This is an optimization exercise on Yosys and OpenROAD, whose aim is small area, not a production implementation. At most, simulation tests tie the RTL to the original design; equivalence was not proved. Some runs may be left out. An edit can pass the tests and still lose a function that they never use. Function not checked in runs 1 and 2: the RTL went through the layout flow alone. Power is estimated from default activity; no workload was simulated.

==> design/flow/design.v <==
module LLIO
(
	input         CLK_50M,
	input         ENABLE,         
	input         IO_LATCH_IN,    
	output logic  IO_LATCH_OUT,
	input         IO_DATA_IN,     
	output logic  IO_DATA_OUT,
	input         LLIO_SYNC,      
	output        LLIO_EN,        
	output [7:0]  LLIO_TYPE,      
	output [23:0] LLIO_BUTTONS,   
	output [47:0] LLIO_ANALOG     
);
enum bit [7:0] {
	LLIO_POLL               = 8'h00,  
	LLIO_STATUS             = 8'h01,  
	LLIO_PRESSURE_STATUS    = 8'h02,  
	LLIO_SET_MODES          = 8'h20,  
	LLIO_GET_MODES          = 8'h21,  
	LLIO_RUMBLE_CONST_START_FROM_PARMS = 8'h11,  
	LLIO_RUBMLE_CONST_END              = 8'h12,
	LLIO_RUMBLE_SINE_START_FROM_PARMS  = 8'h14,  
	LLIO_RUMBLE_SINE_END               = 8'h18,
	LLIO_RUMBLE_CONST_JOLT             = 8'h1A,
	LLIO_RUMBLE_SINE_JOLT              = 8'h1B,
	LLIO_RUMBLE_PARMS                  = 8'h1C  
} commands;
enum bit [7:0] {
	LLIO_ERROR_NODATA       = 8'h00,
	LLIO_ERROR_AP_NO_REPORT = 8'hFF
} errors;
enum bit [20:0] {
	TIME_POLL   = 21'd820000,  
	TIME_SETTLE = 21'd150,     
	TIME_WAIT   = 21'd500,     
	TIME_LEADIN = 21'd84,      
	TIME_BIT_H  = 21'd109,     
	TIME_BIT_R  = 21'd115,     
	TIME_SYNC_H = 21'd49,      
	TIME_SYNC_L = 21'd50       
} time_periods;
typedef enum bit [2:0] {
	READ_IDLE,
	READ_POLL,
	WRITE_STATUS,
	READ_STATUS,
	WRITE_SETUP,
	WRITE_MODES,
	READ_MODES
} execution_stage;
typedef enum bit [3:0] {
	STATE_IDLE,
	STATE_WRITE_START,
	STATE_WRITE,
	STATE_WRITE_END,
	STATE_READ_START,
	STATE_READ_WAIT,
	STATE_READ,
	STATE_READ_END
} execution_state;
logic [20:0]  cycle, count, poll_offset, poll_counter, sync_counter;
logic [31:0]  write_buffer;
logic [3:0]   write_length;
logic [2:0]   read_bit;  
logic [3:0]   read_byte;
logic [7:0]   read_buffer[13];
logic [3:0]   read_length;
logic [23:0]  lljs_buttons;
logic [47:0]  lljs_analog;
logic [7:0]   lljs_type;
logic [7:0]   lljs_modes;
reg   [20:0]  poll_time;
logic latch;
logic is_latched;
logic data_in, data_out;
logic enable;
logic old_sync, new_sync, old_data;
execution_stage stage;
execution_state state;
assign LLIO_TYPE = lljs_type;
assign LLIO_BUTTONS = lljs_buttons;
assign LLIO_ANALOG = lljs_analog;
assign LLIO_EN = enable;
always_comb begin
	if (latch) begin
		IO_LATCH_OUT <= 1'b0;
		IO_DATA_OUT <= data_out;
	end else begin
		IO_LATCH_OUT <= 1'b1;
		IO_DATA_OUT <= 1'b1;
	end
end
always_ff @(posedge CLK_50M) begin
	if (ENABLE) begin
	old_sync <= new_sync;
	new_sync <= LLIO_SYNC;
	cycle <= cycle + 1'b1;
	if (~latch) begin
		is_latched <= ~IO_LATCH_IN;
		old_data <= data_in;
		data_in <= IO_DATA_IN;
	end
	if (~old_sync && new_sync) begin
		sync_counter <= 0;
		poll_time <= poll_counter - 21'd9500;  
		poll_counter <= 0;
	end else begin
		sync_counter <= sync_counter + 1'b1;
		poll_counter <= poll_counter + 1'b1;
	end
	if (stage == READ_POLL || stage == READ_STATUS)
		poll_offset <= poll_offset + 1'b1;
	case (state)
		STATE_IDLE: begin  
			if (is_latched) begin  
				enable <= 1'b1;
				cycle <= 0;
				count <= 0;
				read_byte <= 0;
				state <= STATE_READ_START;
			end else if (stage == WRITE_STATUS) begin  
				if (cycle > TIME_WAIT) begin
					cycle <= 0;
					state <= STATE_WRITE_START;
					stage <= READ_STATUS;
					read_length <= 'd13;
					write_buffer <= {24'd0, LLIO_STATUS};
				end
			end else if (stage == WRITE_MODES) begin
				if (cycle > TIME_WAIT) begin
					cycle <= 0;
					stage <= READ_MODES;
					read_length <= 1'd1;
					state <= STATE_WRITE_START;
					write_buffer <= {24'd0, LLIO_GET_MODES};
				end
			end else if (sync_counter >= (((poll_offset < (poll_time >> 1)) && enable) ?
				(poll_time - poll_offset) : poll_time)) begin  
				if (stage != READ_IDLE) begin  
					enable <= 1'b0;
					poll_offset <= 0;
					poll_time <= TIME_POLL;
					lljs_buttons <= 24'h0;
					lljs_type <= 8'h0;
					lljs_analog <= 48'h808080808080;
				end
				poll_offset <= 0;
				sync_counter <= 0;
				cycle <= 0;
				read_length <= 0;
				state <= STATE_WRITE_START;
				stage <= READ_POLL;
				write_buffer <= {24'd0, LLIO_POLL};
			end
		end
		STATE_WRITE_START: begin
			if (cycle == 0) begin
				data_out <= 1'b0; 
				latch <= 1'b1;  
				write_length <= 'h8;  
			end else if (cycle >= TIME_LEADIN) begin
				cycle <= 0;
				state <= STATE_WRITE;
			end
		end
		STATE_WRITE: begin
			if (write_length == 0) begin
				state <= STATE_WRITE_END;
				cycle <= 0;
			end else if (cycle == 'd0) begin  
				data_out <= 1'b1;
			end else if (cycle == TIME_BIT_H) begin  
				data_out <= ~write_buffer[0];
				write_buffer <= {1'b0, write_buffer[31:1]};
			end else if (cycle >= (TIME_BIT_R + TIME_BIT_H)) begin
				write_length <= write_length - 1'b1;
				cycle <= 0;
			end
		end
		STATE_WRITE_END: begin
			if (cycle == 0)
				data_out <= 1'b1;
			else if (cycle == TIME_SYNC_H)
				data_out <= 1'b0;
			else if (cycle == (TIME_SYNC_H + TIME_SYNC_L)) begin
				latch <= 1'b0;  
			end else if (cycle >= (TIME_SYNC_H + TIME_SYNC_L + TIME_SETTLE)) begin
				state <= STATE_IDLE;
				cycle <= 0;
			end
		end
		STATE_READ_START: begin
			if (cycle >= TIME_SETTLE && ~is_latched) begin  
				cycle <= 0;
				if (stage == READ_POLL)  
					stage <= WRITE_STATUS;
				state <= STATE_IDLE;
			end else if (count >= 'd10) begin  
				cycle <= 'd10;
				read_bit <= 3'h0;
				state <= STATE_READ;
			end else if (cycle >= TIME_LEADIN && data_in) begin  
				count <= count + 1'b1;
			end
		end
		STATE_READ_WAIT: begin  
			if (cycle > (TIME_SYNC_H + TIME_SYNC_L + 'd5) ||
				((cycle > 'd25) && ~old_data && data_in)) begin  
				cycle <= 0;
				read_bit <= 3'h0;
				state <= (read_byte >= read_length) ? STATE_READ_END : STATE_READ;
			end
		end
		STATE_READ: begin
			if (~is_latched) begin  
				cycle <= 0;
				state <= STATE_IDLE;
			end if (cycle == (TIME_BIT_H + (TIME_BIT_R >> 1))) begin  
				read_buffer[read_byte][read_bit] <= ~data_in;
				read_bit <= read_bit + 1'b1;
			end else if (cycle >= TIME_BIT_H + TIME_BIT_R) begin
				cycle <= 0;
				if (read_bit == 3'h0) begin  
					if (read_byte == 0) begin
						if (stage == READ_STATUS) begin
							lljs_type <= read_buffer[0];
						end else if (stage == READ_MODES) begin
							lljs_modes <= read_buffer[0];
						end
					end else if (read_byte == 'd3)
						lljs_buttons[23:0] <= {read_buffer[3], read_buffer[2], read_buffer[1]};
					else if (read_byte == 'd12) begin
						lljs_analog[47:0] <=
							{read_buffer[11], read_buffer[10], read_buffer[8],
							read_buffer[7], read_buffer[5], read_buffer[4]};
					end
					read_byte <= read_byte + 1'd1;
					state <= STATE_READ_WAIT;
				end
			end
		end
		STATE_READ_END: begin
			if (cycle >= TIME_WAIT) begin  
				if (stage == READ_STATUS) begin
					if (lljs_modes[7]) begin
						lljs_buttons[10] <= lljs_buttons[10] | (lljs_analog[15:8] < 'd50);
						lljs_buttons[11] <= lljs_buttons[10] | (lljs_analog[15:8] > 'd200);
						lljs_buttons[12] <= lljs_buttons[10] | (lljs_analog[7:0]  < 'd50);
						lljs_buttons[13] <= lljs_buttons[10] | (lljs_analog[7:0]  > 'd200);
					end
					stage <= WRITE_MODES;
				end else begin
					stage <= READ_IDLE;
				end
				cycle <= 0;
				state <= STATE_IDLE;
			end
		end
		default: begin
			cycle <= 0;
			count <= 0;
			stage <= READ_IDLE;
			state <= STATE_IDLE;
		end
	endcase
	end else begin
		cycle <= 0;
		count <= 0;
		poll_offset <= 0;
		poll_counter <= 0;
		sync_counter <= 0;
		poll_time <= TIME_POLL;
		write_buffer <= 0;
		write_length <= 0;
		read_bit <= 0;
		read_byte <= 0;
		read_length <= 0;
		is_latched <= 1'b0;
		data_in <= 1'b0;
		data_out <= 1'b0;
		old_data <= 1'b0;
		old_sync <= 1'b0;
		new_sync <= 1'b0;
		latch <= 1'b0;
		enable <= 1'b0;
		lljs_analog <= 0;
		lljs_buttons <= 0;
		lljs_modes <= 0;
		lljs_type <= 0;
		state <= STATE_IDLE;
		stage <= READ_IDLE;
	end
end
endmodule
==> design/flow/constraint.sdc <==
create_clock -name core_clock -period 20.0 [get_ports {CLK_50M}]
set_input_delay 4.0000 -clock core_clock [delete_from_list [all_inputs] [get_ports {CLK_50M}]]
set_output_delay 4.0000 -clock core_clock [all_outputs]
set_load 0.01 [all_outputs]
==> design/flow/config.mk <==
export PLATFORM = sky130hd
export DESIGN_NAME = LLIO
export DESIGN_NICKNAME = LLIO
export VERILOG_FILES = /design/flow/design.v
export SDC_FILE = /design/flow/constraint.sdc
export NUM_CORES = 4
export LEC_CHECK = 0
export CAP_MARGIN = 20
export CORE_MARGIN = 2
export CORE_UTILIZATION = 40
export PLACE_DENSITY = 0.6
export SLEW_MARGIN = 20
==> design/flow/run.sh <==
#!/bin/bash
# synth_recipe.tcl (not shown) runs the flow's synth.tcl, then flattens the netlist and writes it again
# the make line also repeats each setting of config.mk as NAME=value (left out here)
make -C /OpenROAD-flow-scripts/flow DESIGN_CONFIG=/design/flow/config.mk WORK_HOME=/design/flow/orfs CLKGATE_MAP_FILE= SYNTH_SCRIPT=/design/flow/synth_recipe.tcl finish
**Run 1: cell classes on the final placement**

Scale bar: 50 um.
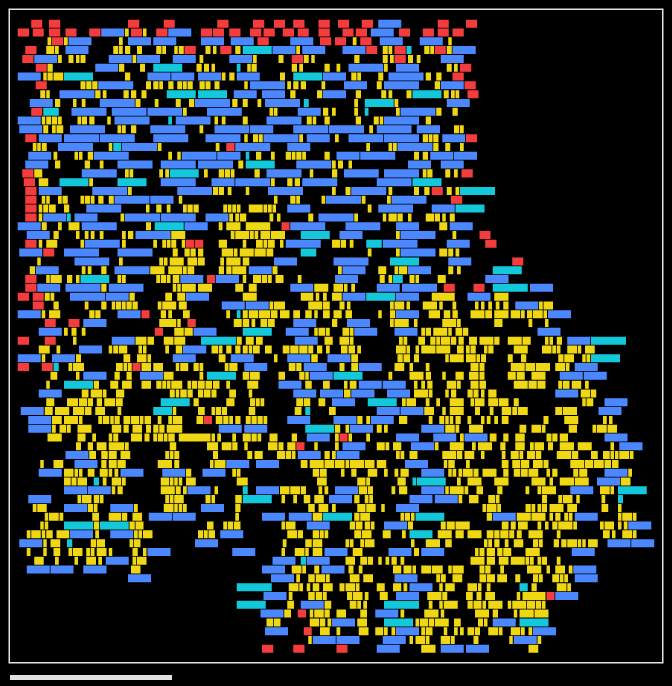
| class | color | cells |
|---|---|---|
| registers | blue | 321 |
| clock drivers and dummy loads | cyan | 68 |
| remaining logic cells | yellow | 1387 |
| remaining buffers and delay cells | red | 102 |

**Run 1: cells by drive strength**

Scale bar: 50 um.
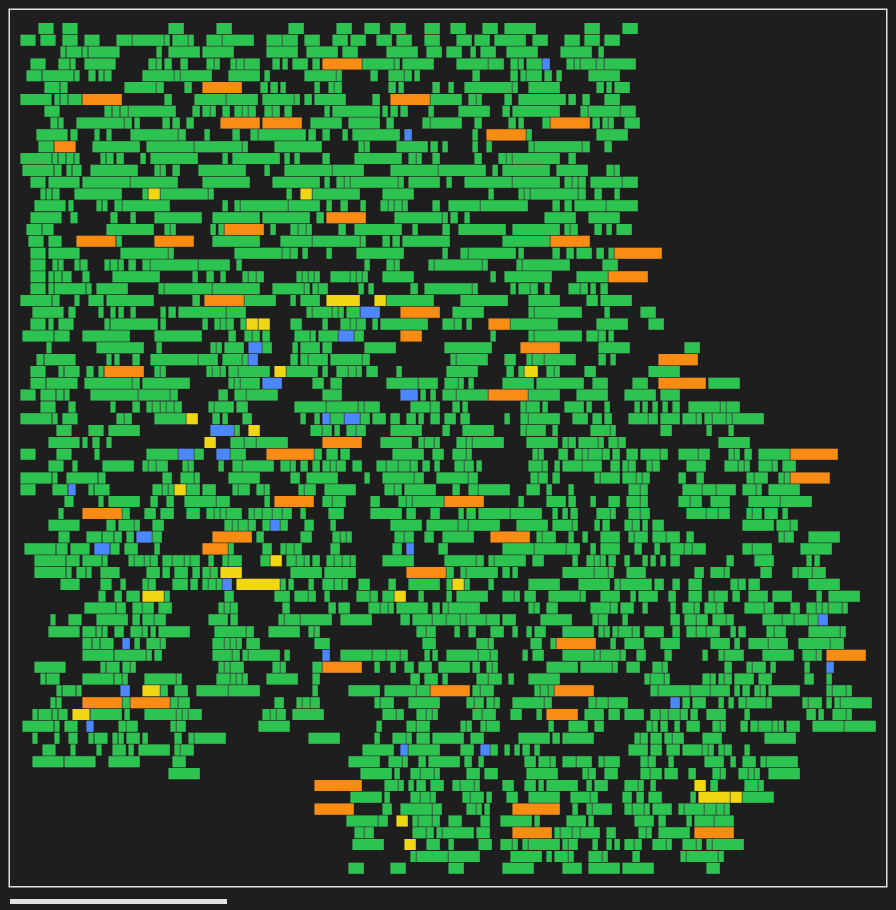
| size | color | cells | most used |
|---|---|---|---|
| x3 and x4 | yellow | 25 | buf_4 |
| x1 and smaller | green | 1776 | nor2_1 |
| x6 and larger | orange | 49 | clkbuf_16 |
| x2 | blue | 28 | clkinv_2 |

**Run 1: placement density heat map**

Scale bar: 50 um. The die is cut into 20 by 20 equal tiles; dark blue is low, red is high, 0 to 100% covered.
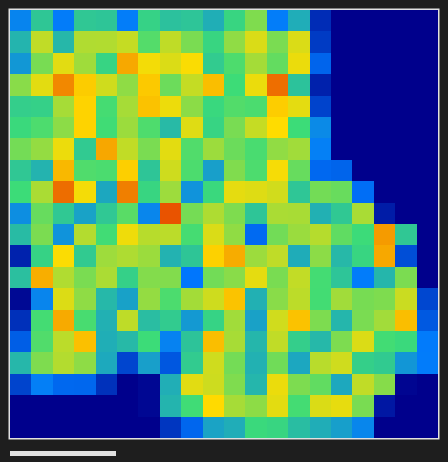
emptiest ninth of the die: upper right
nearly empty tiles: 18%
mean over tiles: 43%
tiles over 75% full: 7.2%

==> out/qor.csv, run 1 <==
stage,metric,value,unit
global_route,M2 GR Usage,0.320,
drt,DRT met1 WL,18700,um
drt,Vias,12800,
clock_tree,root buf cell,clkbuf_16,
sta,crit share post-route,0.339,
clock_tree,H-tree depth,2,
drt,DR WL/cell,16.6,um
clock_tree,Clock Sink Count,321,
global_route,busiest metal layer after global routing,met2,
global_route,gr usage total,0.196,
cells_and_area,Regs by FF count,"read_buffer (80), lljs_analog (48), lljs_buttons (24)",
cells_and_area,diodes inserted,0,
cells_and_area,"Core Util, Final",0.474,
status,status,no timing/DRC/antenna violations,
drt,Iter 0 DRT Violations,905,
drt,Via-to-Cell Ratio,5.32,
placement,dpl ws,12.61,ns
global_route,initial antenna violation count,0,
placement,dpl cells,2328,
sta,Worst Tran Pin Value,1.07,ns
die,die area,40600,um2
synthesis,"FF+latch count, synth",321,
sta,Rel. slew slack,0.285,
power_and_ir_drop,PD cells,86.3,nW/um2
sta,RSZ-0062 raised after global routing,no,
die,IO Pins,88,
cells_and_area,register area,7230,um2
synthesis,Post-synth ARST share,0,
drt,Detail Route Antenna Nets,0,
synthesis,Adder-Cell Fraction of Synth Area,0.0695,
power_and_ir_drop,leak pwr,6.45,nW
global_route,number of global-route vias before repair,12200,
clock_tree,PostCTS Resize Cnt,0,
cells_and_area,Non-clock buffers,102,
global_route,met3 Track Usage GR,0.0270,
clock_tree,hold_buf cts,0,
global_route,remaining global-route overflow,0,
synthesis,leading area contributor after synthesis,dfxtp_1,
sta,Setup TNS Final,0,ns
setup_path,crit path buf inv count,3,
power_and_ir_drop,P_clk,0.000717,W
clock_tree,total CTS buffers,37,
sta,Slew Limit Fails,0,
setup_path,Worst R2R Path Depth,21,
placement,I/O Buffers,87,
setup_path,Crit path depth,6,
global_route,first-pass GRT wire length,64500,um
cells_and_area,top cell category,multi-input combinational cells,
setup_path,crit path capture type,flip-flop,
min_path,hold path depth,2,
placement,dpl hpwl,27600,um
cells_and_area,Finished Cell Area,18300,um2
cells_and_area,Fill cells,3765,
setup_path,Worst Path Arrival,7.25,ns
power_and_ir_drop,switching pwr,0.000410,W
sta,FMAX,147,MHz
cells_and_area,Layout area overhead,17.1,%
power_and_ir_drop,top power group,clock,
die,Die Y,201,um
drt,Detailed Route WL,39700,um
cells_and_area,share of layout cells above drive strength 1,0.0543,
synthesis,cell count after synthesis,1791,
synthesis,Yosys warnings,1,
synthesis,top_reg_cell synth,dfxtp_1,
cells_and_area,clk tree area frac,0.0714,
sta,final hold violations,0,
synthesis,Post-synth top cells,"nor2_1, dfxtp_1, nand2_1",
global_route,met1 Track Usage GR,0.269,
power_and_ir_drop,VDD IR max,0.0000583,V
power_and_ir_drop,clock group share of total power,0.455,
synthesis,Yosys cell types,67,
power_and_ir_drop,total power,0.00158,W
setup_path,CP peak stage delay,0.89,ns
setup_path,flop2flop setup slack,13.85,ns
drt,WL met3,2000,um
die,initial core utilization,0.404,
synthesis,multiplexer area fraction after synthesis,0.00907,
setup_path,Reg-to-Reg Start,poll_time[13],
cells_and_area,Layout Nets,1940,
setup_path,CP top delay family,simple AND/OR/NAND/NOR gates,
synthesis,top-count cell post-synth,nor2_1,
drt,max layer used,met4,
min_path,worst min path class,reg -> reg,
synthesis,largest family of logic cells by synthesized area,simple AND/OR/NAND/NOR gates,
die,width of the die,201,um
clock_tree,Post-CTS Setup Repair Bufs,0,
setup_path,Critical Path RT,20.47,ns
placement,placed cell area,17000,um2
drt,drt pass-1 iters,5,
setup_path,Critical Path Sink,cycle[4],
cells_and_area,sequential portion of the cell area,0.396,
synthesis,Post-synth EDFFs,80,
setup_path,CP max-delay cell,nor2_1,
synthesis,post-synthesis compound-gate area fraction,0.126,
power_and_ir_drop,Logic pwr share,0.104,
cells_and_area,"commonest non-fill, non-tap cell in the layout",nor2_1,
setup_path,cell breakdown of the critical path,clkdlybuf4s50_1 > buf_4 > clkinv_2 > nor2_1 > nand2_1 > nor3_1,
clock_tree,CTS tree,built,
synthesis,Post-Syn Area,15600,um2
power_and_ir_drop,P_comb,0.000163,W
synthesis,syn avg cell area,8.71,um2
cells_and_area,fraction of area in multi-input gates,0.430,
synthesis,Post-Synth Simple-Gate Area,0.234,
cells_and_area,multi-input gate count,1322,
**Run 1: the whole layout, all layers**

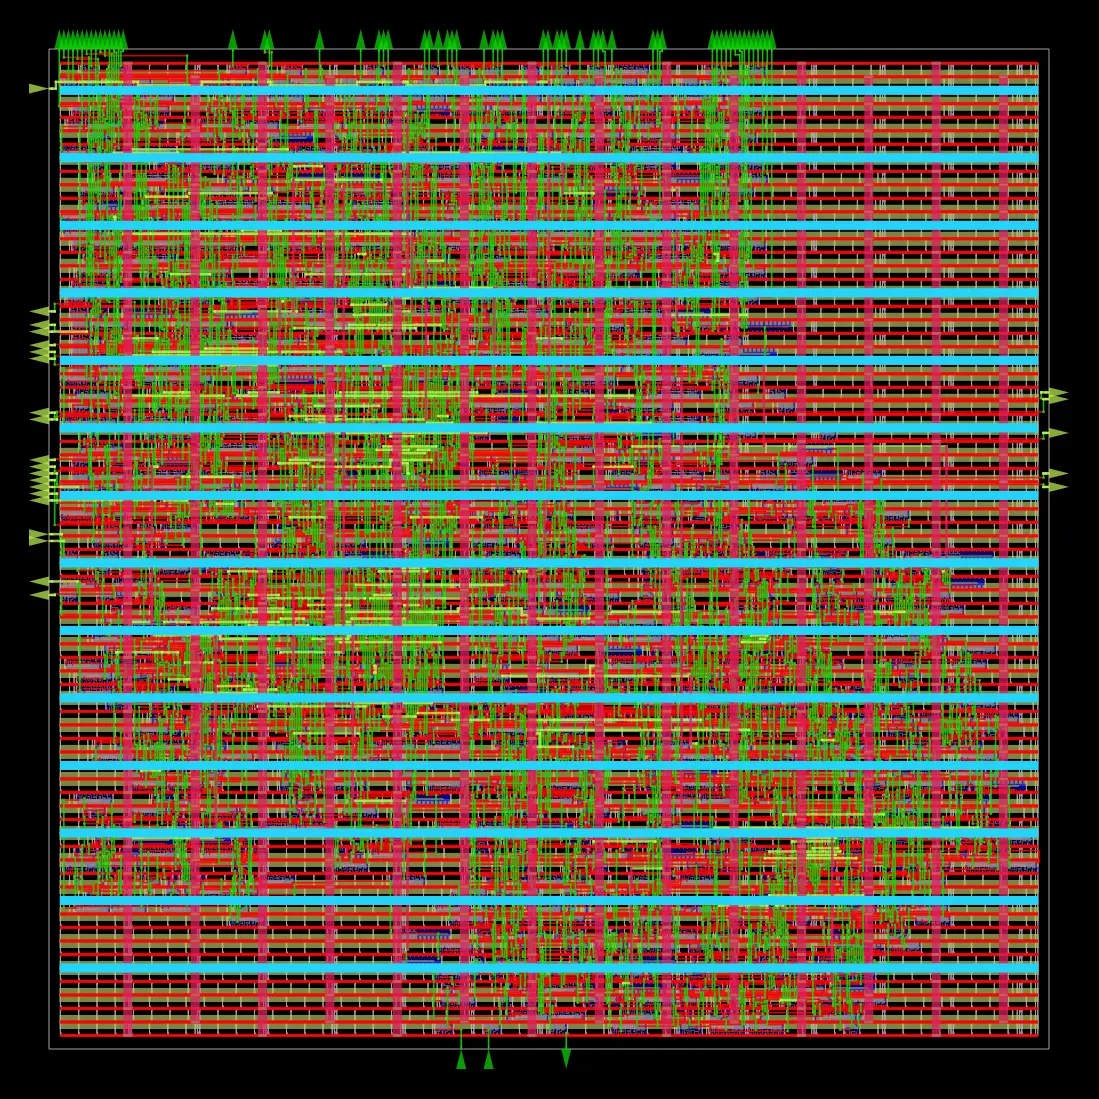

--- run 2 (changed files replaced; the others as in run 1) ---
==> design/flow/design.v <==
module LLIO
(
	input         CLK_50M,
	input         ENABLE,
	input         IO_LATCH_IN,
	output logic  IO_LATCH_OUT,
	input         IO_DATA_IN,
	output logic  IO_DATA_OUT,
	input         LLIO_SYNC,
	output        LLIO_EN,
	output [7:0]  LLIO_TYPE,
	output [23:0] LLIO_BUTTONS,
	output [47:0] LLIO_ANALOG
);
localparam [20:0] TIME_POLL = 21'd820000;
localparam [20:0] PC_INIT   = 21'd2087652;  
localparam [2:0] READ_IDLE    = 3'd0;
localparam [2:0] READ_POLL    = 3'd1;
localparam [2:0] WRITE_STATUS = 3'd2;
localparam [2:0] READ_STATUS  = 3'd3;
localparam [2:0] WRITE_MODES  = 3'd5;
localparam [2:0] READ_MODES   = 3'd6;
localparam [2:0] STATE_IDLE        = 3'd0;
localparam [2:0] STATE_WRITE_START = 3'd1;
localparam [2:0] STATE_WRITE       = 3'd2;
localparam [2:0] STATE_WRITE_END   = 3'd3;
localparam [2:0] STATE_READ_START  = 3'd4;
localparam [2:0] STATE_READ_WAIT   = 3'd5;
localparam [2:0] STATE_READ        = 3'd6;
localparam [2:0] STATE_READ_END    = 3'd7;
logic [20:0] cycle, poll_offset, poll_counter, sync_counter, poll_time;
logic [3:0]  cnt;         
logic [3:0]  read_byte;
logic        len13;
logic [47:0] chain;
logic [23:0] lljs_buttons;
logic [47:0] lljs_analog;
logic [7:0]  lljs_type;
logic        mode7;
logic latch, is_latched, data_in, data_out, enable;
logic old_sync, new_sync, old_data;
logic [2:0] stage, state;
assign LLIO_TYPE    = lljs_type;
assign LLIO_BUTTONS = lljs_buttons;
assign LLIO_ANALOG  = lljs_analog;
assign LLIO_EN      = enable;
assign IO_LATCH_OUT = ~latch;
assign IO_DATA_OUT  = ~latch | data_out;
wire        cond = enable && (poll_offset < poll_time[20:1]);
wire [21:0] lhs  = {1'b0, sync_counter} + (cond ? {1'b0, poll_offset} : 22'd0);
wire        trig = lhs >= {1'b0, poll_time};
wire cmd_bit = (cnt[2:0] == 3'd0) ? stage[1] : ((cnt[2:0] == 3'd5) & stage[2]);
wire shift_en = (read_byte != 4'd6) && (read_byte != 4'd9) && (read_byte != 4'd12);
always_ff @(posedge CLK_50M) begin
	if (ENABLE) begin
	old_sync <= new_sync;
	new_sync <= LLIO_SYNC;
	cycle <= cycle + 1'b1;
	if (~latch) begin
		is_latched <= ~IO_LATCH_IN;
		old_data <= data_in;
		data_in <= IO_DATA_IN;
	end
	if (~old_sync && new_sync) begin
		sync_counter <= 0;
		poll_time <= poll_counter;
		poll_counter <= PC_INIT;
	end else begin
		sync_counter <= sync_counter + 1'b1;
		poll_counter <= poll_counter + 1'b1;
	end
	if (stage == READ_POLL || stage == READ_STATUS)
		poll_offset <= poll_offset + 1'b1;
	case (state)
		STATE_IDLE: begin
			cnt <= 4'd0;
			if (is_latched) begin
				enable <= 1'b1;
				cycle <= 0;
				read_byte <= 0;
				state <= STATE_READ_START;
			end else if (stage == WRITE_STATUS) begin
				if (cycle > 21'd500) begin
					cycle <= 0;
					state <= STATE_WRITE_START;
					stage <= READ_STATUS;
					len13 <= 1'b1;
				end
			end else if (stage == WRITE_MODES) begin
				if (cycle > 21'd500) begin
					cycle <= 0;
					stage <= READ_MODES;
					len13 <= 1'b0;
					state <= STATE_WRITE_START;
				end
			end else if (trig) begin
				if (stage != READ_IDLE) begin
					enable <= 1'b0;
					poll_time <= TIME_POLL;
					lljs_buttons <= 24'h0;
					lljs_type <= 8'h0;
					lljs_analog <= 48'h808080808080;
				end
				poll_offset <= 0;
				sync_counter <= 0;
				cycle <= 0;
				len13 <= 1'b0;
				state <= STATE_WRITE_START;
				stage <= READ_POLL;
			end
		end
		STATE_WRITE_START: begin
			if (cycle == 0) begin
				data_out <= 1'b0;
				latch <= 1'b1;
			end else if (cycle >= 21'd84) begin
				cycle <= 0;
				state <= STATE_WRITE;
			end
		end
		STATE_WRITE: begin
			if (cnt[3]) begin
				state <= STATE_WRITE_END;
				cycle <= 0;
			end else if (cycle == 0) begin
				data_out <= 1'b1;
			end else if (cycle == 21'd109) begin
				data_out <= ~cmd_bit;
			end else if (cycle >= 21'd224) begin
				cnt <= cnt + 1'b1;
				cycle <= 0;
			end
		end
		STATE_WRITE_END: begin
			if (cycle == 0)
				data_out <= 1'b1;
			else if (cycle == 21'd49)
				data_out <= 1'b0;
			else if (cycle == 21'd99) begin
				latch <= 1'b0;
			end else if (cycle >= 21'd249) begin
				state <= STATE_IDLE;
				cycle <= 0;
			end
		end
		STATE_READ_START: begin
			if (cycle >= 21'd150 && ~is_latched) begin
				cycle <= 0;
				if (stage == READ_POLL)
					stage <= WRITE_STATUS;
				state <= STATE_IDLE;
			end else if (cnt[3] & cnt[1]) begin  
				cycle <= 21'd10;
				cnt <= 4'd0;
				state <= STATE_READ;
			end else if (cycle >= 21'd84 && data_in) begin
				cnt <= cnt + 1'b1;
			end
		end
		STATE_READ_WAIT: begin
			cnt <= 4'd0;
			if (cycle > 21'd104 || ((cycle > 21'd25) && ~old_data && data_in)) begin
				cycle <= 0;
				state <= (len13 && read_byte != 4'd13) ? STATE_READ : STATE_READ_END;
			end
		end
		STATE_READ: begin
			if (~is_latched) begin
				cycle <= 0;
				state <= STATE_IDLE;
			end
			if (cycle == 21'd166) begin
				if (shift_en)
					chain <= {~data_in, chain[47:1]};
				cnt[2:0] <= cnt[2:0] + 1'b1;
			end else if (cycle >= 21'd224) begin
				cycle <= 0;
				if (cnt[2:0] == 3'd0) begin
					if (read_byte == 0) begin
						if (stage == READ_STATUS)
							lljs_type <= chain[47:40];
						else if (stage == READ_MODES)
							mode7 <= chain[47];
					end else if (read_byte == 4'd3)
						lljs_buttons <= chain[47:24];
					else if (read_byte == 4'd12)
						lljs_analog <= chain;
					read_byte <= read_byte + 1'd1;
					state <= STATE_READ_WAIT;
				end
			end
		end
		STATE_READ_END: begin
			if (cycle >= 21'd500) begin
				if (stage == READ_STATUS) begin
					if (mode7) begin
						lljs_buttons[10] <= lljs_buttons[10] | (lljs_analog[15:8] < 8'd50);
						lljs_buttons[11] <= lljs_buttons[10] | (lljs_analog[15:8] > 8'd200);
						lljs_buttons[12] <= lljs_buttons[10] | (lljs_analog[7:0]  < 8'd50);
						lljs_buttons[13] <= lljs_buttons[10] | (lljs_analog[7:0]  > 8'd200);
					end
					stage <= WRITE_MODES;
				end else begin
					stage <= READ_IDLE;
				end
				cycle <= 0;
				state <= STATE_IDLE;
			end
		end
	endcase
	end else begin
		cycle <= 0;
		cnt <= 0;
		poll_offset <= 0;
		poll_counter <= PC_INIT;
		sync_counter <= 0;
		poll_time <= TIME_POLL;
		read_byte <= 0;
		len13 <= 1'b0;
		is_latched <= 1'b0;
		data_in <= 1'b0;
		data_out <= 1'b0;
		old_data <= 1'b0;
		old_sync <= 1'b0;
		new_sync <= 1'b0;
		latch <= 1'b0;
		enable <= 1'b0;
		lljs_analog <= 0;
		lljs_buttons <= 0;
		mode7 <= 1'b0;
		lljs_type <= 0;
		state <= STATE_IDLE;
		stage <= READ_IDLE;
	end
end
endmodule
**Run 2: the whole layout, all layers**

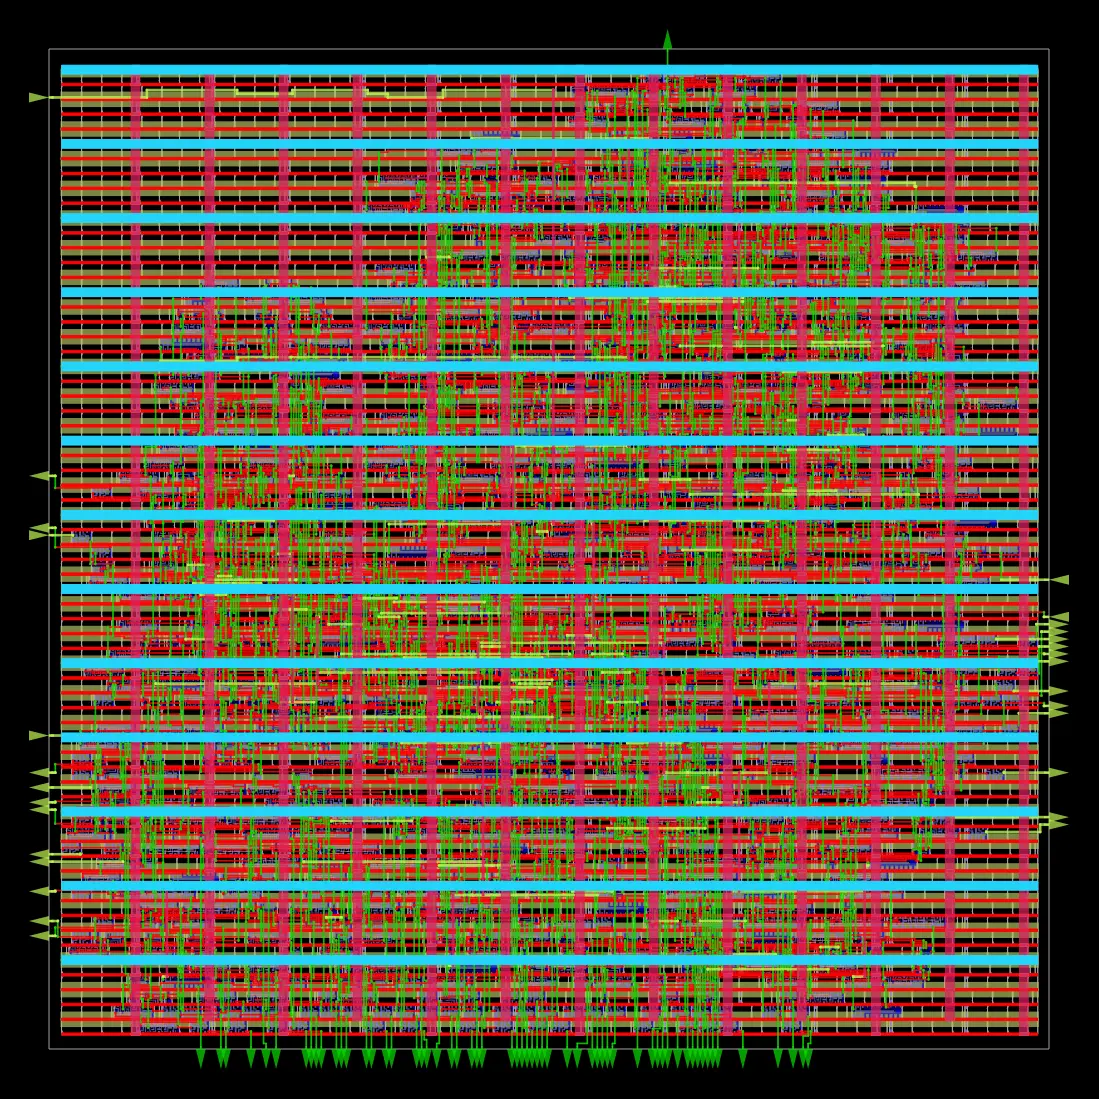
IO Pins: 88
Finished Cell Area: 15000 um2
Core Util, Final: 0.474

==> out/qor.csv, run 2 <==
stage,metric,value,unit,change
status,status,no timing/DRC/antenna violations,,
cells_and_area,Fill cells,2969,,-21%
global_route,M2 GR Usage,0.281,,-0.0386
synthesis,Post-synth ARST share,0,,unchanged
synthesis,top_reg_cell synth,dfxtp_1,,
drt,drt pass-1 iters,5,,unchanged
global_route,gr usage total,0.181,,-0.0147
sta,Setup TNS Final,0,ns,unchanged
sta,Slew Limit Fails,0,,unchanged
cells_and_area,Non-clock buffers,99,,-2.9%
die,width of the die,183,um,-9.0%
power_and_ir_drop,Logic pwr share,0.199,,+0.095
drt,DR WL/cell,16.0,um,-3.4%
clock_tree,total CTS buffers,29,,-22%
synthesis,top-count cell post-synth,dfxtp_1,,
clock_tree,Clock Sink Count,257,,-20%
drt,WL met3,1390,um,-30%
power_and_ir_drop,switching pwr,0.000427,W,+4.1%
cells_and_area,Layout Nets,1548,,-20%
synthesis,leading area contributor after synthesis,dfxtp_1,,
setup_path,Critical Path RT,20.51,ns,+0.04 ns
cells_and_area,top cell category,multi-input combinational cells,,
synthesis,syn avg cell area,9.11,um2,+4.7%
cells_and_area,register area,5630,um2,-22%
die,die area,33600,um2,-17%
drt,DRT met1 WL,15100,um,-19%
synthesis,Post-Synth Simple-Gate Area,0.219,,-0.0149
setup_path,crit path capture type,flip-flop,,
cells_and_area,share of layout cells above drive strength 1,0.0585,,+0.00415
power_and_ir_drop,P_comb,0.000284,W,+74%
synthesis,post-synthesis compound-gate area fraction,0.128,,+0.00195
power_and_ir_drop,PD cells,95.1,nW/um2,+10%
min_path,hold path depth,1,,-1
global_route,busiest metal layer after global routing,met2,,
drt,Detailed Route WL,30300,um,-24%
placement,placed cell area,14000,um2,-18%
clock_tree,Post-CTS Setup Repair Bufs,0,,unchanged
drt,max layer used,met4,,
power_and_ir_drop,top power group,sequential cells,,
cells_and_area,fraction of area in multi-input gates,0.449,,+0.0184
placement,dpl ws,13.57,ns,+0.954 ns
sta,FMAX,155,MHz,+4.8%
synthesis,Yosys cell types,82,,+22%
drt,Detail Route Antenna Nets,0,,unchanged
global_route,initial antenna violation count,0,,unchanged
power_and_ir_drop,clock group share of total power,0.394,,-0.061
synthesis,Adder-Cell Fraction of Synth Area,0.0745,,+0.00504
power_and_ir_drop,VDD IR max,0.0000762,V,+31%
cells_and_area,Regs by FF count,"chain (48), lljs_analog (48), lljs_buttons (24)",,
die,initial core utilization,0.406,,+0.00209
power_and_ir_drop,total power,0.00143,W,-9.5%
**Run 2: cell classes on the final placement**

Scale bar: 50 um.
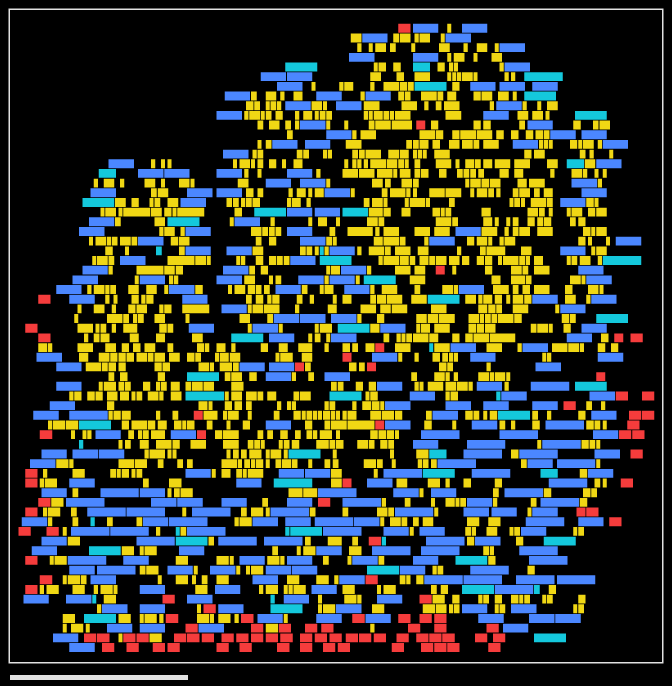
| class | color | cells |
|---|---|---|
| clock drivers and dummy loads | cyan | 52 |
| remaining logic cells | yellow | 1080 |
| registers | blue | 257 |
| remaining buffers and delay cells | red | 99 |

**Run 2: placement density heat map**

Scale bar: 50 um. The die is cut into 18 by 18 equal tiles; dark blue is low, red is high, 0 to 100% covered.
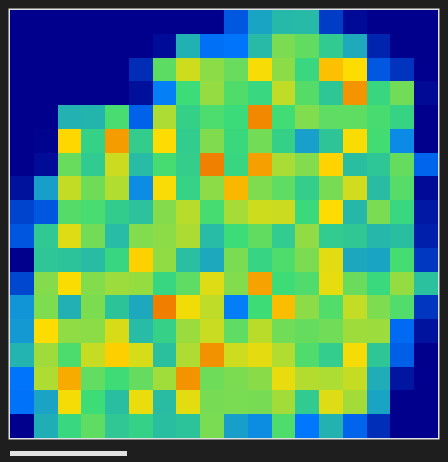

==> inputs of run 3 (changes only) <==
--- a/design/flow/design.v
+++ b/design/flow/design.v
@@ -47,7 +47,31 @@
 assign IO_LATCH_OUT = ~latch;
 assign IO_DATA_OUT  = ~latch | data_out;
-wire        cond = enable && (poll_offset < poll_time[20:1]);
-wire [21:0] lhs  = {1'b0, sync_counter} + (cond ? {1'b0, poll_offset} : 22'd0);
-wire        trig = lhs >= {1'b0, poll_time};
+function automatic [20:0] inc21(input [20:0] a);
+	logic c;
+	c = 1'b1;
+	for (int i = 0; i < 21; i++) begin
+		inc21[i] = a[i] ^ c;
+		c = c & a[i];
+	end
+endfunction
+function automatic ge22(input [21:0] a, input [21:0] b);
+	logic c;
+	c = 1'b1;
+	for (int i = 0; i < 22; i++)
+		c = (a[i] & ~b[i]) | ((a[i] | ~b[i]) & c);
+	ge22 = c;
+endfunction
+function automatic [21:0] add21(input [20:0] a, input [20:0] b);
+	logic c;
+	c = 1'b0;
+	for (int i = 0; i < 21; i++) begin
+		add21[i] = a[i] ^ b[i] ^ c;
+		c = (a[i] & b[i]) | ((a[i] | b[i]) & c);
+	end
+	add21[21] = c;
+endfunction
+wire        cond = enable && !ge22({1'b0, poll_offset}, {2'b0, poll_time[20:1]});
+wire [21:0] lhs  = add21(sync_counter, cond ? poll_offset : 21'd0);
+wire        trig = ge22(lhs, {1'b0, poll_time});
 wire cmd_bit = (cnt[2:0] == 3'd0) ? stage[1] : ((cnt[2:0] == 3'd5) & stage[2]);
 wire shift_en = (read_byte != 4'd6) && (read_byte != 4'd9) && (read_byte != 4'd12);
@@ -56,5 +80,5 @@
 	old_sync <= new_sync;
 	new_sync <= LLIO_SYNC;
-	cycle <= cycle + 1'b1;
+	cycle <= inc21(cycle);
 	if (~latch) begin
 		is_latched <= ~IO_LATCH_IN;
@@ -67,9 +91,9 @@
 		poll_counter <= PC_INIT;
 	end else begin
-		sync_counter <= sync_counter + 1'b1;
-		poll_counter <= poll_counter + 1'b1;
+		sync_counter <= inc21(sync_counter);
+		poll_counter <= inc21(poll_counter);
 	end
 	if (stage == READ_POLL || stage == READ_STATUS)
-		poll_offset <= poll_offset + 1'b1;
+		poll_offset <= inc21(poll_offset);
 	case (state)
 		STATE_IDLE: begin
**Run 3: placement density heat map**

Scale bar: 50 um. The die is cut into 18 by 18 equal tiles; dark blue is low, red is high, 0 to 100% covered.
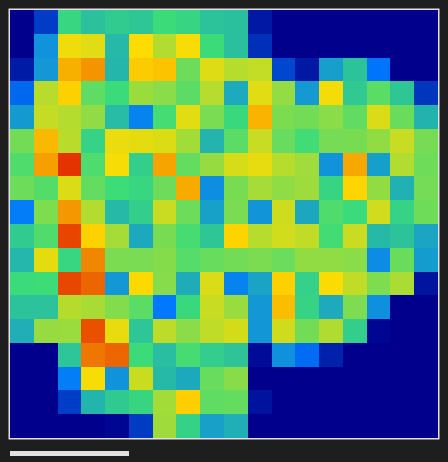
fullest tile: 94%
emptiest ninth of the die: lower right
nearly empty tiles: 19%
mean over tiles: 44%
tiles over 75% full: 8.3%

**Run 3: the whole layout, all layers**

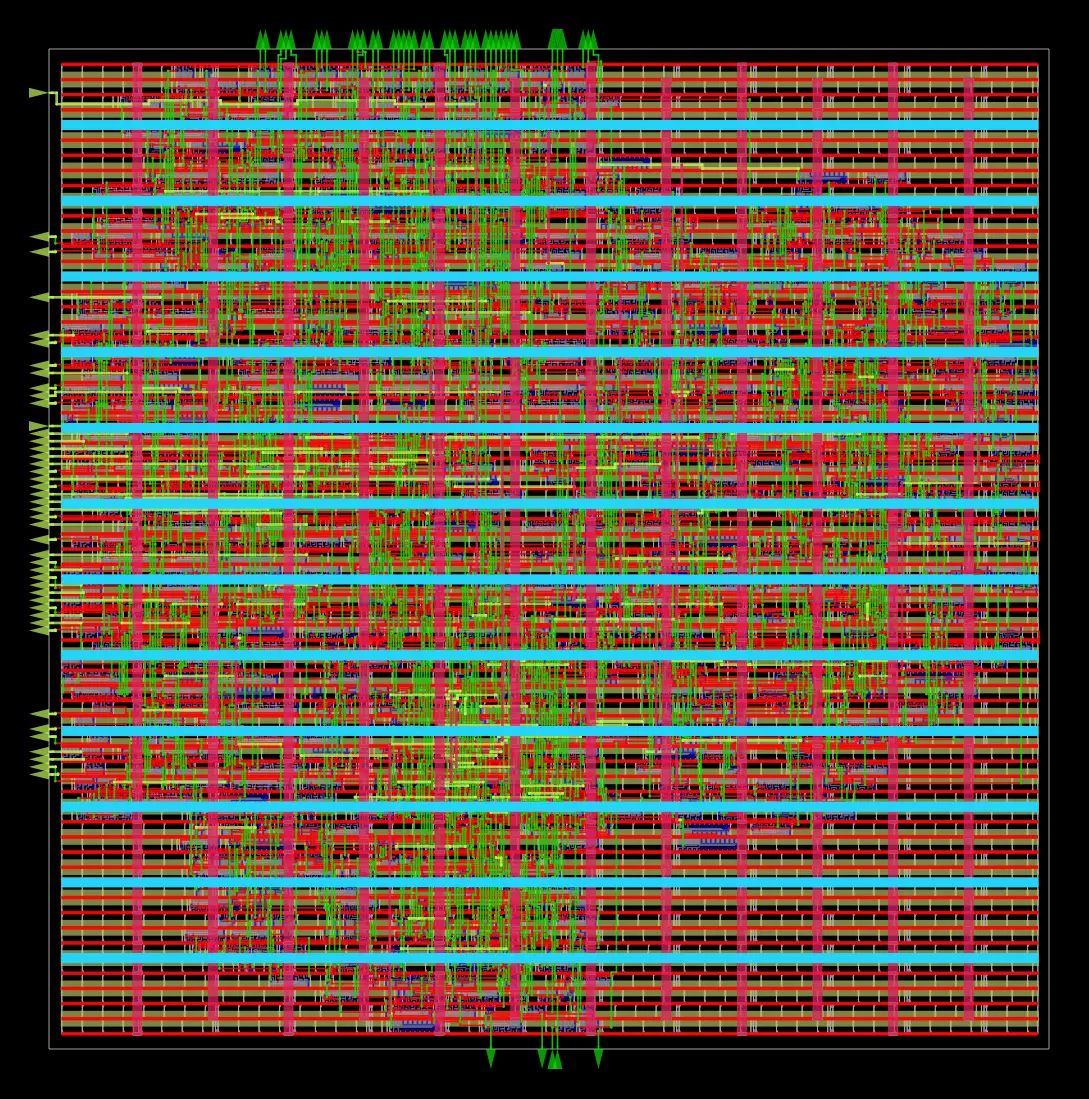
Core Util, Final: 0.477
die area: 32200 um2
Rows: 64

==> out/qor.csv, run 3 <==
stage,metric,value,unit,change
status,status,no timing/DRC/antenna violations,,
global_route,met1 Track Usage GR,0.258,,
power_and_ir_drop,PD cells,91.0,nW/um2,-4.3%
clock_tree,clock-pin slew on the worst setup and hold paths,0.06,ns,
die,CORE AREA,30500,um2,
setup_path,crit path capture type,flip-flop,,
placement,placed cell area,13500,um2,-3.5%
cells_and_area,clock buffers,31,,
drt,Vias,9510,,
power_and_ir_drop,VDD IR max,0.0000627,V,-18%
global_route,met3 Track Usage GR,0.0377,,
min_path,worst min path class,reg -> reg,,
synthesis,post-synthesis compound-gate area fraction,0.164,,+0.0357
cells_and_area,Regs by FF count,"chain (48), lljs_analog (48), lljs_buttons (24)",,
cells_and_area,multi-input gate count,883,,
synthesis,Yosys cell types,85,,+3.7%
cells_and_area,register area,5630,um2,unchanged
power_and_ir_drop,Logic pwr share,0.133,,-0.066
cells_and_area,share of layout cells above drive strength 1,0.0687,,+0.0103
cells_and_area,Inverters,56,,
power_and_ir_drop,leak pwr,5.64,nW,
die,initial core utilization,0.404,,-0.00237
drt,drt drc,0,,
die,tapcell count,396,,
sta,Slew Limit Fails,0,,unchanged
global_route,largest net degree at the start of global routing,81,,
drt,DRT met1 WL,14300,um,-5.6%
synthesis,"FF+latch count, synth",257,,
sta,RSZ-0062 raised after global routing,no,,
synthesis,Adder-Cell Fraction of Synth Area,0.127,,+0.0520
power_and_ir_drop,switching pwr,0.000366,W,-14%
synthesis,Post-Synth Simple-Gate Area,0.187,,-0.0322
sta,final hold violations,0,,
cells_and_area,fraction of area in multi-input gates,0.425,,-0.0240
synthesis,top-count cell post-synth,dfxtp_1,,
drt,Detail Route Antenna Nets,0,,unchanged
drt,WL met3,1710,um,+23%
power_and_ir_drop,total power,0.00132,W,-7.1%
setup_path,Critical Path RT,20.51,ns,about the same
clock_tree,total CTS buffers,29,,unchanged
global_route,gr usage total,0.184,,+0.00335
global_route,M2 GR Usage,0.291,,+0.0101
clock_tree,H-tree depth,1,,
cells_and_area,top cell category,multi-input combinational cells,,
global_route,number of global-route vias before repair,9150,,
cells_and_area,area of the multi-input gates,6180,um2,
cells_and_area,Finished Cell Area,14600,um2,-3.0%
synthesis,leading area contributor after synthesis,dfxtp_1,,
clock_tree,hold_buf cts,0,,
sta,Rel. slew slack,0.298,,
power_and_ir_drop,P_comb,0.000175,W,-38%
die,IO Pins,88,,unchanged
cells_and_area,Fill cells,2855,,-3.8%
sta,Final Hold Slack,0.450,ns,
die,Die Y,180,um,
synthesis,Post-synth top cells,"dfxtp_1, nand2_1, ha_1",,
min_path,Hold Crit Start,chain[11],,
setup_path,crit path buf inv count,2,,
power_and_ir_drop,clock group share of total power,0.441,,+0.047
synthesis,Post-synth EDFFs,48,,
synthesis,Post-synth ARST share,0,,unchanged
drt,max layer used,met4,,
synthesis,Syn Nets,1386,,
sta,FMAX,77.9,MHz,-50%
synthesis,syn avg cell area,9.68,um2,+6.2%
drt,DR WL/cell,17.3,um,+8.0%
clock_tree,root buf cell,clkbuf_16,,
global_route,busiest metal layer after global routing,met2,,
power_and_ir_drop,top power group,clock,,
global_route,initial antenna violation count,0,,unchanged
placement,I/O Buffers,87,,
clock_tree,Clock Sink Count,257,,unchanged
drt,drt pass-1 iters,7,,+2
sta,Setup TNS Final,0,ns,unchanged
cells_and_area,Layout area overhead,18.1,%,
drt,Detailed Route WL,30200,um,about the same
min_path,hold path depth,0,,-1
sta,crit share post-route,0.642,,
cells_and_area,Non-clock buffers,103,,+4.0%
die,width of the die,180,um,-2.0%
clock_tree,worst-case clock buffer depth,3,,
placement,dpl ws,7.08,ns,-6.48 ns
setup_path,Critical Path Sink,lljs_analog[1],,
synthesis,top_reg_cell synth,dfxtp_1,,
power_and_ir_drop,P_int,0.000958,W,
cells_and_area,Layout Nets,1442,,-6.8%
placement,dpl cells,1695,,
clock_tree,PostCTS Resize Cnt,0,,
clock_tree,CTS tree,built,,
clock_tree,Post-CTS Setup Repair Bufs,0,,unchanged
**Run 3: gate families picked out**

Scale bar: 50 um.
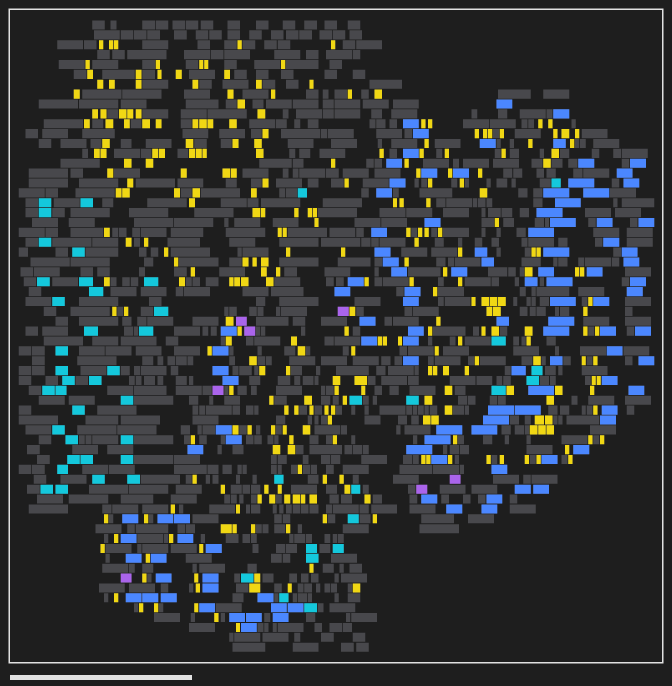

==> inputs of run 4 (changes only) <==
--- a/design/flow/config.mk
+++ b/design/flow/config.mk
@@ -9,4 +9,7 @@
 export CORE_MARGIN = 2
 export CORE_UTILIZATION = 40
+export CTS_BUF_LIST = sky130_fd_sc_hd__clkbuf_16
+export CTS_CLUSTER_DIAMETER = 100
+export CTS_CLUSTER_SIZE = 30
 export PLACE_DENSITY = 0.6
 export SLEW_MARGIN = 20
**Run 4: gate families picked out**

Scale bar: 50 um.
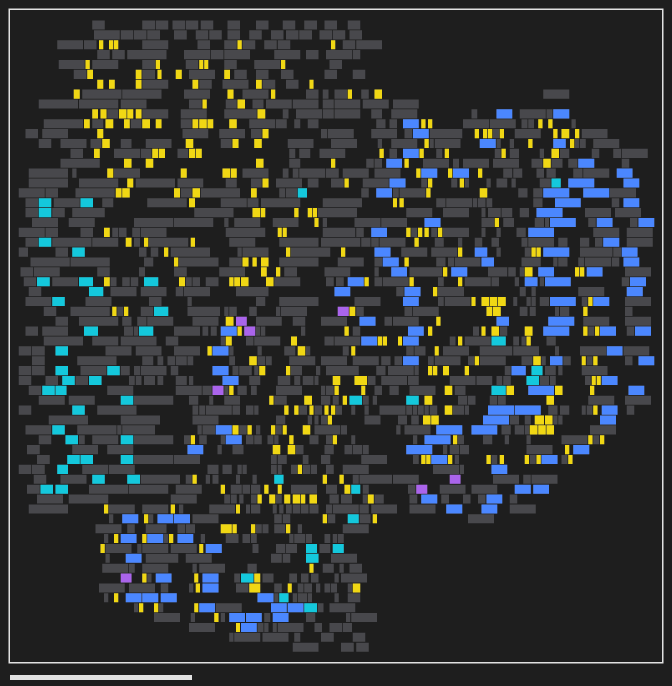
| family | color | cells |
|---|---|---|
| nand cells | yellow | 286 |
| xor and xnor cells | purple | 7 |
| fa/ha/maj cells | blue | 114 |
| non-inverting ao/oa cells | cyan | 50 |

**Run 4: cells by drive strength**

Scale bar: 50 um.
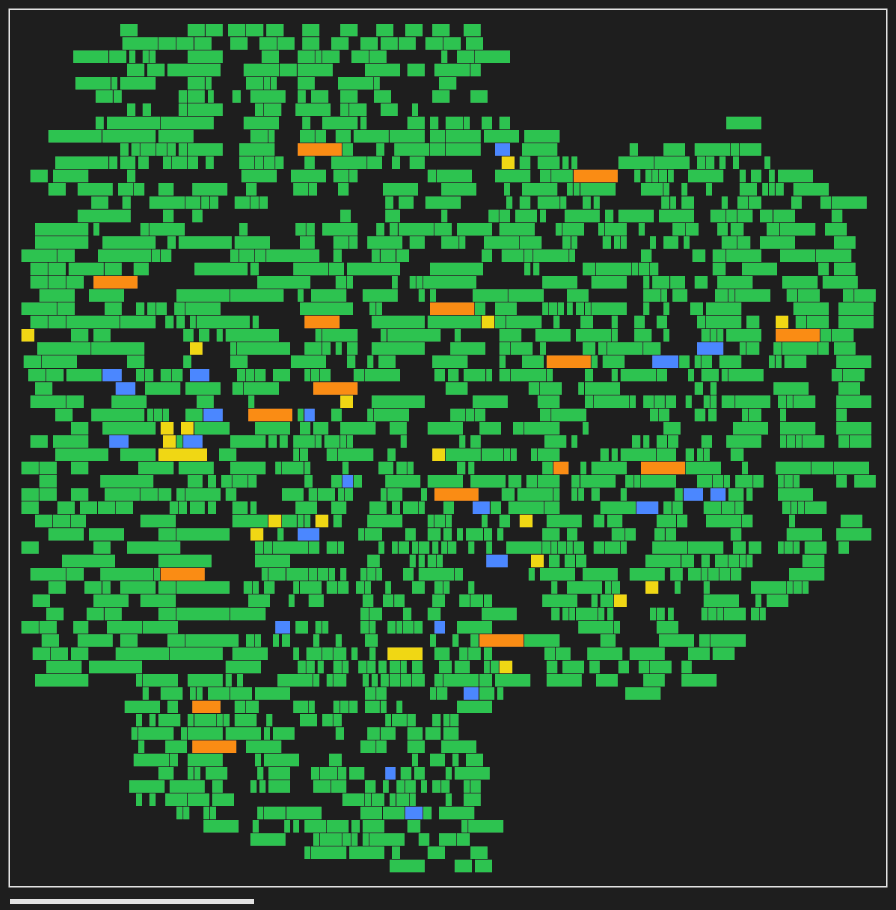
| size | color | cells | most used |
|---|---|---|---|
| x2 | blue | 22 | o221a_2 |
| x1 and smaller | green | 1263 | dfxtp_1 |
| x6 and larger | orange | 16 | clkbuf_16 |
| x3 and x4 | yellow | 20 | buf_4 |

==> out/qor.csv, run 4 <==
stage,metric,value,unit,change
die,IO Pins,88,,unchanged
cells_and_area,Inverters,56,,unchanged
cells_and_area,Layout area overhead,12.6,%,
status,status,no timing/DRC/antenna violations,,
cells_and_area,multi-input gate count,883,,unchanged
die,initial core utilization,0.404,,unchanged
synthesis,Post-synth top cells,"dfxtp_1, nand2_1, ha_1",,
global_route,met3 Track Usage GR,0.0304,,-0.00729
cells_and_area,top cell category,multi-input combinational cells,,
sta,Rel. slew slack,0.306,,+0.00843
power_and_ir_drop,total power,0.00103,W,-22%
power_and_ir_drop,VDD IR max,0.0000581,V,-7.3%
synthesis,post-synthesis compound-gate area fraction,0.164,,unchanged
min_path,worst min path class,reg -> reg,,
clock_tree,worst-case clock buffer depth,3,,unchanged
power_and_ir_drop,P_int,0.000727,W,-24%
drt,drt drc,0,,unchanged
setup_path,Critical Path RT,20.46,ns,-0.05 ns
synthesis,Post-Synth Simple-Gate Area,0.187,,unchanged
global_route,M2 GR Usage,0.286,,-0.00475
synthesis,top_reg_cell synth,dfxtp_1,,
die,die area,32200,um2,unchanged
die,CORE AREA,30500,um2,unchanged
sta,RSZ-0062 raised after global routing,no,,
clock_tree,PostCTS Resize Cnt,0,,unchanged
global_route,number of global-route vias before repair,8849,,-3.3%
clock_tree,root buf cell,clkbuf_16,,
clock_tree,clock-pin slew on the worst setup and hold paths,0.11,ns,+0.05 ns
synthesis,leading area contributor after synthesis,dfxtp_1,,
clock_tree,Post-CTS Setup Repair Bufs,0,,unchanged
drt,DR WL/cell,17.2,um,-0.60%
die,Rows,64,,unchanged
power_and_ir_drop,top power group,sequential cells,,
setup_path,crit path capture type,flip-flop,,
cells_and_area,Fill cells,2923,,+2.4%
synthesis,Post-synth EDFFs,48,,unchanged
power_and_ir_drop,Logic pwr share,0.169,,+0.036
drt,WL met3,1650,um,-3.9%
cells_and_area,fraction of area in multi-input gates,0.445,,+0.0207
placement,dpl ws,7.08,ns,unchanged
drt,DRT met1 WL,14000,um,-2.1%
cells_and_area,area of the multi-input gates,6180,um2,unchanged
synthesis,Syn Nets,1386,,unchanged
placement,placed cell area,13500,um2,unchanged
power_and_ir_drop,leak pwr,5.33,nW,-5.4%
sta,Final Hold Slack,0.428,ns,-0.0215 ns
synthesis,Adder-Cell Fraction of Synth Area,0.127,,unchanged
global_route,met1 Track Usage GR,0.258,,about the same
cells_and_area,Finished Cell Area,13900,um2,-4.6%
cells_and_area,Non-clock buffers,103,,unchanged
synthesis,Post-synth ARST share,0,,unchanged
setup_path,crit path buf inv count,2,,unchanged
synthesis,top-count cell post-synth,dfxtp_1,,
**Run 4: the whole layout, all layers**

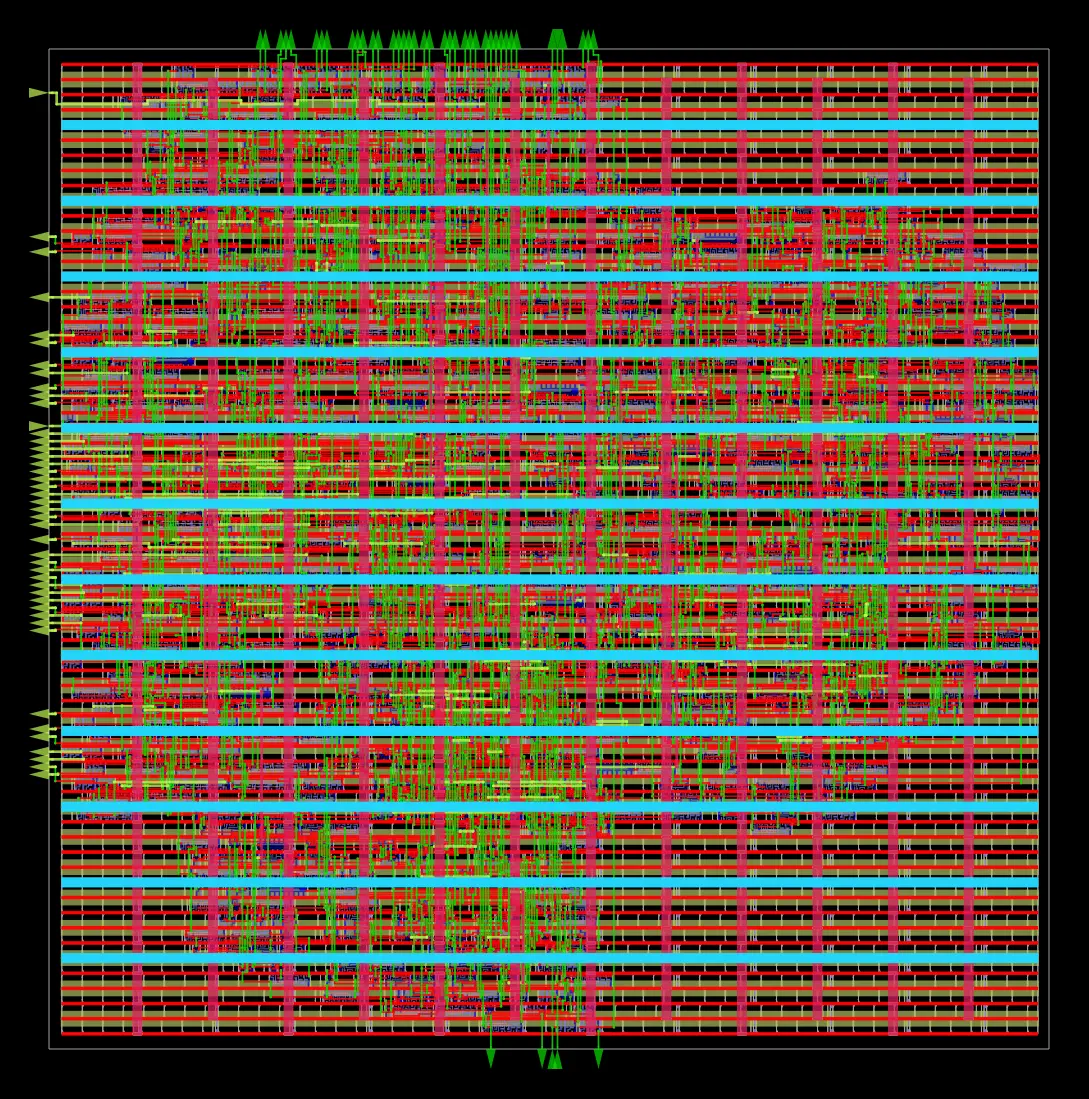

==> inputs of run 5 (changes only) <==
--- a/design/flow/config.mk
+++ b/design/flow/config.mk
@@ -9,7 +9,7 @@
 export CORE_MARGIN = 2
 export CORE_UTILIZATION = 40
-export CTS_BUF_LIST = sky130_fd_sc_hd__clkbuf_16
-export CTS_CLUSTER_DIAMETER = 100
-export CTS_CLUSTER_SIZE = 30
+export CTS_BUF_LIST = sky130_fd_sc_hd__clkbuf_8
+export CTS_CLUSTER_DIAMETER = 60
+export CTS_CLUSTER_SIZE = 16
 export PLACE_DENSITY = 0.6
 export SLEW_MARGIN = 20
**Run 5: the whole layout, all layers**

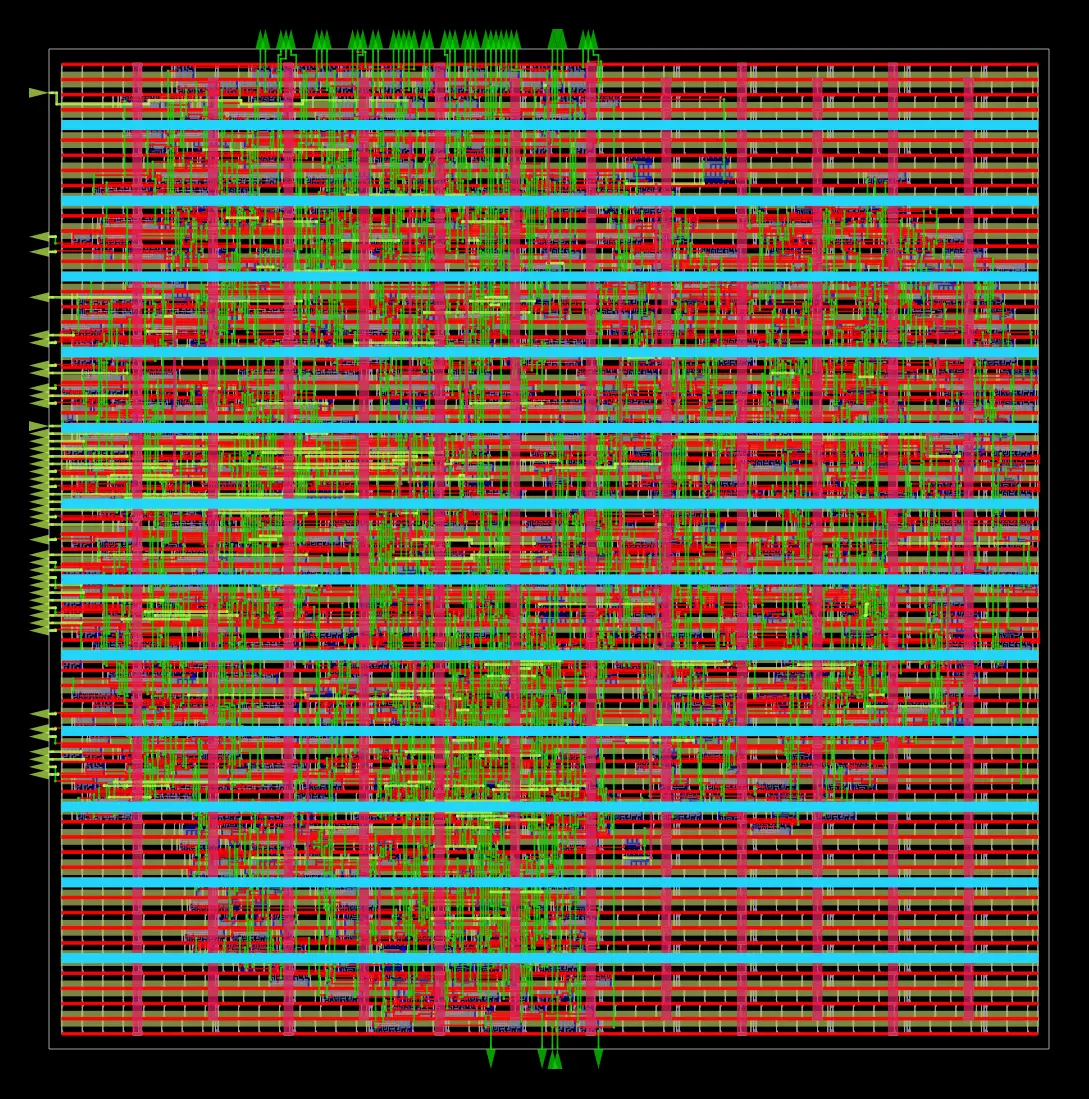
Core Util, Final: 0.463
final non-filler cell total: 1747
Die Y: 180 um

==> out/qor.csv, run 5 <==
stage,metric,value,unit,change
synthesis,Post-synth ARST share,0,,unchanged
sta,Rel. slew slack,0.290,,-0.0162
synthesis,Adder-Cell Fraction of Synth Area,0.127,,unchanged
die,IO Pins,88,,unchanged
sta,RSZ-0062 raised after global routing,no,,
synthesis,top-count cell post-synth,dfxtp_1,,
drt,drt drc,0,,unchanged
die,initial core utilization,0.404,,unchanged
clock_tree,clock-pin slew on the worst setup and hold paths,0.10,ns,about the same
clock_tree,PostCTS Resize Cnt,0,,unchanged
placement,dpl ws,7.08,ns,unchanged
power_and_ir_drop,P_int,0.000765,W,+5.3%
power_and_ir_drop,total power,0.00112,W,+8.2%
cells_and_area,diodes inserted,0,,
cells_and_area,Inverters,56,,unchanged
synthesis,top_reg_cell synth,dfxtp_1,,
synthesis,Post-synth EDFFs,48,,unchanged
die,CORE AREA,30500,um2,unchanged
clock_tree,total CTS buffers,28,,
cells_and_area,top cell category,multi-input combinational cells,,
clock_tree,worst-case clock buffer depth,3,,unchanged
global_route,M2 GR Usage,0.288,,+0.00184
synthesis,Post-Synth Simple-Gate Area,0.187,,unchanged
power_and_ir_drop,Logic pwr share,0.157,,-0.012
drt,DR WL/cell,17.2,um,about the same
die,Rows,64,,unchanged
clock_tree,Post-CTS Setup Repair Bufs,0,,unchanged
cells_and_area,multi-input gate count,883,,unchanged
global_route,met1 Track Usage GR,0.258,,+0.000771
global_route,number of global-route vias before repair,9057,,+2.4%
cells_and_area,area of the multi-input gates,6180,um2,unchanged
min_path,worst min path class,reg -> reg,,
status,status,no timing/DRC/antenna violations,,
setup_path,crit path buf inv count,2,,unchanged
clock_tree,root buf cell,clkbuf_8,,
synthesis,leading area contributor after synthesis,dfxtp_1,,
cells_and_area,Finished Cell Area,14100,um2,+1.7%
placement,placed cell area,13500,um2,unchanged
power_and_ir_drop,top power group,sequential cells,,
synthesis,Syn Nets,1386,,unchanged
die,die area,32200,um2,unchanged
cells_and_area,Non-clock buffers,103,,unchanged
**Run 5: cells by drive strength**

Scale bar: 50 um.
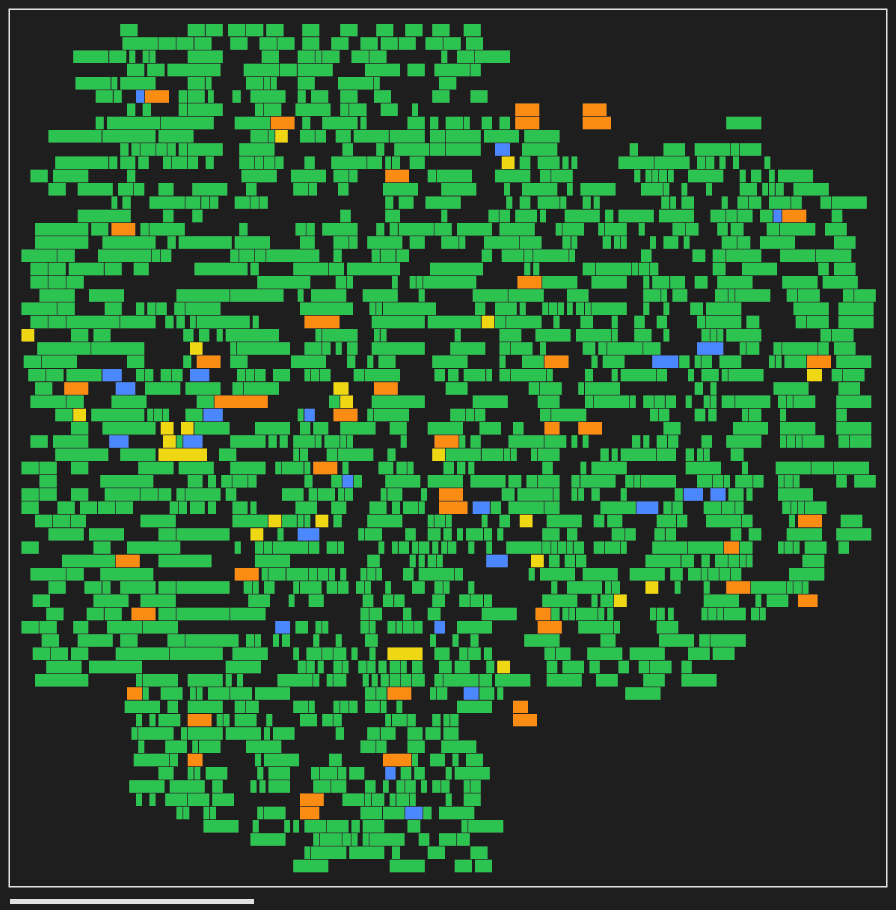
| size | color | cells | most used |
|---|---|---|---|
| x6 and larger | orange | 42 | clkbuf_8 |
| x3 and x4 | yellow | 23 | buf_4 |
| x1 and smaller | green | 1262 | dfxtp_1 |
| x2 | blue | 24 | o221a_2 |


==> notes/layouts.md <==
Pictures saved along the way, in no particular order.

Gate families picked out.
Scale bar: 50 um.
image #1
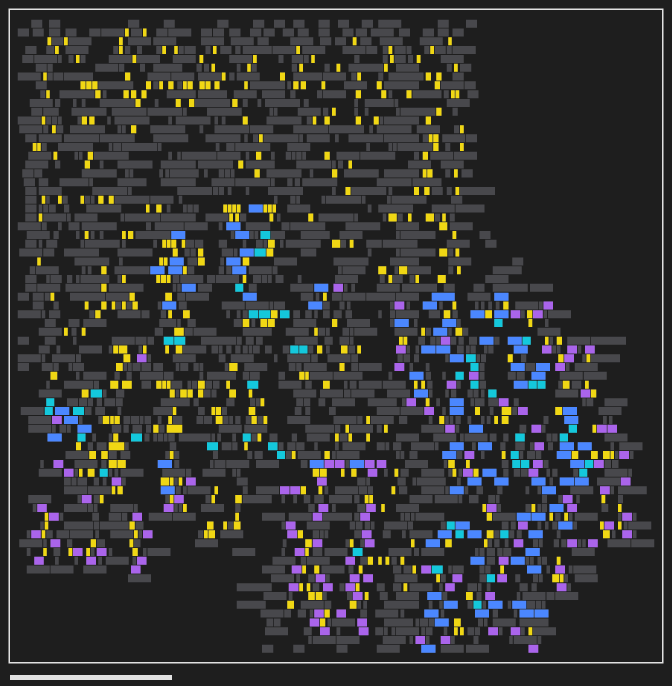
image #2
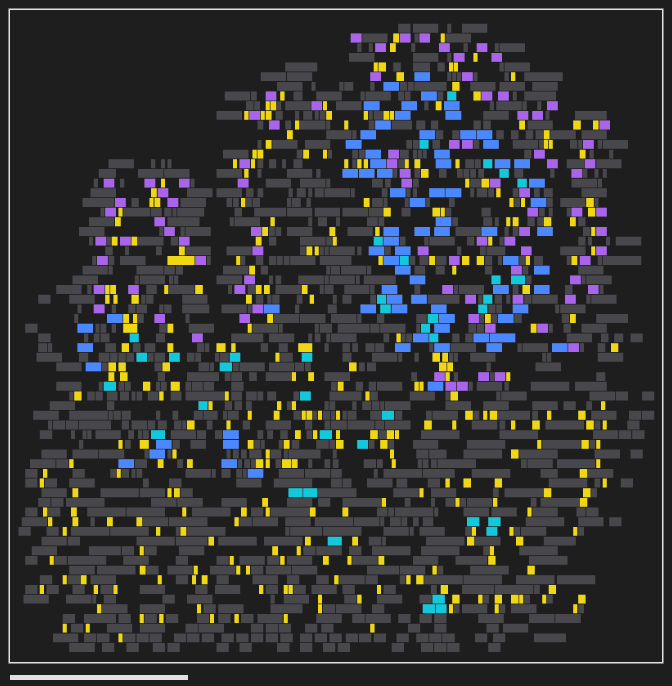
image #3
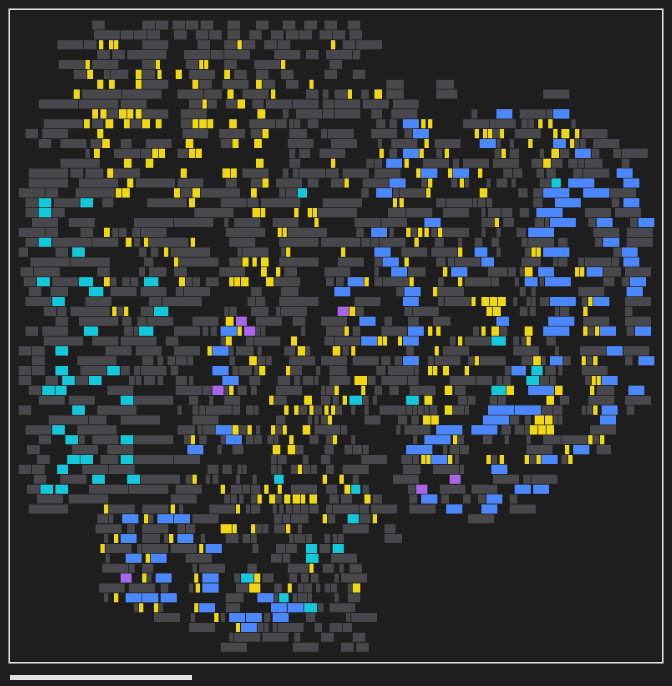
- largest die: image #1
- most cells: image #1
Run 5 is image #3.
Run 1 is image #1.
Run 2 is image #2.

Key to image #1:
| family | color | cells |
|---|---|---|
| nand cells | yellow | 371 |
| xor and xnor cells | purple | 110 |
| non-inverting ao/oa cells | cyan | 46 |
| fa/ha/maj cells | blue | 86 |

==> separate check: timing with driven ports <==
In the flow no input, the clock included, has a driving cell. The finished layouts below were timed again as built, in two steps.
Step 1 assumes that a clkbuf_16 drives the clock port and a buf_2 every other input.
Step 2 adds t to the input delays and takes it off the output delays; t is the mean of the earliest and latest rising clock arrival at the registers after step 1. Input paths then give back, and output paths get back, about the clock's delay inside the block.
Slacks: ideal / step 1 / step 2; pairs: ideal / step 1.
| run | t (ns) | setup WS [ns] | worst slew at a driven data input, ns |
|---|---|---|---|
| run 1 | 0.610 | 13.218 / 13.257 / 12.647 | 0.03 |
| run 2 | 0.599 | 13.529 / 13.529 / 13.529 | 0.03 |
| run 3 | 0.613 | 7.157 / 7.157 / 7.157 | 0.03 |
| run 4 | 0.544 | 7.101 / 7.101 / 7.101 | 0.03 |
| run 5 | 0.631 | 7.123 / 7.123 / 7.123 | 0.03 |
After both steps every run listed still meets setup and hold. The setup slack of run 1, which loses most, moves by +0.039 ns with the drivers and by -0.571 ns with both steps.
